Source: an optimization exercise on an open RTL-to-GDS flow (aim: small area). Production flows keep margins and buffers that such runs may drop. Function was checked by simulation only, so behaviour that the tests miss may differ from the original. The series may have gaps, and a smaller design here may also do less where the tests do not look. Power figures rest on the tool's default switching activity, not on a simulated workload.

===== flow/config.mk =====
export PLATFORM = sky130hd
export DESIGN_NAME = cam_srl
export DESIGN_NICKNAME = cam_srl
export VERILOG_FILES = /design/flow/design.v
export SDC_FILE = /design/flow/constraint.sdc
export NUM_CORES = 4
export LEC_CHECK = 0
export CAP_MARGIN = 20
export CORE_MARGIN = 2
export CORE_UTILIZATION = 40
export SLEW_MARGIN = 20
export SYNTH_HIERARCHICAL = 1

===== flow/constraint.sdc =====
create_clock -name core_clock -period 6.0 [get_ports {clk}]
set_input_delay 1.2000 -clock core_clock [delete_from_list [all_inputs] [get_ports {clk}]]
set_output_delay 1.2000 -clock core_clock [all_outputs]
set_load 0.01 [all_outputs]

===== flow/design.v =====
`timescale 1ns / 1ps
module priority_encoder #
(
    parameter WIDTH = 4,
    parameter LSB_PRIORITY = "LOW"
)
(
    input  wire [WIDTH-1:0]         input_unencoded,
    output wire                     output_valid,
    output wire [$clog2(WIDTH)-1:0] output_encoded,
    output wire [WIDTH-1:0]         output_unencoded
);
parameter W1 = 2**$clog2(WIDTH);
parameter W2 = W1/2;
generate
    if (WIDTH == 1) begin
        assign output_valid = input_unencoded;
        assign output_encoded = 0;
    end else if (WIDTH == 2) begin
        assign output_valid = |input_unencoded;
        if (LSB_PRIORITY == "LOW") begin
            assign output_encoded = input_unencoded[1];
        end else begin
            assign output_encoded = ~input_unencoded[0];
        end
    end else begin
        wire [$clog2(W2)-1:0] out1, out2;
        wire valid1, valid2;
        priority_encoder #(
            .WIDTH(W2),
            .LSB_PRIORITY(LSB_PRIORITY)
        )
        priority_encoder_inst1 (
            .input_unencoded(input_unencoded[W2-1:0]),
            .output_valid(valid1),
            .output_encoded(out1)
        );
        priority_encoder #(
            .WIDTH(W2),
            .LSB_PRIORITY(LSB_PRIORITY)
        )
        priority_encoder_inst2 (
            .input_unencoded({{W1-WIDTH{1'b0}}, input_unencoded[WIDTH-1:W2]}),
            .output_valid(valid2),
            .output_encoded(out2)
        );
        assign output_valid = valid1 | valid2;
        if (LSB_PRIORITY == "LOW") begin
            assign output_encoded = valid2 ? {1'b1, out2} : {1'b0, out1};
        end else begin
            assign output_encoded = valid1 ? {1'b0, out1} : {1'b1, out2};
        end
    end
endgenerate
assign output_unencoded = 1 << output_encoded;
endmodule
`timescale 1ns / 1ps
module cam_srl #(
    parameter DATA_WIDTH = 64,
    parameter ADDR_WIDTH = 5,
    parameter SLICE_WIDTH = 4
)
(
    input  wire                     clk,
    input  wire                     rst,
    input  wire [ADDR_WIDTH-1:0]    write_addr,
    input  wire [DATA_WIDTH-1:0]    write_data,
    input  wire                     write_delete,
    input  wire                     write_enable,
    output wire                     write_busy,
    input  wire [DATA_WIDTH-1:0]    compare_data,
    output wire [2**ADDR_WIDTH-1:0] match_many,
    output wire [2**ADDR_WIDTH-1:0] match_single,
    output wire [ADDR_WIDTH-1:0]    match_addr,
    output wire                     match
);
localparam RING_BITS = 4;
localparam RING_LEN = 2**RING_BITS;
localparam RINGS = 2**(ADDR_WIDTH-RING_BITS);
localparam RAM_DEPTH = 2**ADDR_WIDTH;
reg [RING_BITS-1:0] rot_reg;
reg pend_reg;
reg [ADDR_WIDTH-1:0] pend_addr_reg;
reg [DATA_WIDTH-1:0] pend_data_reg;
reg pend_del_reg;
wire [RING_BITS-1:0] pend_slot = pend_addr_reg[RING_BITS-1:0] + rot_reg;
wire port_write = pend_reg && (pend_slot == {RING_BITS{1'b1}});
assign write_busy = pend_reg;
reg [DATA_WIDTH-1:0] slot_data[0:RAM_DEPTH-1];
reg [RAM_DEPTH-1:0] slot_valid;
reg [RAM_DEPTH-1:0] slot_match;
reg [RAM_DEPTH-1:0] entry_match;
reg [RAM_DEPTH-1:0] match_many_reg;
assign match_many = match_many_reg;
integer r, p;
localparam HI_GROUPS = (DATA_WIDTH + 2) / 3;
localparam LO_GROUPS = DATA_WIDTH / 2;
wire [HI_GROUPS*3-1:0] compare_data_n = {{HI_GROUPS*3-DATA_WIDTH{1'b1}}, ~compare_data};
wire [HI_GROUPS-1:0] hi_ok[0:RAM_DEPTH-1];
wire [LO_GROUPS-1:0] lo_bad[0:RAM_DEPTH-1];
genvar gp, gb;
generate
    for (gp = 0; gp < RAM_DEPTH; gp = gp + 1) begin : cmp
        wire [HI_GROUPS*3-1:0] d = {{HI_GROUPS*3-DATA_WIDTH{1'b0}}, slot_data[gp]};
        for (gb = 0; gb < HI_GROUPS; gb = gb + 1) begin : hi
            cam_cmp_hi3 cmp_hi_inst (
                .d(d[3*gb +: 3]),
                .cn(compare_data_n[3*gb +: 3]),
                .ok(hi_ok[gp][gb])
            );
        end
        for (gb = 0; gb < LO_GROUPS; gb = gb + 1) begin : lo
            cam_cmp_lo2 cmp_lo_inst (
                .d(d[2*gb +: 2]),
                .cn(compare_data_n[2*gb +: 2]),
                .bad(lo_bad[gp][gb])
            );
        end
    end
endgenerate
always @* begin
    for (p = 0; p < RAM_DEPTH; p = p + 1) begin
        slot_match[p] = slot_valid[p] && &hi_ok[p] && !(|lo_bad[p]);
    end
    for (r = 0; r < RINGS; r = r + 1) begin
        for (p = 0; p < RING_LEN; p = p + 1) begin
            entry_match[r*RING_LEN + p] = slot_match[r*RING_LEN + ((p + rot_reg) % RING_LEN)]
                && !(pend_reg && pend_addr_reg == r*RING_LEN + p);
        end
    end
end
always @(posedge clk) begin
    match_many_reg <= entry_match;
end
always @(posedge clk) begin
    for (r = 0; r < RINGS; r = r + 1) begin
        for (p = 1; p < RING_LEN; p = p + 1) begin
            slot_data[r*RING_LEN + p] <= slot_data[r*RING_LEN + p - 1];
            slot_valid[r*RING_LEN + p] <= slot_valid[r*RING_LEN + p - 1] && !rst;
        end
        if (port_write && pend_addr_reg[ADDR_WIDTH-1:RING_BITS] == r) begin
            slot_data[r*RING_LEN] <= pend_data_reg;
            slot_valid[r*RING_LEN] <= !pend_del_reg && !rst;
        end else begin
            slot_data[r*RING_LEN] <= slot_data[r*RING_LEN + RING_LEN - 1];
            slot_valid[r*RING_LEN] <= slot_valid[r*RING_LEN + RING_LEN - 1] && !rst;
        end
    end
end
always @(posedge clk) begin
    if (rst) begin
        rot_reg <= 0;
        pend_reg <= 1'b0;
    end else begin
        rot_reg <= rot_reg + 1;
        if (!pend_reg) begin
            if (write_enable) begin
                pend_reg <= 1'b1;
            end
        end else if (port_write) begin
            pend_reg <= 1'b0;
        end
    end
    if (!pend_reg && write_enable) begin
        pend_addr_reg <= write_addr;
        pend_data_reg <= write_data;
        pend_del_reg <= write_delete;
    end
end
priority_encoder #(
    .WIDTH(RAM_DEPTH),
    .LSB_PRIORITY("HIGH")
)
priority_encoder_inst (
    .input_unencoded(match_many_reg),
    .output_valid(match),
    .output_encoded(match_addr),
    .output_unencoded(match_single)
);
endmodule
module cam_cmp_hi3 (
    input  wire [2:0] d,
    input  wire [2:0] cn,
    output wire       ok
);
assign ok = ~((d[0] & cn[0]) | (d[1] & cn[1]) | (d[2] & cn[2]));
endmodule
module cam_cmp_lo2 (
    input  wire [1:0] d,
    input  wire [1:0] cn,
    output wire       bad
);
assign bad = ~((d[0] | cn[0]) & (d[1] | cn[1]));
endmodule

===== flow/run.sh =====
#!/bin/bash
# synth_recipe.tcl (not shown) runs the flow's synth.tcl, then flattens the netlist and writes it again
# the make line also repeats each setting of config.mk as NAME=value (left out here)
make -C /OpenROAD-flow-scripts/flow DESIGN_CONFIG=/design/flow/config.mk WORK_HOME=/design/flow/orfs CLKGATE_MAP_FILE= SYNTH_SCRIPT=/design/flow/synth_recipe.tcl finish

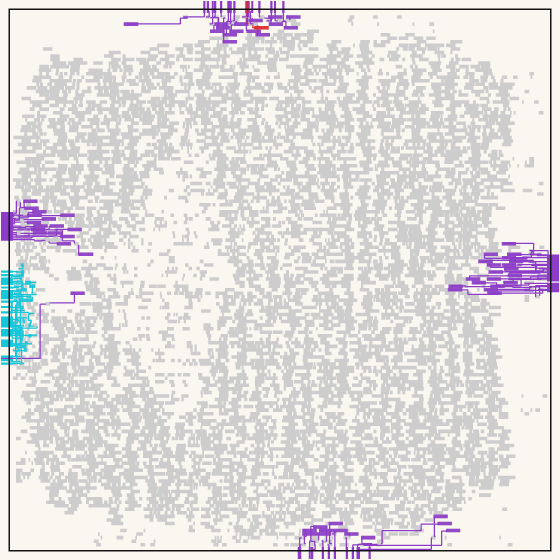
(run_1/port_nets.png)
colour	port	bits	direction	end cells	buffers	wire
purple	`write_data`	64	input	64	64	2370 um
red	`write_delete`	1	input	1	1	16.3 um
cyan	`match_single`	32	output	32	32	684 um
IO Count: 208
# port buffers: 207

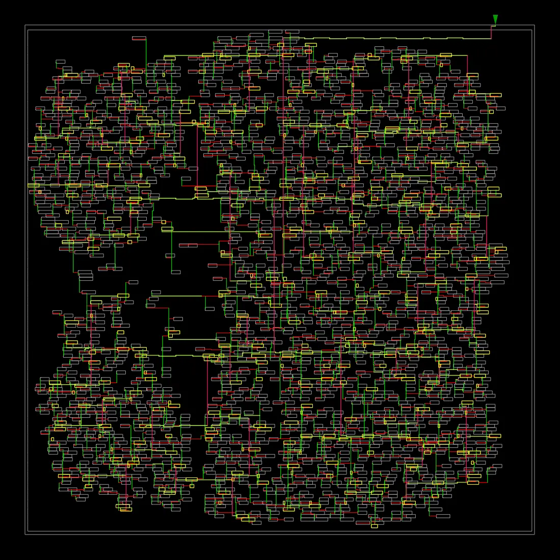
(run_1/final_clocks.png)
CTS buffer count: 210
CTS Sinks: 2187

==> metrics.md, run 1 <==
| Metric | Value |
|---|---|
| Final std cells w/o fill | `between 8000 and 9000` |
| Hold Crit Start | `slot_data[4][46]$_DFF_P_` |
| Hold Fails Final Rpt | `0` |
| Cell mode on critical path | `or2_1` |
| DRC Markers | `0` |
| Worst reg-to-reg path cell count | `9` |
| Largest net degree at the start of global routing | `67` |
| Fin Hold WS | `roughly 0.34 ns` |
| Crit share post-route | `0.838` |
| # nets final | `6330` |
| VDD IR max | `0.000301 V` |
| RSZ-0062 raised after global routing | `false` |
| Crit path kind | `reg2out` |
| Max Fanout on Critical Path | `21` |
| TNS Setup | `0 ns` |
| Post-CTS sizing | `0` |
| WHS Endpoint | `slot_data[5][46]$_DFF_P_` |
| Die Y | `between 400 and 500 um` |
| Hold WC Path Type | `reg2reg` |
| Total power after layout | `32.2 mW` |
| Vias in the first global route | `approximately 54000` |
| Row count | `150` |
| Synthesized cell area | `67500 um^2` |
| RR Startpoint | `slot_data[22][39]$_DFF_P_` |
| Final WL | `roughly 270000 um` |
| Initial antenna violation count | `8` |
| CTS tree | `yes` |
| CTS Hold Buffers Added | `0` |
| Routed vias/inst | `6.54` |
| Slew HR | `0.213` |
| Worst path cell trace | `or2_1 -> or2_1 -> or2_1 -> or2_1 -> nand2b_2 -> nor4_1 -> clkdlybuf4s50_1` |
| Initial core utilization | `0.403` |
| Die Area | `approximately 170000 um^2` |
| Final GP Congestion | `0.969` |
| CTS H-tree depth | `4` |
| Fin util | `0.493` |
| Final setup viols | `0` |
| CTS Root Cell | `clkbuf_16` |
| Placed insts | `just over 8000` |
| Least-Margin Pin Slew | `1.17 ns` |
| First drt pass iteration count | `11` |
| Slowest Stage Delay on Critical Path | `between 0.5 and 0.6 ns` |
| Clock Pin Slew Worst Setup and Hold Paths | `around 0.060 ns` |
| Crit end category | `primary output` |
| 1st-iter DRT viols | `around 10000` |
| Fin crit period | `5.03 ns` |
| Routed Antenna Nets | `0` |
| Reg-to-Reg End | `match_many_reg[17]$_DFF_P_` |
| Synth Instances | `~5300` |
| CP required | `about 4.8 ns` |
| Arr. time, crit path | `around 3.8 ns` |
| R2R setup slack | `about 2.0 ns` |
| Detailed placement HPWL | `between 200000 and 250000 um` |
| First-pass GRT wire length | `385000 um` |
| Max-cap viol count | `0` |
| Slew Viols, Final | `0` |
| Crit start category | `register` |
| GRT Residual Overflow | `0` |
| Yosys warns | `9` |
| Pwr dens | `390 nW/um^2` |
| Largest register FFs | `between 2000 and 2500` |
| Longest Clk Path Bufs | `3` |
| Area Overhead vs Synth | `22.4%` |
| Post-CTS setup buffers | `0` |
| Status | `finished clean` |
| Leak | `between 20 and 30 nW` |
| Die X | `just over 400 um` |
| Core area | `167000 um^2` |
| Fmax | `~200 MHz` |
| Via count | `between 50000 and 60000` |
| Fillcell total | `15000` |
| Slowest stage cell on the critical path | `clkdlybuf4s50_1` |
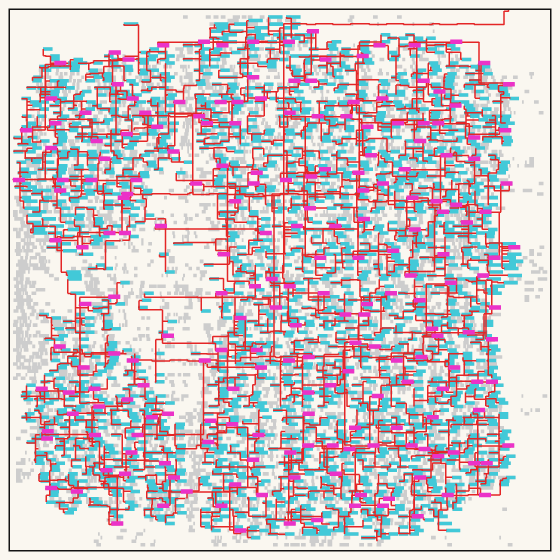
(run_1/clock_map.png)
[red] clock wires | length: 23.4 mm
[cyan] flip-flops | count: 2187
[magenta] cells driving clock nets | count: 210
flops lie	all over the die
clock share of power: 0.428
worst skew pair latency: 0.85 ns
clock network power consumption: 13.8 mW

-- run 1: placed cells by master, fill, tap and decap left out, types with 8 or more instances in the layout --
cell type,count
conb_1,128
bufinv_16,22
nand4_1,193
a222oi_1,704
clkbuf_8,40
nor2b_1,35
nand3_1,63
nand2b_1,9
nor2_1,117
xor2_1,9
clkbuf_1,52
nor4_1,222
nand4b_1,34
buf_12,20
clkbuf_16,213
o22ai_1,1026
or2_1,30
clkdlybuf4s50_1,206
a22oi_1,64
clkinvlp_4,8
nand2_1,76
dfxtp_1,2116
nand3b_1,8
clkinv_2,37
ha_1,10
or4_1,31
inv_2,64
a21oi_1,35
a32oi_1,32
edfxtp_1,70
nor3_1,82
nor4b_2,27
mux2_4,12
xnor2_1,11
inv_1,35
buf_4,323
nor4_2,9
mux2_2,140
-- run 1: metrics by stage --
stage / instance area [um^2] / setup WS (ns)
3_3_place_gp: 75300 / 0.433
5_1_grt: 82600 / 0.783
2_1_floorplan: 68000 / 1.22
3_5_place_dp: 75300 / 0.474
4_1_cts: 82600 / 0.908
6_report: 82600 / 0.972
-- run 1: layer usage --
layer	routed length (um)	global-route usage	vias to the layer above
met5	24	0	-
met4	6190	0.0692	4
met3	31300	0.0749	292
met2	117000	0.452	3395
met1	117000	0.435	28000
li1	-	-	24400
-- run 1: critical path: cells and delay by family (launching register included) --
kind	cells	cell delay [ns]
and+or+nand+nor	6	1.99
buffers and inverters	1	0.59
DFF	1	0.39
-- run 1: report_power, final --
| part | total (mW) | internal [mW] | switching (mW) |
|---|---|---|---|
| combinational | 2.75 | 1.10 | 1.65 |
| clock | 13.8 | 8.01 | 5.78 |
| sequential | 15.7 | 15.1 | 0.575 |
-- run 1: worst max path at each step --
| stage | from | to | cells past startpoint |
|---|---|---|---|
| floorplan | write_enable | pend_addr_reg[0]$_DFFE_PP_ | 1 |
| global placement | compare_data[6] | match_many_reg[21]$_DFF_P_ | 12 |
| detailed placement | compare_data[6] | match_many_reg[21]$_DFF_P_ | 11 |
| CTS | match_many_reg[0]$_DFF_P_ | match_single[28] | 7 |
| global route | match_many_reg[0]$_DFF_P_ | match_single[26] | 7 |
| finish | match_many_reg[0]$_DFF_P_ | match_single[28] | 7 |
-- run 1: area by class of cell --
cell class	count	area, um^2	share of cell area
Sequential cell	2187	44500	0.539
Multi-Input combinational cell	3133	22800	0.276
Antenna cell	2	5.00	0.0000606
Clock buffer	305	6080	0.0736
Clock inverter	87	1190	0.0144
Timing Repair Buffer	551	4920	0.0596
Tap cell	2204	2760	0.0334
Inverter	99	372	0.00450
==> run_1/final_congestion.png <==
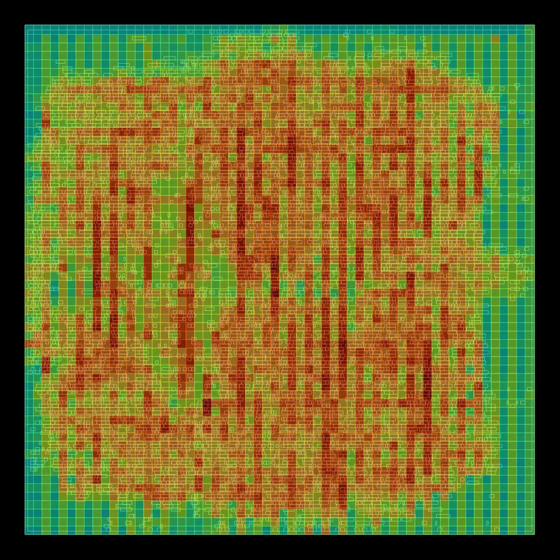

==> run 2: changes to the inputs <==
--- a/flow/design.v
+++ b/flow/design.v
@@ -97,3 +97,3 @@
 localparam LO_GROUPS = DATA_WIDTH / 2;
-wire [HI_GROUPS*3-1:0] compare_data_n = {{HI_GROUPS*3-DATA_WIDTH{1'b1}}, ~compare_data};
+wire [DATA_WIDTH-1:0] compare_data_n = ~compare_data;
 wire [HI_GROUPS-1:0] hi_ok[0:RAM_DEPTH-1];
@@ -103,7 +103,10 @@
     for (gp = 0; gp < RAM_DEPTH; gp = gp + 1) begin : cmp
-        wire [HI_GROUPS*3-1:0] d = {{HI_GROUPS*3-DATA_WIDTH{1'b0}}, slot_data[gp]};
         for (gb = 0; gb < HI_GROUPS; gb = gb + 1) begin : hi
-            cam_cmp_hi3 cmp_hi_inst (
-                .d(d[3*gb +: 3]),
-                .cn(compare_data_n[3*gb +: 3]),
+            localparam N = (DATA_WIDTH - 3*gb < 3) ? DATA_WIDTH - 3*gb : 3;
+            cam_cmp_hi #(
+                .N(N)
+            )
+            cmp_hi_inst (
+                .d(slot_data[gp][3*gb +: N]),
+                .cn(compare_data_n[3*gb +: N]),
                 .ok(hi_ok[gp][gb])
@@ -113,3 +116,3 @@
             cam_cmp_lo2 cmp_lo_inst (
-                .d(d[2*gb +: 2]),
+                .d(slot_data[gp][2*gb +: 2]),
                 .cn(compare_data_n[2*gb +: 2]),
@@ -124,5 +127,26 @@
     end
+end
+wire [RING_BITS-1:0] rot_n = ~rot_reg;
+wire [RAM_DEPTH-1:0] rot_stage[0:RING_BITS];
+assign rot_stage[0] = slot_match;
+genvar gs, gr, ge;
+generate
+    for (gs = 0; gs < RING_BITS; gs = gs + 1) begin : rot
+        for (gr = 0; gr < RINGS; gr = gr + 1) begin : ring
+            for (ge = 0; ge < RING_LEN; ge = ge + 1) begin : ent
+                cam_sel_n sel_inst (
+                    .a(rot_stage[gs][gr*RING_LEN + (ge + 2**gs) % RING_LEN]),
+                    .s(rot_reg[gs]),
+                    .b(rot_stage[gs][gr*RING_LEN + ge]),
+                    .sn(rot_n[gs]),
+                    .y(rot_stage[gs+1][gr*RING_LEN + ge])
+                );
+            end
+        end
+    end
+endgenerate
+always @* begin
     for (r = 0; r < RINGS; r = r + 1) begin
         for (p = 0; p < RING_LEN; p = p + 1) begin
-            entry_match[r*RING_LEN + p] = slot_match[r*RING_LEN + ((p + rot_reg) % RING_LEN)]
+            entry_match[r*RING_LEN + p] = rot_stage[RING_BITS][r*RING_LEN + p]
                 && !(pend_reg && pend_addr_reg == r*RING_LEN + p);
@@ -134,2 +158,20 @@
 end
+wire [RINGS-1:0] port_sel;
+wire [RINGS-1:0] port_sel_n = ~port_sel;
+wire [DATA_WIDTH-1:0] port_data[0:RINGS-1];
+genvar gd;
+generate
+    for (gr = 0; gr < RINGS; gr = gr + 1) begin : port
+        assign port_sel[gr] = port_write && pend_addr_reg[ADDR_WIDTH-1:RING_BITS] == gr;
+        for (gd = 0; gd < DATA_WIDTH; gd = gd + 1) begin : pbit
+            cam_sel sel_inst (
+                .a(pend_data_reg[gd]),
+                .s(port_sel[gr]),
+                .b(slot_data[gr*RING_LEN + RING_LEN - 1][gd]),
+                .sn(port_sel_n[gr]),
+                .y(port_data[gr][gd])
+            );
+        end
+    end
+endgenerate
 always @(posedge clk) begin
@@ -140,7 +182,6 @@
         end
-        if (port_write && pend_addr_reg[ADDR_WIDTH-1:RING_BITS] == r) begin
-            slot_data[r*RING_LEN] <= pend_data_reg;
+        slot_data[r*RING_LEN] <= port_data[r];
+        if (port_sel[r]) begin
             slot_valid[r*RING_LEN] <= !pend_del_reg && !rst;
         end else begin
-            slot_data[r*RING_LEN] <= slot_data[r*RING_LEN + RING_LEN - 1];
             slot_valid[r*RING_LEN] <= slot_valid[r*RING_LEN + RING_LEN - 1] && !rst;
@@ -148,2 +189,19 @@
     end
+end
+wire pend_load = !pend_reg && write_enable;
+wire pend_load_n = ~pend_load;
+wire [DATA_WIDTH-1:0] pend_data_next;
+generate
+    for (gd = 0; gd < DATA_WIDTH; gd = gd + 1) begin : pend_bit
+        cam_sel sel_inst (
+            .a(write_data[gd]),
+            .s(pend_load),
+            .b(pend_data_reg[gd]),
+            .sn(pend_load_n),
+            .y(pend_data_next[gd])
+        );
+    end
+endgenerate
+always @(posedge clk) begin
+    pend_data_reg <= pend_data_next;
 end
@@ -165,3 +223,2 @@
         pend_addr_reg <= write_addr;
-        pend_data_reg <= write_data;
         pend_del_reg <= write_delete;
@@ -180,8 +237,11 @@
 endmodule
-module cam_cmp_hi3 (
-    input  wire [2:0] d,
-    input  wire [2:0] cn,
-    output wire       ok
-);
-assign ok = ~((d[0] & cn[0]) | (d[1] & cn[1]) | (d[2] & cn[2]));
+module cam_cmp_hi #(
+    parameter N = 3
+)
+(
+    input  wire [N-1:0] d,
+    input  wire [N-1:0] cn,
+    output wire         ok
+);
+assign ok = ~|(d & cn);
 endmodule
@@ -194 +254,19 @@
 endmodule
+module cam_sel (
+    input  wire a,
+    input  wire s,
+    input  wire b,
+    input  wire sn,
+    output wire y
+);
+assign y = (a & s) | (b & sn);
+endmodule
+module cam_sel_n (
+    input  wire a,
+    input  wire s,
+    input  wire b,
+    input  wire sn,
+    output wire y
+);
+assign y = ~((a | sn) & (b | s));
+endmodule
--- a/flow/config.mk
+++ b/flow/config.mk
@@ -9,3 +9,6 @@
 export CORE_MARGIN = 2
-export CORE_UTILIZATION = 40
+export CORE_UTILIZATION = 52
+export CTS_BUF_LIST = sky130_fd_sc_hd__clkbuf_8
+export CTS_CLUSTER_DIAMETER = 50
+export CTS_CLUSTER_SIZE = 16
 export SLEW_MARGIN = 20
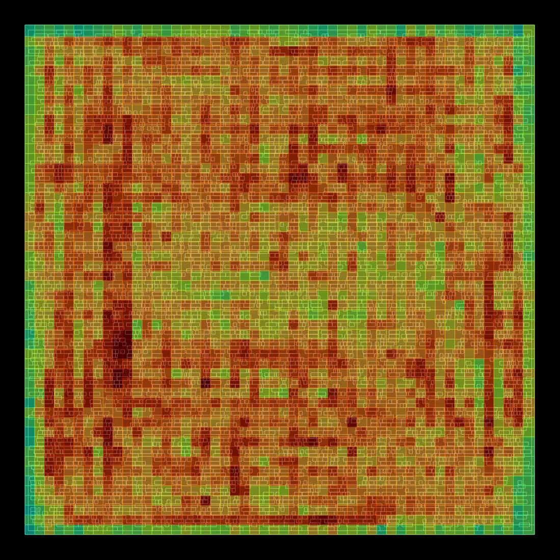
(run_2/final_congestion.png)
met2 usage: 0.509
GR Layer Usage met3: 0.131
fin util: 0.600
GRT Total Usage: 0.414

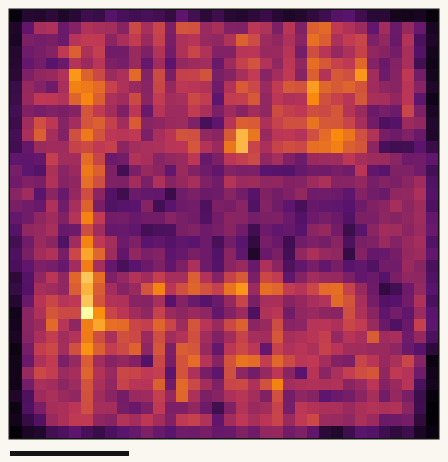
(run_2/wire_density.png)
The bar under the picture is 100 um long. 36 x 36 tiles, from black (low) to pale yellow (high), scaled to the fullest tile. Values are wire area over tile area, all layers added.
tiles over half the peak	22%
mean over tiles	0.39
nearly empty tiles	0.30%
fullest tile	0.99
final WL: 280000 um
via count: 56500
drt wl/cell: 37.0 um

==> metrics.md, run 2 <==
| Metric | Value |
|---|---|
| Yosys warns | `9 (unchanged)` |
| Post-CTS sizing | `0 (unchanged)` |
| Reg power frac | `0.592 (was 0.487)` |
| Detailed placement HPWL | `215000 um (was 208000 um)` |
| Row count | `130 (was 150)` |
| Slew Viols, Final | `0 (unchanged)` |
| Routed vias/inst | `7.47 (was 6.54)` |
| TNS Setup | `0 ns (unchanged)` |
| Hold WC Path Type | `reg2reg (unchanged)` |
| Core area | `126000 um^2 (was 167000 um^2)` |
| CTS Hold Buffers Added | `0 (unchanged)` |
| Share of layout cells above drive strength 1 | `0.0972 (was 0.148)` |
| Least-Margin Pin Slew | `1.13 ns (was 1.17 ns)` |
| Syn Area/Cell | `12.6 um^2 (about the same)` |
| Area Overhead vs Synth | `14.6% (was 22.4%)` |
| Fin crit period | `5.32 ns (was 5.03 ns)` |
| Fin Hold WS | `0.343 ns (was 0.336 ns)` |
| Commonest non-fill, non-tap cell in the layout | `dfxtp_1 (unchanged)` |
| Largest register FFs | `2048 (unchanged)` |
| Fmax | `188 MHz (was 199 MHz)` |
| First drt pass iteration count | `14 (was 11)` |
| Pwr dens | `349 nW/um^2 (was 390 nW/um^2)` |
| Hold Fails Final Rpt | `0 (unchanged)` |
| Reg-to-Reg End | `slot_data[0][10]$_DFF_P_ (was match_many_reg[17]$_DFF_P_)` |
| RR Startpoint | `pend_addr_reg[0]$_DFFE_PP_ (was slot_data[22][39]$_DFF_P_)` |
| Die X | `360 um (was 415 um)` |
| Longest Clk Path Bufs | `3 (unchanged)` |
| Crit path kind | `reg2out (unchanged)` |
| Vias in the first global route | `50500 (was 53700)` |
| Routed Antenna Nets | `0 (unchanged)` |
| VDD IR max | `0.000279 V (was 0.000301 V)` |
| Combinational share of power | `0.090 (was 0.085)` |
| Internal | `19.3 mW (was 24.2 mW)` |
| Final setup viols | `0 (unchanged)` |
| Largest net degree at the start of global routing | `65 (was 67)` |
| Worst skew pair latency | `0.97 ns (was 0.85 ns)` |
| CP required | `4.80 ns (about the same)` |
| Final std cells w/o fill | `7570 (was 8568)` |
| # nets final | `5966 (was 6330)` |
| Total power after layout | `26.3 mW (was 32.2 mW)` |
| Crit end category | `primary output (unchanged)` |
| Die Area | `130000 um^2 (was 172000 um^2)` |
| Clock Pin Slew Worst Setup and Hold Paths | `0.10 ns (was 0.06 ns)` |
| Crit start category | `register (unchanged)` |
| DRC Markers | `0 (unchanged)` |
| First-pass GRT wire length | `385000 um (about the same)` |
| CTS H-tree depth | `4 (unchanged)` |
| CTS buffer count | `176 (was 210)` |
| Initial antenna violation count | `8 (unchanged)` |
| GRT Residual Overflow | `0 (unchanged)` |
| Post-DP Area | `72100 um^2 (was 75300 um^2)` |
| 1st-iter DRT viols | `14300 (was 10300)` |
| Slew HR | `0.245 (was 0.213)` |
| CTS tree | `yes (unchanged)` |
| CP endpoint | `match_single[25] (was match_single[28])` |
| Most frequent cells in the layout | `2181 x dfxtp_1, 1152 x o22ai_1, 672 x a222oi_1, 229 x nor4_1, 206 x clkdlybuf4s50_1 (was 2116 x dfxtp_1, 1026 x o22ai_1, 704 x a222oi_1, 323 x buf_4, 222 x nor4_1)` |
| Crit share post-route | `0.887 (was 0.838)` |
| Sw Ratio | `0.268 (was 0.249)` |
| Status | `finished clean (unchanged)` |
| Placed insts | `7296 (was 8173)` |
| Post-CTS setup buffers | `0 (unchanged)` |
| Initial core utilization | `0.524 (was 0.403)` |
| Critical path startpoint | `match_many_reg[1]$_DFF_P_ (was match_many_reg[0]$_DFF_P_)` |
| # port buffers | `207 (unchanged)` |
| Synth Instances | `5248 (was 5349)` |
| Worst reg-to-reg path cell count | `8 (was 9)` |
| RSZ-0062 raised after global routing | `false (unchanged)` |
| Die Y | `360 um (was 415 um)` |
| Leak | `26.2 nW (was 29.6 nW)` |
| Final GP Congestion | `1.04 (was 0.969)` |
| Clock share of power | `0.318 (was 0.428)` |
| Worst clock skew | `0.0531 ns (was 0.0411 ns)` |
| Arr. time, crit path | `4.12 ns (was 3.83 ns)` |
| NetSw | `7.05 mW (was 8.01 mW)` |
| Synthesized cell area | `65900 um^2 (was 67500 um^2)` |
| R2R setup slack | `2.12 ns (was 1.97 ns)` |
| IO Count | `208 (unchanged)` |
| Post-route cell area | `75500 um^2 (was 82600 um^2)` |
| CTS Root Cell | `clkbuf_8 (was clkbuf_16)` |
| CTS Sinks | `2187 (unchanged)` |
| Max Fanout on Critical Path | `21 (unchanged)` |
| Max-cap viol count | `0 (unchanged)` |
## run 2: area by class of cell
type	instances	area [um^2]
clock inverter	77	722
clock buffer	195	2680
inverter	104	393
sequential	2187	43800
multi-input combinational	2936	21500
fill	10400	50200
tap	1650	2060
antenna	2	5.00
timing repair buffer	419	4320
## run 2: critical path, stage by stage, from the launching register on
cell and delay (ns):
dfxtp_1 0.34, or2_1 0.27, or2_1 0.30, or2_1 0.39
or2_1 0.58, nand2b_2 0.38, nor3_1 0.32, clkdlybuf4s50_1 0.60
## run 2: worst min path at each step
stage | slack (ns) | from | depth (start not counted) | to
after floorplan | 0.35 | slot_data[9][10]$_DFF_P_ | 0 | slot_data[10][10]$_DFF_P_
after global placement | 0.35 | slot_data[9][23]$_DFF_P_ | 0 | slot_data[10][23]$_DFF_P_
after detailed placement | 0.36 | slot_data[30][4]$_DFF_P_ | 0 | slot_data[31][4]$_DFF_P_
after CTS | 0.33 | slot_data[23][19]$_DFF_P_ | 0 | slot_data[24][19]$_DFF_P_
after global routing | 0.35 | slot_data[17][58]$_DFF_P_ | 0 | slot_data[18][58]$_DFF_P_
final | 0.34 | slot_data[23][19]$_DFF_P_ | 0 | slot_data[24][19]$_DFF_P_
## run 2: per-stage QoR
stage               setup WS [ns]   util
global placement            0.524  0.573
global route                0.539  0.600
finish                      0.681  0.600
floorplan                    1.81      -
CTS                         0.661  0.600
detailed placement          0.491  0.573
## run 2: power groups by stage
stage	clock, mW	combinational, mW	sequential [mW]
after floorplan	0	1.28	15.6
after global placement	0	2.27	15.9
after detailed placement	0	2.29	15.9
after CTS	8.38	2.29	15.6
after global routing	8.92	2.46	15.6
final	8.37	2.37	15.6
## run 2: metal layers
metal / vias to the layer above / share of wire / track usage
li1: 23700 / - / -
met1: 27300 / 0.42 / 0.636
met2: 5043 / 0.36 / 0.509
met3: 529 / 0.16 / 0.131
met4: 0 / 0.054 / 0.203
met5: - / 0 / 0
==> run_2/port_nets.png <==
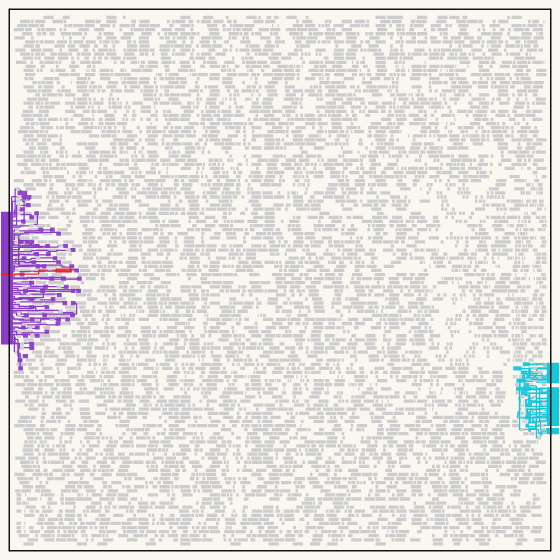

==> run 3: changes to the inputs <==
==> flow/flow/run.sh (new file) <==
#!/bin/bash
# Layout flow: the standard ORFS flow (standard.sh) with two changes.
#  - Ports are buffered with sky130_fd_sc_hd__buf_2 instead of the default
#    buffer (clkdlybuf4s50_1); every input and output still gets one.
#  - Clock tree synthesis uses clkbuf_8 buffers, clusters of at most 16
#    sinks within 50 um, and adds no dummy loads.
# The run's full output is in standard.log; ORFS's per-step logs are under
# orfs/logs.
set -euo pipefail
export BUFFER_PORTS_ARGS="-buffer_cell sky130_fd_sc_hd__buf_2"
export CTS_ARGS="-sink_clustering_enable -repair_clock_nets -sink_clustering_size 16 -sink_clustering_max_diameter 50 -buf_list sky130_fd_sc_hd__clkbuf_8 -dont_use_dummy_load"
bash standard.sh finish > standard.log 2>&1
==> flow/standard.sh (new file) <==
#!/bin/bash
# synth_recipe.tcl (not shown) runs the flow's synth.tcl, then flattens the netlist and writes it again
# the make line also repeats each setting of config.mk as NAME=value (left out here)
make -C /OpenROAD-flow-scripts/flow DESIGN_CONFIG=/design/flow/config.mk WORK_HOME=/design/flow/orfs CLKGATE_MAP_FILE= SYNTH_SCRIPT=/design/flow/synth_recipe.tcl "${@:-finish}"
removed: flow/run.sh
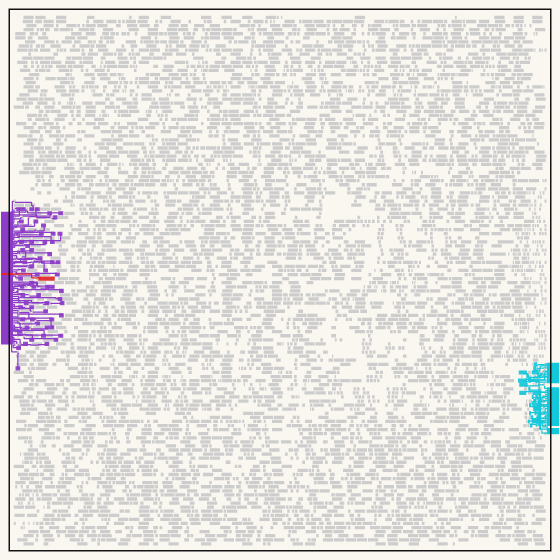
(run_3/port_nets.png)
colour	port	bits	direction	end cells	buffers	wire
cyan	`match_single`	32	output	32	32	488 um
red	`write_delete`	1	input	1	1	22.5 um
purple	`write_data`	64	input	64	64	1440 um

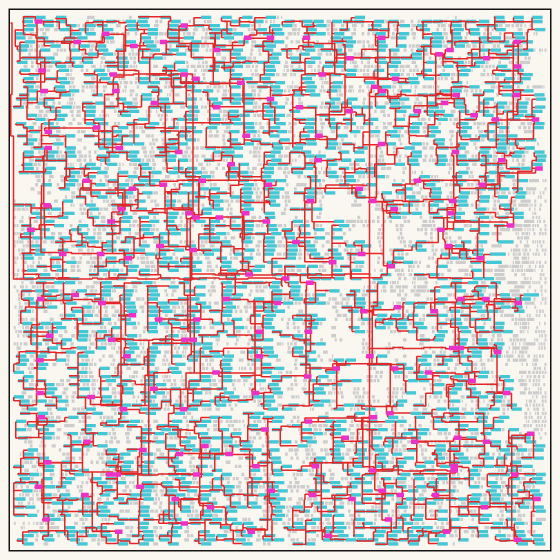
(run_3/clock_map.png)
[red] clock wires | length: 21.1 mm
[cyan] flip-flops | count: 2187
[magenta] cells driving clock nets | count: 177
flops lie	all over the die
routed clock nets	178
clock share of power: 0.286
clock network power consumption: 7.19 mW
worst clock skew: 0.0881 ns
worst skew pair latency: 0.97 ns

==> metrics.md, run 3 <==
| Metric | Value |
|---|---|
| Detailed placement HPWL | `224000 um (was 215000 um)` |
| Reg power frac | `0.623 (was 0.592)` |
| Fillcell total | `10500 (was 10400)` |
| Most frequent cells in the layout | `2181 x dfxtp_1, 1152 x o22ai_1, 672 x a222oi_1, 229 x nor4_1, 207 x buf_2 (was 2181 x dfxtp_1, 1152 x o22ai_1, 672 x a222oi_1, 229 x nor4_1, 206 x clkdlybuf4s50_1)` |
| Arr. time, crit path | `3.69 ns (was 4.12 ns)` |
| Max-cap viol count | `0 (unchanged)` |
| NetSw | `6.71 mW (was 7.05 mW)` |
| Placed insts | `7285 (was 7296)` |
| Crit-path leading delay family | `simple AND/OR/NAND/NOR gates (unchanged)` |
| GRT Residual Overflow | `0 (unchanged)` |
| Die X | `360 um (unchanged)` |
| Vias in the first global route | `50600 (was 50500)` |
| Crit share post-route | `0.815 (was 0.887)` |
| Fmax | `205 MHz (was 188 MHz)` |
| Crit start category | `register (unchanged)` |
| Core area | `126000 um^2 (unchanged)` |
| # nets final | `5956 (was 5966)` |
| GRT Total Usage | `0.428 (was 0.414)` |
| Crit path kind | `reg2out (unchanged)` |
| Commonest non-fill, non-tap cell in the layout | `dfxtp_1 (unchanged)` |
| Post-CTS setup buffers | `0 (unchanged)` |
| Routed vias/inst | `7.61 (was 7.47)` |
| Pwr dens | `343 nW/um^2 (was 349 nW/um^2)` |
| Die Area | `130000 um^2 (unchanged)` |
| Share of layout cells above drive strength 1 | `0.119 (was 0.0972)` |
| Largest register FFs | `2048 (unchanged)` |
| Initial core utilization | `0.524 (unchanged)` |
| Leak | `25.8 nW (was 26.2 nW)` |
| Routed Antenna Nets | `0 (unchanged)` |
| CTS Sinks | `2187 (unchanged)` |
| Largest net degree at the start of global routing | `66 (was 65)` |
| Clock Pin Slew Worst Setup and Hold Paths | `0.10 ns (about the same)` |
| VDD IR max | `0.000249 V (was 0.000279 V)` |
| Combinational share of power | `0.091 (was 0.090)` |
| TNS Setup | `0 ns (unchanged)` |
| Worst path bufs/invs | `1 (unchanged)` |
| First-pass GRT wire length | `393000 um (was 385000 um)` |
| Met2 usage | `0.519 (was 0.509)` |
| Hold WC Path Type | `reg2reg (unchanged)` |
| Global Route met1 Usage | `0.660 (was 0.636)` |
| Final setup viols | `0 (unchanged)` |
| Initial antenna violation count | `11 (was 8)` |
| CTS buffer count | `177 (was 176)` |
| Final WL | `289000 um (was 280000 um)` |
| Hold Fails Final Rpt | `0 (unchanged)` |
| Final GP Congestion | `1.03 (was 1.04)` |
| Cell mode on critical path | `or2_1 (unchanged)` |
| Internal | `18.4 mW (was 19.3 mW)` |
| CTS tree | `yes (unchanged)` |
| Via count | `56800 (was 56500)` |
| Status | `finished clean (unchanged)` |
| # port buffers | `207 (unchanged)` |
| Post-DP Area | `70800 um^2 (was 72100 um^2)` |
| CTS Hold Buffers Added | `0 (unchanged)` |
| Drt wl/cell | `38.7 um (was 37.0 um)` |
| GR Layer Usage met3 | `0.143 (was 0.131)` |
| Area Overhead vs Synth | `11.3% (was 14.6%)` |
| Post-route cell area | `73300 um^2 (was 75500 um^2)` |
| RSZ-0062 raised after global routing | `false (unchanged)` |
| First drt pass iteration count | `13 (was 14)` |
| Post-CTS sizing | `0 (unchanged)` |
| DRC Markers | `0 (unchanged)` |
| CTS Root Cell | `clkbuf_8 (unchanged)` |
| Longest Clk Path Bufs | `3 (unchanged)` |
| Die Y | `360 um (unchanged)` |
| Row count | `130 (unchanged)` |
| Worst path cell trace | `or2_1 -> or2_1 -> or2_1 -> or2_1 -> nand2b_2 -> nor3_1 -> buf_2 (was or2_1 -> or2_1 -> or2_1 -> or2_1 -> nand2b_2 -> nor3_1 -> clkdlybuf4s50_1)` |
| Crit end category | `primary output (unchanged)` |
| CTS H-tree depth | `4 (unchanged)` |
| Slew HR | `0.243 (was 0.245)` |
| Syn Area/Cell | `12.6 um^2 (unchanged)` |
| Fin crit period | `4.89 ns (was 5.32 ns)` |
| Slowest stage cell on the critical path | `or2_1 (was clkdlybuf4s50_1)` |
| Synth Instances | `5248 (unchanged)` |
| IO Count | `208 (unchanged)` |
| Sw Ratio | `0.267 (was 0.268)` |
| GRT Max-Usage Layer | `met1 (unchanged)` |
| 1st-iter DRT viols | `14600 (was 14300)` |
| CP required | `4.80 ns (about the same)` |
| Synthesized cell area | `65900 um^2 (unchanged)` |
| Least-Margin Pin Slew | `1.13 ns (about the same)` |
| Yosys warns | `9 (unchanged)` |
| Slowest Stage Delay on Critical Path | `0.57 ns (was 0.60 ns)` |
| Max Fanout on Critical Path | `21 (unchanged)` |
| Final std cells w/o fill | `7470 (was 7570)` |
| Slew Viols, Final | `0 (unchanged)` |
## run 3: power by group through the flow
stage          Combinational, mW  Clock [mW]  Sequential (mW)
5_1_grt                     2.36        7.68             15.6
2_1_floorplan               1.28           0             15.6
6_report                    2.28        7.19             15.7
3_3_place_gp                2.18           0             15.9
4_1_cts                     2.20        7.17             15.6
3_5_place_dp                2.19           0             15.9
## run 3: routing by layer
metal  vias up  wire (um)
li1      23600          -
met1     27400     123000
met2      5255     103000
met3       565      47100
met4         2      15800
met5         -         13
## run 3: final timing paths
| kind | startpoint | endpoint | slack, ns | cells after the start |
|---|---|---|---|---|
| setup / recovery | match_many_reg[1]$_DFF_P_ | match_single[25] | 1.11 | 7 |
| hold reg to reg | slot_data[23][1]$_DFF_P_ | slot_data[24][1]$_DFF_P_ | 0.29 | 0 |
| setup reg to reg | slot_data[26][29]$_DFF_P_ | match_many_reg[16]$_DFF_P_ | 1.94 | 10 |
| hold / removal | slot_data[23][1]$_DFF_P_ | slot_data[24][1]$_DFF_P_ | 0.29 | 0 |
## run 3: worst register-to-register path, stage by stage, from the launching register on
cell and delay (ns):
dfxtp_1 0.45, a222oi_1 0.81, nand4_1 0.40, nor4_1 0.72, nand2_1 0.10, nor3_1 0.44, o22ai_1 0.20, o22ai_1 0.26
o22ai_1 0.13, o22ai_1 0.23, a21boi_0 0.19
## run 3: layout make-up
cell class / instances / area, um^2 / area share
tap: 1650 / 2060 / 0.0282
timing repair buffer: 408 / 3080 / 0.0421
clock buffer: 177 / 2440 / 0.0332
inverter: 104 / 394 / 0.00538
multi-input combinational: 2936 / 21500 / 0.293
antenna: 8 / 20.0 / 0.000273
sequential: 2187 / 43800 / 0.598
## run 3: per-stage QoR
step	util	total power, mW	hold slack [ns]	setup WS [ns]
6_report	0.583	25.1	0.288	1.11
5_1_grt	0.583	25.7	0.288	0.982
4_1_cts	0.583	24.9	0.278	1.09
3_5_place_dp	0.563	18.1	0.357	0.705
3_3_place_gp	0.563	18.1	0.354	0.706
2_1_floorplan	-	16.8	0.350	1.81
==> run_3/final_clocks.png <==
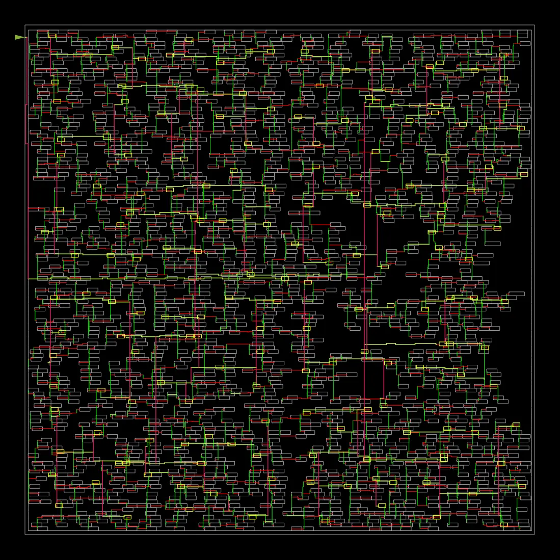

==> run 4: changes to the inputs <==
--- a/flow/flow/run.sh
+++ b/flow/flow/run.sh
@@ -2,3 +2,3 @@
 # Layout flow: the standard ORFS flow (standard.sh) with two changes.
-#  - Ports are buffered with sky130_fd_sc_hd__buf_2 instead of the default
+#  - Ports are buffered with sky130_fd_sc_hd__buf_1 instead of the default
 #    buffer (clkdlybuf4s50_1); every input and output still gets one.
@@ -9,3 +9,3 @@
 set -euo pipefail
-export BUFFER_PORTS_ARGS="-buffer_cell sky130_fd_sc_hd__buf_2"
+export BUFFER_PORTS_ARGS="-buffer_cell sky130_fd_sc_hd__buf_1"
 export CTS_ARGS="-sink_clustering_enable -repair_clock_nets -sink_clustering_size 16 -sink_clustering_max_diameter 50 -buf_list sky130_fd_sc_hd__clkbuf_8 -dont_use_dummy_load"
--- a/flow/config.mk
+++ b/flow/config.mk
@@ -13,2 +13,3 @@
 export CTS_CLUSTER_SIZE = 16
+export GPL_TIMING_DRIVEN = 0
 export SLEW_MARGIN = 20
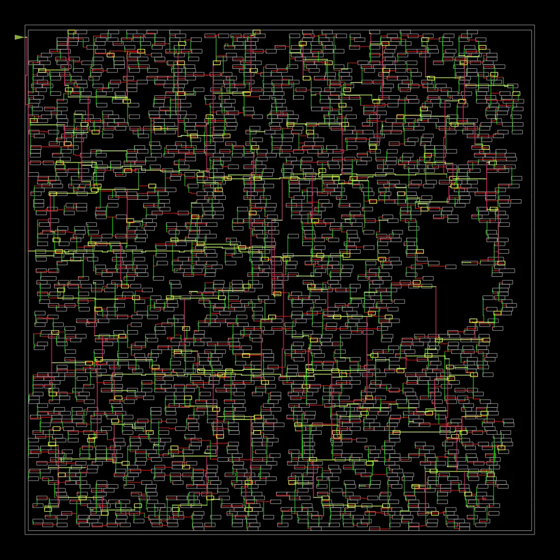
(run_4/final_clocks.png)
Seq cells: 2187
layout clock buffer count: 172

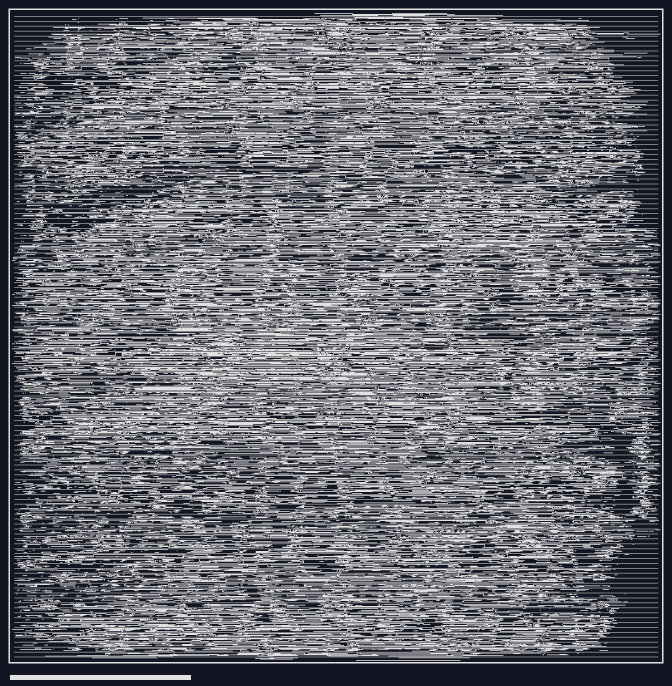
(run_4/met1.png)
The bar under the picture is 100 um long. Supply wires on this layer in grey.
wire length on this layer	123 mm
longest straight run	87.6 um
share of all routed wire	41%
nets with wire on the layer	5483
final WL: 296000 um
via count: 58800

==> metrics.md, run 4 <==
| Metric | Value |
|---|---|
| Combinational share of power | `0.094 (was 0.091)` |
| DRC Markers | `0 (unchanged)` |
| Crit end category | `register (was primary output)` |
| CTS tree | `yes (unchanged)` |
| GR Layer Usage met3 | `0.221 (was 0.143)` |
| Drt wl/cell | `40.3 um (was 38.7 um)` |
| Routed Antenna Nets | `0 (unchanged)` |
| Post-CTS sizing | `0 (unchanged)` |
| Max-cap viol count | `0 (unchanged)` |
| NetSw | `6.67 mW (was 6.71 mW)` |
| Fin Hold WS | `0.345 ns (was 0.288 ns)` |
| Pwr dens | `343 nW/um^2 (about the same)` |
| Core area | `126000 um^2 (unchanged)` |
| Initial antenna violation count | `9 (was 11)` |
| Hold Crit Start | `slot_data[17][38]$_DFF_P_ (was slot_data[23][1]$_DFF_P_)` |
| Least-Margin Pin Slew | `1.40 ns (was 1.13 ns)` |
| TNS Setup | `0 ns (unchanged)` |
| Post-DP Area | `70600 um^2 (was 70800 um^2)` |
| Die Area | `130000 um^2 (unchanged)` |
| RSZ-0062 raised after global routing | `false (unchanged)` |
| CTS Sinks | `2187 (unchanged)` |
| CP required | `6.85 ns (was 4.80 ns)` |
| Arr. time, crit path | `6.30 ns (was 3.69 ns)` |
| Commonest non-fill, non-tap cell in the layout | `dfxtp_1 (unchanged)` |
| CTS H-tree depth | `4 (unchanged)` |
| Yosys warns | `9 (unchanged)` |
| GRT Total Usage | `0.436 (was 0.428)` |
| Hold WC Path Type | `reg2reg (unchanged)` |
| Max Fanout on Critical Path | `33 (was 21)` |
| Leak | `24.8 nW (was 25.8 nW)` |
| Placed insts | `7174 (was 7285)` |
| Fin util | `0.581 (was 0.583)` |
| RR Startpoint | `slot_data[31][1]$_DFF_P_ (was slot_data[26][29]$_DFF_P_)` |
| Slew Viols, Final | `0 (unchanged)` |
| Crit path kind | `in2reg (was reg2out)` |
| Sw Ratio | `0.267 (about the same)` |
| Internal | `18.3 mW (was 18.4 mW)` |
| VDD IR max | `0.000264 V (was 0.000249 V)` |
| Worst clock skew | `0.0482 ns (was 0.0881 ns)` |
| Fin crit period | `5.45 ns (was 4.89 ns)` |
| Synth Instances | `5248 (unchanged)` |
| Hold Fails Final Rpt | `0 (unchanged)` |
| Worst skew pair latency | `0.97 ns (about the same)` |
| CTS buffer count | `172 (was 177)` |
| Sequential cell area | `43800 um^2 (about the same)` |
| GRT Max-Usage Layer | `met1 (unchanged)` |
| IO Count | `208 (unchanged)` |
| Status | `finished clean (unchanged)` |
| Fmax | `183 MHz (was 205 MHz)` |
| Total power after layout | `25.0 mW (was 25.1 mW)` |
| Share of layout cells above drive strength 1 | `0.0664 (was 0.119)` |
| Synthesized cell area | `65900 um^2 (unchanged)` |
| Vias in the first global route | `53200 (was 50600)` |
| # port buffers | `206 (was 207)` |
| Critical path startpoint | `compare_data[1] (was match_many_reg[1]$_DFF_P_)` |
| Final GP Congestion | `0.970 (was 1.03)` |
| # nets final | `5840 (was 5956)` |
| CTS Hold Buffers Added | `0 (unchanged)` |
| Largest register FFs | `2048 (unchanged)` |
| Most frequent cells in the layout | `2178 x dfxtp_1, 1152 x o22ai_1, 672 x a222oi_1, 229 x nor4_1, 206 x buf_1 (was 2181 x dfxtp_1, 1152 x o22ai_1, 672 x a222oi_1, 229 x nor4_1, 207 x buf_2)` |
| Post-CTS setup buffers | `0 (unchanged)` |
| CTS Root Cell | `clkbuf_8 (unchanged)` |
| Routed vias/inst | `8.00 (was 7.61)` |
| Detailed placement HPWL | `202000 um (was 224000 um)` |
| Final setup viols | `0 (unchanged)` |
| GRT Residual Overflow | `0 (unchanged)` |
| Global Route met1 Usage | `0.646 (was 0.660)` |
| Reg power frac | `0.623 (about the same)` |
| Post-route cell area | `73000 um^2 (was 73300 um^2)` |
==> run 4: final cells by class <==
| type | count | share of cell area |
|---|---|---|
| Inverter | 104 | 0.00757 |
| Buffer | 21 | 0.00238 |
| Tap cell | 1650 | 0.0283 |
| Timing Repair Buffer | 276 | 0.0339 |
| Sequential cell | 2187 | 0.600 |
| Clock buffer | 172 | 0.0324 |
| Antenna cell | 6 | 0.000206 |
| Multi-Input combinational cell | 2936 | 0.295 |
==> run 4: power by group through the flow <==
stage | clock, mW | sequential, mW | combinational, mW
6_report | 7.09 | 15.6 | 2.35
3_5_place_dp | 0 | 15.8 | 2.22
3_3_place_gp | 0 | 15.8 | 2.08
4_1_cts | 7.05 | 15.5 | 2.23
2_1_floorplan | 0 | 15.6 | 1.28
5_1_grt | 7.58 | 15.6 | 2.41
==> run 4: metal layers <==
metal	routed length (um)	vias up
met5	72	-
met4	11900	12
met3	56300	872
met2	105000	6296
met1	123000	28300
li1	-	23300
==> run 4: final timing paths <==
path	end	slack, ns	depth (start not counted)
worst min register to register	slot_data[18][38]$_DFF_P_	0.34	0
worst min-delay path	slot_data[18][38]$_DFF_P_	0.34	0
worst max-delay path	match_many_reg[18]$_DFF_P_	0.55	13
worst max register to register	match_many_reg[18]$_DFF_P_	1.23	10
==> run 4: worst max-delay path: stages <==
cell and delay, ns:
buf_1 0.16, inv_4 0.46, buf_12 0.31, o22ai_1 0.15, or4_1 0.56, nor4_1 0.94, nand2_1 0.10, nor3_1 1.14
o22ai_1 0.25, o22ai_1 0.27, o22ai_1 0.15, o22ai_1 0.25, a21boi_0 0.28
==> run_4/clock_map.png <==
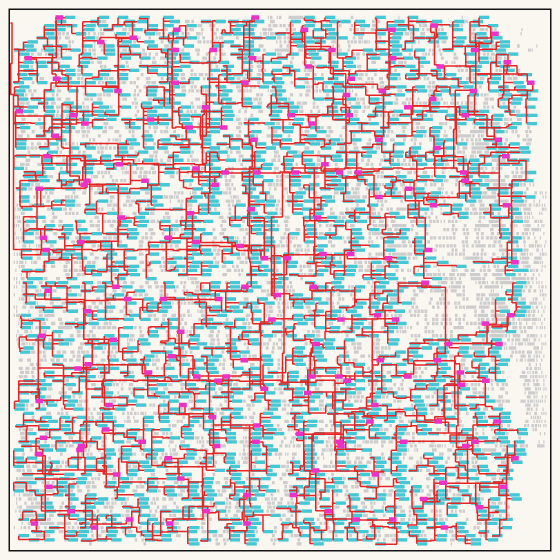

==> run 5: changes to the inputs <==
--- a/flow/design.v
+++ b/flow/design.v
@@ -97,3 +97,16 @@
 localparam LO_GROUPS = DATA_WIDTH / 2;
-wire [DATA_WIDTH-1:0] compare_data_n = ~compare_data;
+localparam CMP_GROUP = 8;
+wire [DATA_WIDTH-1:0] compare_data_n[0:RAM_DEPTH/CMP_GROUP-1];
+genvar gc;
+generate
+    for (gc = 0; gc < RAM_DEPTH/CMP_GROUP; gc = gc + 1) begin : cinv
+        cam_inv #(
+            .WIDTH(DATA_WIDTH)
+        )
+        inv_inst (
+            .a(compare_data),
+            .y(compare_data_n[gc])
+        );
+    end
+endgenerate
 wire [HI_GROUPS-1:0] hi_ok[0:RAM_DEPTH-1];
@@ -110,3 +123,3 @@
                 .d(slot_data[gp][3*gb +: N]),
-                .cn(compare_data_n[3*gb +: N]),
+                .cn(compare_data_n[gp/CMP_GROUP][3*gb +: N]),
                 .ok(hi_ok[gp][gb])
@@ -117,3 +130,3 @@
                 .d(slot_data[gp][2*gb +: 2]),
-                .cn(compare_data_n[2*gb +: 2]),
+                .cn(compare_data_n[gp/CMP_GROUP][2*gb +: 2]),
                 .bad(lo_bad[gp][gb])
@@ -272 +285,10 @@
 endmodule
+module cam_inv #(
+    parameter WIDTH = 1
+)
+(
+    input  wire [WIDTH-1:0] a,
+    output wire [WIDTH-1:0] y
+);
+assign y = ~a;
+endmodule
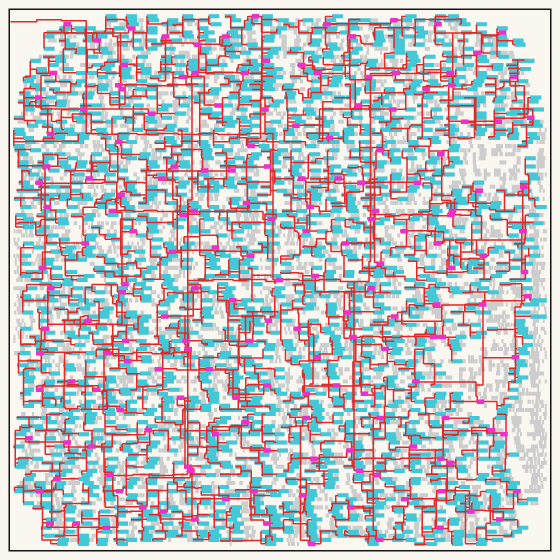
(run_5/clock_map.png)
[magenta] cells driving clock nets | count: 176
[cyan] flip-flops | count: 2187
[red] clock wires | length: 21.4 mm
routed clock nets	177
worst skew pair latency: 0.96 ns
worst clock skew: 0.0603 ns

==> metrics.md, run 5 <==
| Metric | Value |
|---|---|
| Worst reg-to-reg path cell count | `10 (unchanged)` |
| Crit path kind | `in2reg (unchanged)` |
| Status | `complete, but fails checks (was finished clean)` |
| Clock Pin Slew Worst Setup and Hold Paths | `0.09 ns (about the same)` |
| Placed insts | `7313 (was 7174)` |
| Most frequent cells in the layout | `2177 x dfxtp_1, 1152 x o22ai_1, 672 x a222oi_1, 293 x inv_1, 229 x nor4_1 (was 2178 x dfxtp_1, 1152 x o22ai_1, 672 x a222oi_1, 229 x nor4_1, 206 x buf_1)` |
| CTS H-tree depth | `4 (unchanged)` |
| # nets final | `5971 (was 5840)` |
| Post-CTS setup buffers | `0 (unchanged)` |
| CTS tree | `yes (unchanged)` |
| Commonest non-fill, non-tap cell in the layout | `dfxtp_1 (unchanged)` |
| Post-route setup slack | `-0.0430 ns (was 0.550 ns)` |
| Crit share post-route | `1.01 (was 0.908)` |
| Fin Hold WS | `0.328 ns (was 0.345 ns)` |
| GRT Residual Overflow | `0 (unchanged)` |
| Least-Margin Pin Slew | `1.38 ns (was 1.40 ns)` |
| CTS Root Cell | `clkbuf_8 (unchanged)` |
| IO Count | `208 (unchanged)` |
| Final GP Congestion | `1.05 (was 0.970)` |
| DRC Markers | `0 (unchanged)` |
| Max-cap viol count | `0 (unchanged)` |
| Dpl ws | `-0.518 ns (was 0.251 ns)` |
| VDD IR max | `0.000250 V (was 0.000264 V)` |
| Crit start category | `input pin (unchanged)` |
| Share of layout cells above drive strength 1 | `0.0450 (was 0.0664)` |
| Largest net degree at the start of global routing | `67 (unchanged)` |
| Hold WC Path Type | `reg2reg (unchanged)` |
| Final WL | `282000 um (was 296000 um)` |
| Row count | `131 (was 130)` |
| Syn Area/Cell | `12.2 um^2 (was 12.6 um^2)` |
| Initial antenna violation count | `34 (was 9)` |
| Max Fanout on Critical Path | `16 (was 33)` |
| Vias in the first global route | `50200 (was 53200)` |
| Core area | `127000 um^2 (was 126000 um^2)` |
| 1st-iter DRT viols | `12700 (was 14800)` |
| Routed vias/inst | `7.52 (was 8.00)` |
| Hold Fails Final Rpt | `0 (unchanged)` |
| Initial core utilization | `0.523 (was 0.524)` |
| Synthesized cell area | `66600 um^2 (was 65900 um^2)` |
| Longest Clk Path Bufs | `3 (unchanged)` |
| Fmax | `165 MHz (was 183 MHz)` |
| Final std cells w/o fill | `7519 (was 7352)` |
| SO Faults | `setup timing` |
| Die Area | `131000 um^2 (was 130000 um^2)` |
| Largest register FFs | `2048 (unchanged)` |
| # port buffers | `206 (unchanged)` |
| WHS Path Cells | `0 (unchanged)` |
| Post-CTS sizing | `0 (unchanged)` |
| RSZ-0062 raised after global routing | `false (unchanged)` |
| Slew Viols, Final | `0 (unchanged)` |
| Detailed placement HPWL | `216000 um (was 202000 um)` |
| TNS Setup | `-0.0430 ns (was 0 ns)` |
| Pwr dens | `346 nW/um^2 (was 343 nW/um^2)` |
| CTS Hold Buffers Added | `0 (unchanged)` |
| Die Y | `362 um (was 360 um)` |
| Drt wl/cell | `37.6 um (was 40.3 um)` |
| CP required | `6.83 ns (was 6.85 ns)` |
| Area Overhead vs Synth | `8.31% (was 10.9%)` |
| Routed Antenna Nets | `0 (unchanged)` |
| Yosys warns | `9 (unchanged)` |
| Die X | `362 um (was 360 um)` |
| Arr. time, crit path | `6.87 ns (was 6.30 ns)` |
| Final setup viols | `1 (was 0)` |
| Synth Instances | `5440 (was 5248)` |
| CTS Sinks | `2187 (unchanged)` |
| Leak | `25.2 nW (was 24.8 nW)` |
| Slew HR | `0.0748 (was 0.0606)` |
| Fin crit period | `6.04 ns (was 5.45 ns)` |
| First-pass GRT wire length | `385000 um (was 406000 um)` |
| First drt pass iteration count | `15 (was 21)` |
| Crit end category | `register (unchanged)` |
| CTS buffer count | `176 (was 172)` |
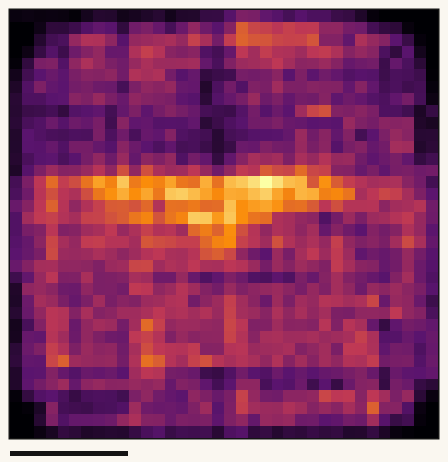
(run_5/wire_density.png)
The bar under the picture is 100 um long. 36 x 36 tiles, from black (low) to pale yellow (high), scaled to the fullest tile. Values are wire area over tile area, all layers added.
mean over tiles	0.39
fullest tile	1.1
tiles over half the peak	14%
densest ninth of the die	centre
via count: 56600
GRT Total Usage: 0.414

## run 5: final cells by class
class                   instances  area (um^2)
fillers                     11000        55200
flip-flops and latches       2187        43800
multi-input cells            2936        21500
clock buffers                 176         2420
well taps                    1662         2080
inverters                     296         1120
repair buffers                211          871
plain buffers                  21          175
diodes                         30         75.1
## run 5: path summary, 6_finish.rpt
kind	startpoint	to	slack (ns)
setup / recovery	compare_data[15]	match_many_reg[17]$_DFF_P_	-0.04
hold / removal	slot_data[18][11]$_DFF_P_	slot_data[19][11]$_DFF_P_	0.33
setup reg to reg	slot_data[16][23]$_DFF_P_	match_many_reg[17]$_DFF_P_	1.23
hold reg to reg	slot_data[18][11]$_DFF_P_	slot_data[19][11]$_DFF_P_	0.33
## run 5: critical path, stage by stage
cell	delay, ns
buf_1	0.83
inv_1	0.66
a222oi_1	0.51
nand4_1	0.36
nor4_1	0.65
nand2_1	0.26
nor3_1	1.11
o22ai_1	0.28
o22ai_1	0.28
o22ai_1	0.15
o22ai_1	0.26
a21boi_0	0.27
## run 5: stage by stage
| step | power (mW) | instance area (um^2) | utilization |
|---|---|---|---|
| final | 25.0 | 72100 | 0.566 |
| after floorplan | 16.8 | 66600 | - |
| after detailed placement | 17.9 | 69600 | 0.547 |
| after CTS | 24.8 | 72000 | 0.566 |
| after global routing | 25.6 | 72100 | 0.566 |
| after global placement | 17.9 | 69400 | 0.545 |
## run 5: routing by layer
layer  vias to the layer above  global-route usage  share of wire  wire length [um]
li1                      23600                   -              -                 -
met1                     28000               0.574           0.41            115000
met2                      4372               0.547           0.39            110000
met3                       522               0.208           0.17             47000
met4                        36               0.142          0.034              9520
met5                         -              0.0355         0.0026               747
## run 5: power breakdown
part           internal (mW)  switching [mW]  total [mW]
logic                  0.718            1.51        2.22
registers               15.0           0.587        15.6
clock network           2.62            4.57        7.19
==> run_5/final_clocks.png <==
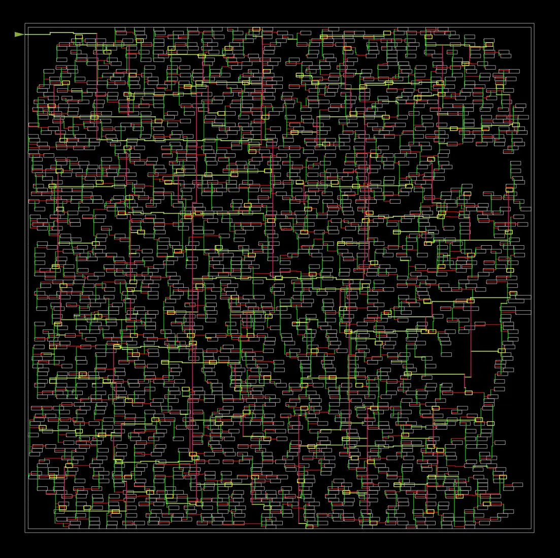

==> run 6: changes to the inputs <==
--- a/flow/flow/run.sh
+++ b/flow/flow/run.sh
@@ -2,3 +2,3 @@
 # Layout flow: the standard ORFS flow (standard.sh) with two changes.
-#  - Ports are buffered with sky130_fd_sc_hd__buf_1 instead of the default
+#  - Ports are buffered with sky130_fd_sc_hd__buf_2 instead of the default
 #    buffer (clkdlybuf4s50_1); every input and output still gets one.
@@ -9,3 +9,3 @@
 set -euo pipefail
-export BUFFER_PORTS_ARGS="-buffer_cell sky130_fd_sc_hd__buf_1"
+export BUFFER_PORTS_ARGS="-buffer_cell sky130_fd_sc_hd__buf_2"
 export CTS_ARGS="-sink_clustering_enable -repair_clock_nets -sink_clustering_size 16 -sink_clustering_max_diameter 50 -buf_list sky130_fd_sc_hd__clkbuf_8 -dont_use_dummy_load"
--- a/flow/config.mk
+++ b/flow/config.mk
@@ -13,3 +13,2 @@
 export CTS_CLUSTER_SIZE = 16
-export GPL_TIMING_DRIVEN = 0
 export SLEW_MARGIN = 20
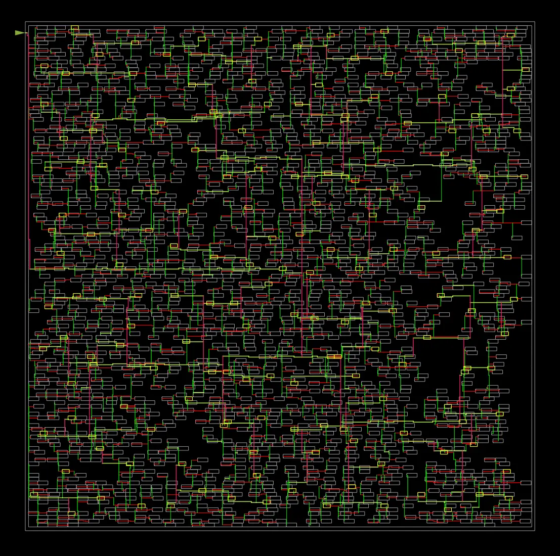
(run_6/final_clocks.png)
clock network power consumption: 7.25 mW
CTS buffer count: 177

==> metrics.md, run 6 <==
| Metric | Value |
|---|---|
| Reg-to-Reg End | `slot_data[16][32]$_DFF_P_ (was match_many_reg[17]$_DFF_P_)` |
| Die X | `362 um (unchanged)` |
| Worst reg-to-reg path cell count | `8 (was 10)` |
| Hold Crit Start | `slot_data[28][14]$_DFF_P_ (was slot_data[18][11]$_DFF_P_)` |
| Leak | `26.0 nW (was 25.2 nW)` |
| Final std cells w/o fill | `7556 (was 7519)` |
| Initial antenna violation count | `42 (was 34)` |
| CTS tree | `yes (unchanged)` |
| Worst clock skew | `0.0999 ns (was 0.0603 ns)` |
| Met2 routed WL | `113000 um (was 110000 um)` |
| CTS Root Cell | `clkbuf_8 (unchanged)` |
| Die Y | `362 um (unchanged)` |
| Highest Signal Layer | `met5 (unchanged)` |
| Syn Area/Cell | `12.2 um^2 (unchanged)` |
| CTS Hold Buffers Added | `0 (unchanged)` |
| Slew Viols, Final | `0 (unchanged)` |
| Area occupied by multi-input gates | `21500 um^2 (about the same)` |
| GRT Total Usage | `0.427 (was 0.414)` |
| Fin Hold WS | `0.308 ns (was 0.328 ns)` |
| Die Area | `131000 um^2 (unchanged)` |
| Met3 routed WL | `47100 um (was 47000 um)` |
| CP required | `4.80 ns (was 6.83 ns)` |
| Slowest Stage Delay on Critical Path | `0.54 ns (was 1.11 ns)` |
| R2R setup slack | `1.63 ns (was 1.23 ns)` |
| WHS Path Cells | `0 (unchanged)` |
| Routed vias/inst | `7.49 (was 7.52)` |
| Dpl ws | `0.791 ns (was -0.518 ns)` |
| Post-DP Area | `70000 um^2 (was 69600 um^2)` |
| Fmax | `209 MHz (was 165 MHz)` |
| Fillcell total | `11000 (about the same)` |
| VDD IR max | `0.000271 V (was 0.000250 V)` |
| Wl on met1 | `119000 um (was 115000 um)` |
| Largest register FFs | `2048 (unchanged)` |
| DRC Markers | `0 (unchanged)` |
| Most frequent cells in the layout | `2181 x dfxtp_1, 1152 x o22ai_1, 672 x a222oi_1, 293 x inv_1, 229 x nor4_1 (was 2177 x dfxtp_1, 1152 x o22ai_1, 672 x a222oi_1, 293 x inv_1, 229 x nor4_1)` |
| Max-cap viol count | `0 (unchanged)` |
| GRT Residual Overflow | `0 (unchanged)` |
| Fin util | `0.569 (was 0.566)` |
| Drt wl/cell | `38.7 um (was 37.6 um)` |
| Longest Clk Path Bufs | `3 (unchanged)` |
| Hold WC Path Type | `reg2reg (unchanged)` |
| RSZ-0062 raised after global routing | `false (unchanged)` |
| Initial core utilization | `0.523 (unchanged)` |
| Area Overhead vs Synth | `8.88% (was 8.31%)` |
| Crit share post-route | `0.796 (was 1.01)` |
| 1st-iter DRT viols | `13900 (was 12700)` |
| Vias in the first global route | `50000 (was 50200)` |
| # nets final | `6008 (was 5971)` |
| Row count | `131 (unchanged)` |
| Routed Antenna Nets | `0 (unchanged)` |
| Core area | `127000 um^2 (unchanged)` |
| Post-route setup slack | `1.22 ns (was -0.0430 ns)` |
| TNS Setup | `0 ns (was -0.0430 ns)` |
| Fin crit period | `4.78 ns (was 6.04 ns)` |
| Slew HR | `0.238 (was 0.0748)` |
| Crit start category | `register (was input pin)` |
| CTS H-tree depth | `4 (unchanged)` |
| Hold Fails Final Rpt | `0 (unchanged)` |
| Worst skew pair latency | `0.96 ns (about the same)` |
| CTS Sinks | `2187 (unchanged)` |
| RR Startpoint | `pend_addr_reg[0]$_DFFE_PP_ (was slot_data[16][23]$_DFF_P_)` |
| Max Fanout on Critical Path | `21 (was 16)` |
| Status | `finished clean (was complete, but fails checks)` |
| Final setup viols | `0 (was 1)` |
| Post-route cell area | `72500 um^2 (was 72100 um^2)` |
| Cell mode on critical path | `or2_1 (was o22ai_1)` |
| Largest net degree at the start of global routing | `67 (unchanged)` |
| # port buffers | `207 (was 206)` |
| Post-CTS sizing | `0 (unchanged)` |
| IO Count | `208 (unchanged)` |
| Commonest non-fill, non-tap cell in the layout | `dfxtp_1 (unchanged)` |
| Yosys warns | `9 (unchanged)` |
| Arr. time, crit path | `3.58 ns (was 6.87 ns)` |
| Final GP Congestion | `1.06 (was 1.05)` |
| Crit path kind | `reg2out (was in2reg)` |
| Worst path cell trace | `or2_1 -> or2_1 -> or2_1 -> or2_1 -> nand2b_2 -> nor4_1 -> buf_2 (was buf_1 -> inv_1 -> a222oi_1 -> nand4_1 -> nor4_1 -> nand2_1 -> nor3_1 -> o22ai_1 -> o22ai_1 -> o22ai_1 -> o22ai_1 -> a21boi_0)` |
| Synthesized cell area | `66600 um^2 (unchanged)` |
| First-pass GRT wire length | `389000 um (was 385000 um)` |
| Clock Pin Slew Worst Setup and Hold Paths | `0.10 ns (was 0.09 ns)` |
| Crit end category | `primary output (was register)` |
| Post-CTS setup buffers | `0 (unchanged)` |
| Synth Instances | `5440 (unchanged)` |
| Slowest stage cell on the critical path | `or2_1 (was nor3_1)` |
| Detailed placement HPWL | `226000 um (was 216000 um)` |
| Share of layout cells above drive strength 1 | `0.0830 (was 0.0450)` |
| Pwr dens | `346 nW/um^2 (about the same)` |
| Sequential cell area | `43800 um^2 (about the same)` |
| Placed insts | `7349 (was 7313)` |
| WHS Endpoint | `slot_data[29][14]$_DFF_P_ (was slot_data[19][11]$_DFF_P_)` |
| First drt pass iteration count | `15 (unchanged)` |
| Least-Margin Pin Slew | `1.13 ns (was 1.38 ns)` |
| Total power after layout | `25.1 mW (was 25.0 mW)` |
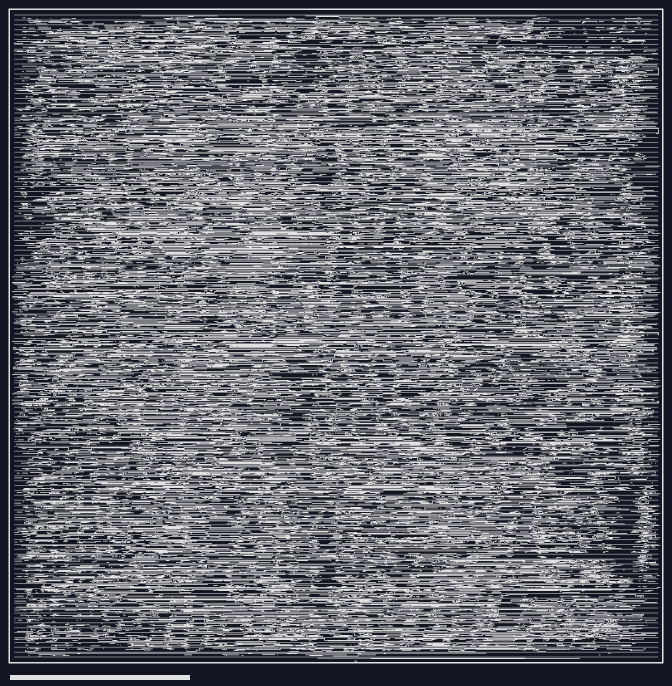
(run_6/met1.png)
The bar under the picture is 100 um long. Supply wires on this layer in grey.
wire length on this layer	119 mm
longest straight run	254 um
Global Route met1 Usage: 0.602
via count: 56600
final WL: 292000 um

[run 6: changes by cell type in the layout (fill, tap and decap cells not counted), sizes merged]
cell,change
clkinv,+1
clkbuf,-7
buf,+44
inv,-1
[run 6: worst max-delay path, delay by kind of cell, from the launching register on]
kind / cells / cell delay (ns)
flip-flops: 1 / 0.38
AND/OR/NAND/NOR: 6 / 2.09
buffers and inverters: 1 / 0.17
[run 6: how the worst max path moves through the flow]
stage / startpoint / end / cells after the start
after floorplan: write_enable / pend_data_reg[0]$_DFF_P_ / 3
final: match_many_reg[0]$_DFF_P_ / match_single[24] / 7
after CTS: match_many_reg[0]$_DFF_P_ / match_single[26] / 7
after global routing: match_many_reg[0]$_DFF_P_ / match_single[25] / 7
after detailed placement: compare_data[42] / match_many_reg[17]$_DFF_P_ / 13
after global placement: compare_data[39] / match_many_reg[6]$_DFF_P_ / 13
[run 6: area by class of cell]
| class | count | share of cell area |
|---|---|---|
| Inverter | 296 | 0.0153 |
| Antenna cell | 30 | 0.00104 |
| Sequential cell | 2187 | 0.605 |
| Multi-Input combinational cell | 2936 | 0.296 |
| Timing Repair Buffer | 268 | 0.0206 |
| Tap cell | 1662 | 0.0287 |
| Clock buffer | 177 | 0.0336 |
[run 6: routing by layer]
layer	global-route usage	vias to the layer above
met3	0.191	540
met5	0	-
met1	0.602	28000
li1	-	23800
met2	0.565	4244
met4	0.165	42
[run 6: where the power goes]
part | internal (mW) | total, mW | switching, mW
logic | 0.723 | 2.27 | 1.55
registers | 15.0 | 15.6 | 0.597
clock network | 2.63 | 7.25 | 4.61
==> run_6/port_nets.png <==
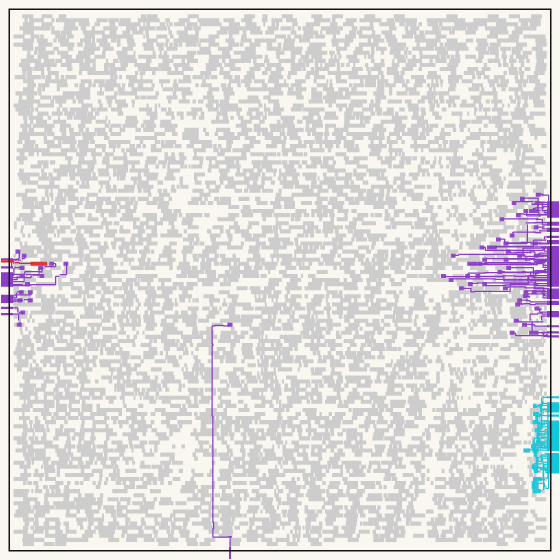

==> run 7: changes to the inputs <==
==> flow/flow/run.sh (replaced) <==
#!/bin/bash
# Layout flow: the standard ORFS flow (standard.sh) with two changes.
#  - Ports are buffered with sky130_fd_sc_hd__buf_1 instead of the default
#    buffer (clkdlybuf4s50_1); every input and output still gets one.
#  - Clock tree synthesis uses clkbuf_8 buffers, clusters of at most 16
#    sinks within 80 um, and adds no dummy loads.
# The run's full output is in standard.log; ORFS's per-step logs are under
# orfs/logs.
set -euo pipefail
export BUFFER_PORTS_ARGS="-buffer_cell sky130_fd_sc_hd__buf_1"
export CTS_ARGS="-sink_clustering_enable -repair_clock_nets -sink_clustering_size 16 -sink_clustering_max_diameter 80 -buf_list sky130_fd_sc_hd__clkbuf_8 -dont_use_dummy_load"
bash standard.sh finish > standard.log 2>&1
--- a/flow/config.mk
+++ b/flow/config.mk
@@ -11,3 +11,3 @@
 export CTS_BUF_LIST = sky130_fd_sc_hd__clkbuf_8
-export CTS_CLUSTER_DIAMETER = 50
+export CTS_CLUSTER_DIAMETER = 80
 export CTS_CLUSTER_SIZE = 16
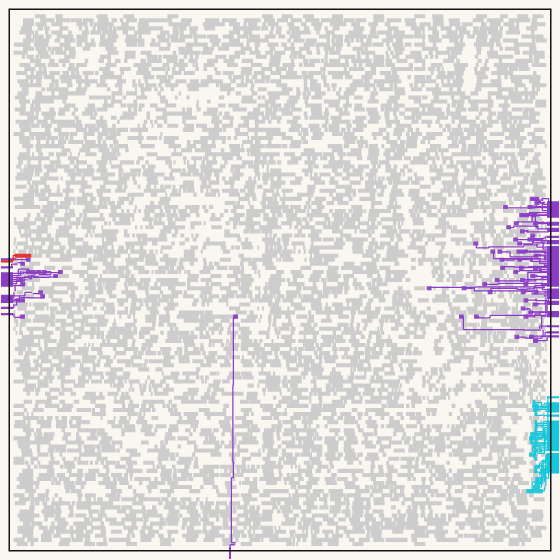
(run_7/port_nets.png)
colour	port	bits	direction	end cells	buffers	wire
purple	`write_data`	64	input	64	64	1770 um
cyan	`match_single`	32	output	32	32	481 um
red	`write_delete`	1	input	1	1	9.30 um

==> metrics.md, run 7 <==
| Metric | Value |
|---|---|
| Status | `finished clean (unchanged)` |
| Met2 routed WL | `115000 um (was 113000 um)` |
| Highest Signal Layer | `met5 (unchanged)` |
| Synthesized cell area | `66600 um^2 (unchanged)` |
| Leak | `25.8 nW (was 26.0 nW)` |
| R2R setup slack | `2.05 ns (was 1.63 ns)` |
| Pwr dens | `339 nW/um^2 (was 346 nW/um^2)` |
| Yosys warns | `9 (unchanged)` |
| Area Overhead vs Synth | `9.45% (was 8.88%)` |
| Least-Margin Pin Slew | `1.32 ns (was 1.13 ns)` |
| Die Y | `362 um (unchanged)` |
| CTS buffer count | `154 (was 177)` |
| VDD IR max | `0.000270 V (was 0.000271 V)` |
| Crit start category | `input pin (was register)` |
| Initial antenna violation count | `47 (was 42)` |
| Routed vias/inst | `7.52 (was 7.49)` |
| Worst clock skew | `0.0785 ns (was 0.0999 ns)` |
| RR Startpoint | `slot_data[21][3]$_DFF_P_ (was pend_addr_reg[0]$_DFFE_PP_)` |
| Hold WC Path Type | `reg2reg (unchanged)` |
| CTS H-tree depth | `4 (unchanged)` |
| Detailed placement HPWL | `233000 um (was 226000 um)` |
| Crit end category | `register (was primary output)` |
| Longest Clk Path Bufs | `3 (unchanged)` |
| Internal | `18.0 mW (was 18.3 mW)` |
| First drt pass iteration count | `13 (was 15)` |
| Most frequent cells in the layout | `2181 x dfxtp_1, 1152 x o22ai_1, 672 x a222oi_1, 293 x inv_1, 229 x nor4_1 (unchanged)` |
| # port buffers | `207 (unchanged)` |
| Fmax | `193 MHz (was 209 MHz)` |
| Wl on met1 | `119000 um (about the same)` |
| Vias in the first global route | `51000 (was 50000)` |
| CTS tree | `yes (unchanged)` |
| CTS Hold Buffers Added | `0 (unchanged)` |
| CP endpoint | `match_many_reg[19]$_DFF_P_ (was match_single[24])` |
| Largest register FFs | `2048 (unchanged)` |
| Row count | `131 (unchanged)` |
| Routed Antenna Nets | `0 (unchanged)` |
| NetSw | `6.68 mW (was 6.76 mW)` |
| Final std cells w/o fill | `7655 (was 7556)` |
| Syn Area/Cell | `12.2 um^2 (unchanged)` |
| DRC Markers | `0 (unchanged)` |
| Fin crit period | `5.19 ns (was 4.78 ns)` |
| Worst reg-to-reg path cell count | `11 (was 8)` |
| GRT Total Usage | `0.438 (was 0.427)` |
| Clock share of power | `0.276 (was 0.289)` |
| Commonest non-fill, non-tap cell in the layout | `dfxtp_1 (unchanged)` |
| Reg power frac | `0.631 (was 0.621)` |
| Max-cap viol count | `0 (unchanged)` |
| Share of layout cells above drive strength 1 | `0.0653 (was 0.0830)` |
| Post-CTS setup buffers | `0 (unchanged)` |
| # nets final | `6113 (was 6008)` |
| Fin util | `0.572 (was 0.569)` |
| Total power after layout | `24.7 mW (was 25.1 mW)` |
| Initial core utilization | `0.523 (unchanged)` |
| Post-CTS sizing | `0 (unchanged)` |
| Crit share post-route | `0.865 (was 0.796)` |
| Arr. time, crit path | `5.98 ns (was 3.58 ns)` |
| Crit path kind | `in2reg (was reg2out)` |
| Reg-to-Reg End | `match_many_reg[19]$_DFF_P_ (was slot_data[16][32]$_DFF_P_)` |
| Met3 routed WL | `50300 um (was 47100 um)` |
| Worst skew pair latency | `0.95 ns (was 0.96 ns)` |
| GRT Residual Overflow | `0 (unchanged)` |
| Final setup viols | `0 (unchanged)` |
| 1st-iter DRT viols | `13600 (was 13900)` |
| CTS Sinks | `2187 (unchanged)` |
| Final GP Congestion | `1.06 (about the same)` |
| Largest net degree at the start of global routing | `66 (was 67)` |
| Combinational share of power | `0.093 (was 0.091)` |
| IO Count | `208 (unchanged)` |
| Sw Ratio | `0.270 (was 0.269)` |
| First-pass GRT wire length | `401000 um (was 389000 um)` |
| CTS Root Cell | `clkbuf_8 (unchanged)` |
| Critical path startpoint | `compare_data[39] (was match_many_reg[0]$_DFF_P_)` |
| Hold Fails Final Rpt | `0 (unchanged)` |
| RSZ-0062 raised after global routing | `false (unchanged)` |
| Max Fanout on Critical Path | `16 (was 21)` |
| Die X | `362 um (unchanged)` |
| Core area | `127000 um^2 (unchanged)` |
| CP required | `6.79 ns (was 4.80 ns)` |
| Synth Instances | `5440 (unchanged)` |
| Slew Viols, Final | `0 (unchanged)` |
| Die Area | `131000 um^2 (unchanged)` |
| Clock Pin Slew Worst Setup and Hold Paths | `0.10 ns (about the same)` |
| Drt wl/cell | `39.1 um (was 38.7 um)` |
| Slew HR | `0.114 (was 0.238)` |
| Placed insts | `7477 (was 7349)` |
| TNS Setup | `0 ns (unchanged)` |
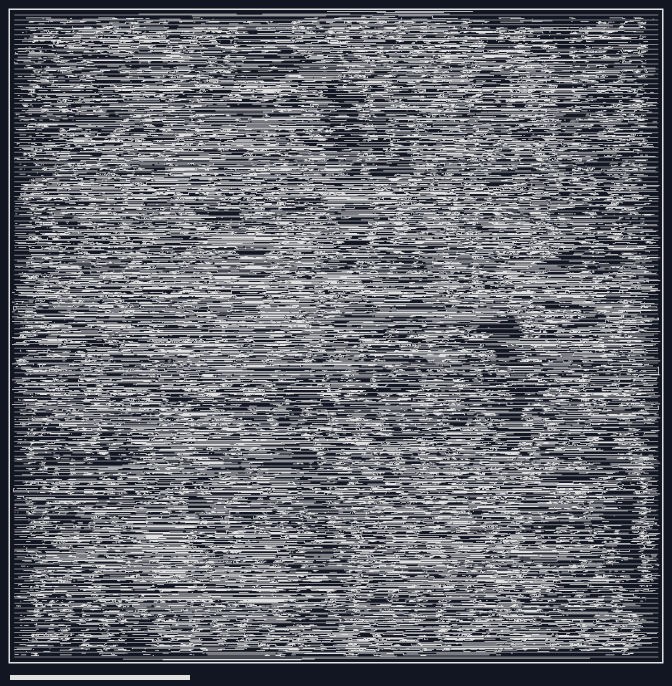
(run_7/met1.png)
The bar under the picture is 100 um long. Supply wires on this layer in grey.
longest straight run	160 um
main direction	horizontal
share of all routed wire	40%
nets with wire on the layer	5816
wire length on this layer	119 mm
via count: 57600
final WL: 300000 um
Global Route met1 Usage: 0.612

[run 7: how the worst min path moves through the flow]
| stage | startpoint | end | slack, ns | cells after the start |
|---|---|---|---|---|
| floorplan | slot_data[9][10]$_DFF_P_ | slot_data[10][10]$_DFF_P_ | 0.35 | 0 |
| global placement | slot_data[29][22]$_DFF_P_ | slot_data[30][22]$_DFF_P_ | 0.35 | 0 |
| global route | slot_data[30][22]$_DFF_P_ | slot_data[31][22]$_DFF_P_ | 0.33 | 0 |
| finish | slot_data[30][22]$_DFF_P_ | slot_data[31][22]$_DFF_P_ | 0.33 | 0 |
| CTS | slot_data[11][53]$_DFF_P_ | slot_data[12][53]$_DFF_P_ | 0.33 | 0 |
| detailed placement | slot_data[20][48]$_DFF_P_ | slot_data[21][48]$_DFF_P_ | 0.36 | 0 |
[run 7: worst max-delay path: stages]
cell	delay [ns]
buf_1	0.92
inv_1	0.63
a222oi_1	0.58
nand4_1	0.33
nor4_1	0.47
nand2_1	0.09
nor3_1	0.61
buf_4	0.26
o22ai_1	0.11
o22ai_1	0.26
o22ai_1	0.13
o22ai_1	0.14
a21boi_0	0.24
[run 7: routing by layer]
metal | GRT usage | up-vias
met5 | 0.0115 | -
met1 | 0.612 | 28400
met4 | 0.198 | 38
met3 | 0.196 | 608
met2 | 0.573 | 4629
li1 | - | 23900
[run 7: area by class of cell]
| cell class | count | area, um^2 |
|---|---|---|
| inverter | 296 | 1110 |
| timing repair buffer | 396 | 2200 |
| antenna | 24 | 60.1 |
| clock buffer | 154 | 2120 |
| fill | 11000 | 54500 |
| multi-input combinational | 2936 | 21500 |
| sequential | 2187 | 43800 |
| tap | 1662 | 2080 |
[run 7: power groups by stage]
stage / logic, mW / clock network, mW / registers [mW]
final: 2.30 / 6.82 / 15.6
after global routing: 2.37 / 7.33 / 15.6
after CTS: 2.20 / 6.80 / 15.5
after detailed placement: 2.19 / 0 / 15.9
after global placement: 2.18 / 0 / 15.9
after floorplan: 1.28 / 0 / 15.6
[run 7: through the flow]
step	instance area [um^2]	worst slack (ns)	hold WS (ns)
2_1_floorplan	66600	1.97	0.350
5_1_grt	72800	0.892	0.332
3_3_place_gp	70700	0.407	0.353
3_5_place_dp	70700	0.305	0.356
6_report	72900	0.809	0.329
4_1_cts	72800	1.19	0.332

re-timing with driven ports:
No port has a modelled driver above. Below, the same layouts with a new extraction and two added sets of constraints. Step 1 assumes that a clkbuf_16 drives the clock port and a buf_2 every other input. Step 2 moves the port delays by t, midway between the first and last clock arrival at a register: inputs arrive t later, outputs are due t later. That takes back most of the time a late clock gives input paths. Slacks: no drivers / after step 1 / after step 2; pairs: no drivers / after step 1.
run | t (ns) | setup slack, ns | worst setup path at the end
run 1 | 0.919 | 0.972 / 0.885 / 0.294 | input to register
run 2 | 1.016 | 0.681 / 0.603 / 0.278 | input to register
run 3 | 0.995 | 1.113 / 1.035 / 0.348 | input to register
run 4 | 1.017 | 0.550 / 0.603 / -0.414 | input to register
run 5 | 1.005 | -0.043 / 0.004 / -1.001 | input to register
run 6 | 0.989 | 1.222 / 1.145 / 0.356 | input to register
run 7 | 0.973 | 0.809 / 0.841 / -0.132 | input to register
Met with ideal ports but missed after step 2: setup timing in run 4 and run 7. For run 4, which loses most, drivers alone change the setup slack by +0.053 ns; drivers and shift together by -0.964 ns.
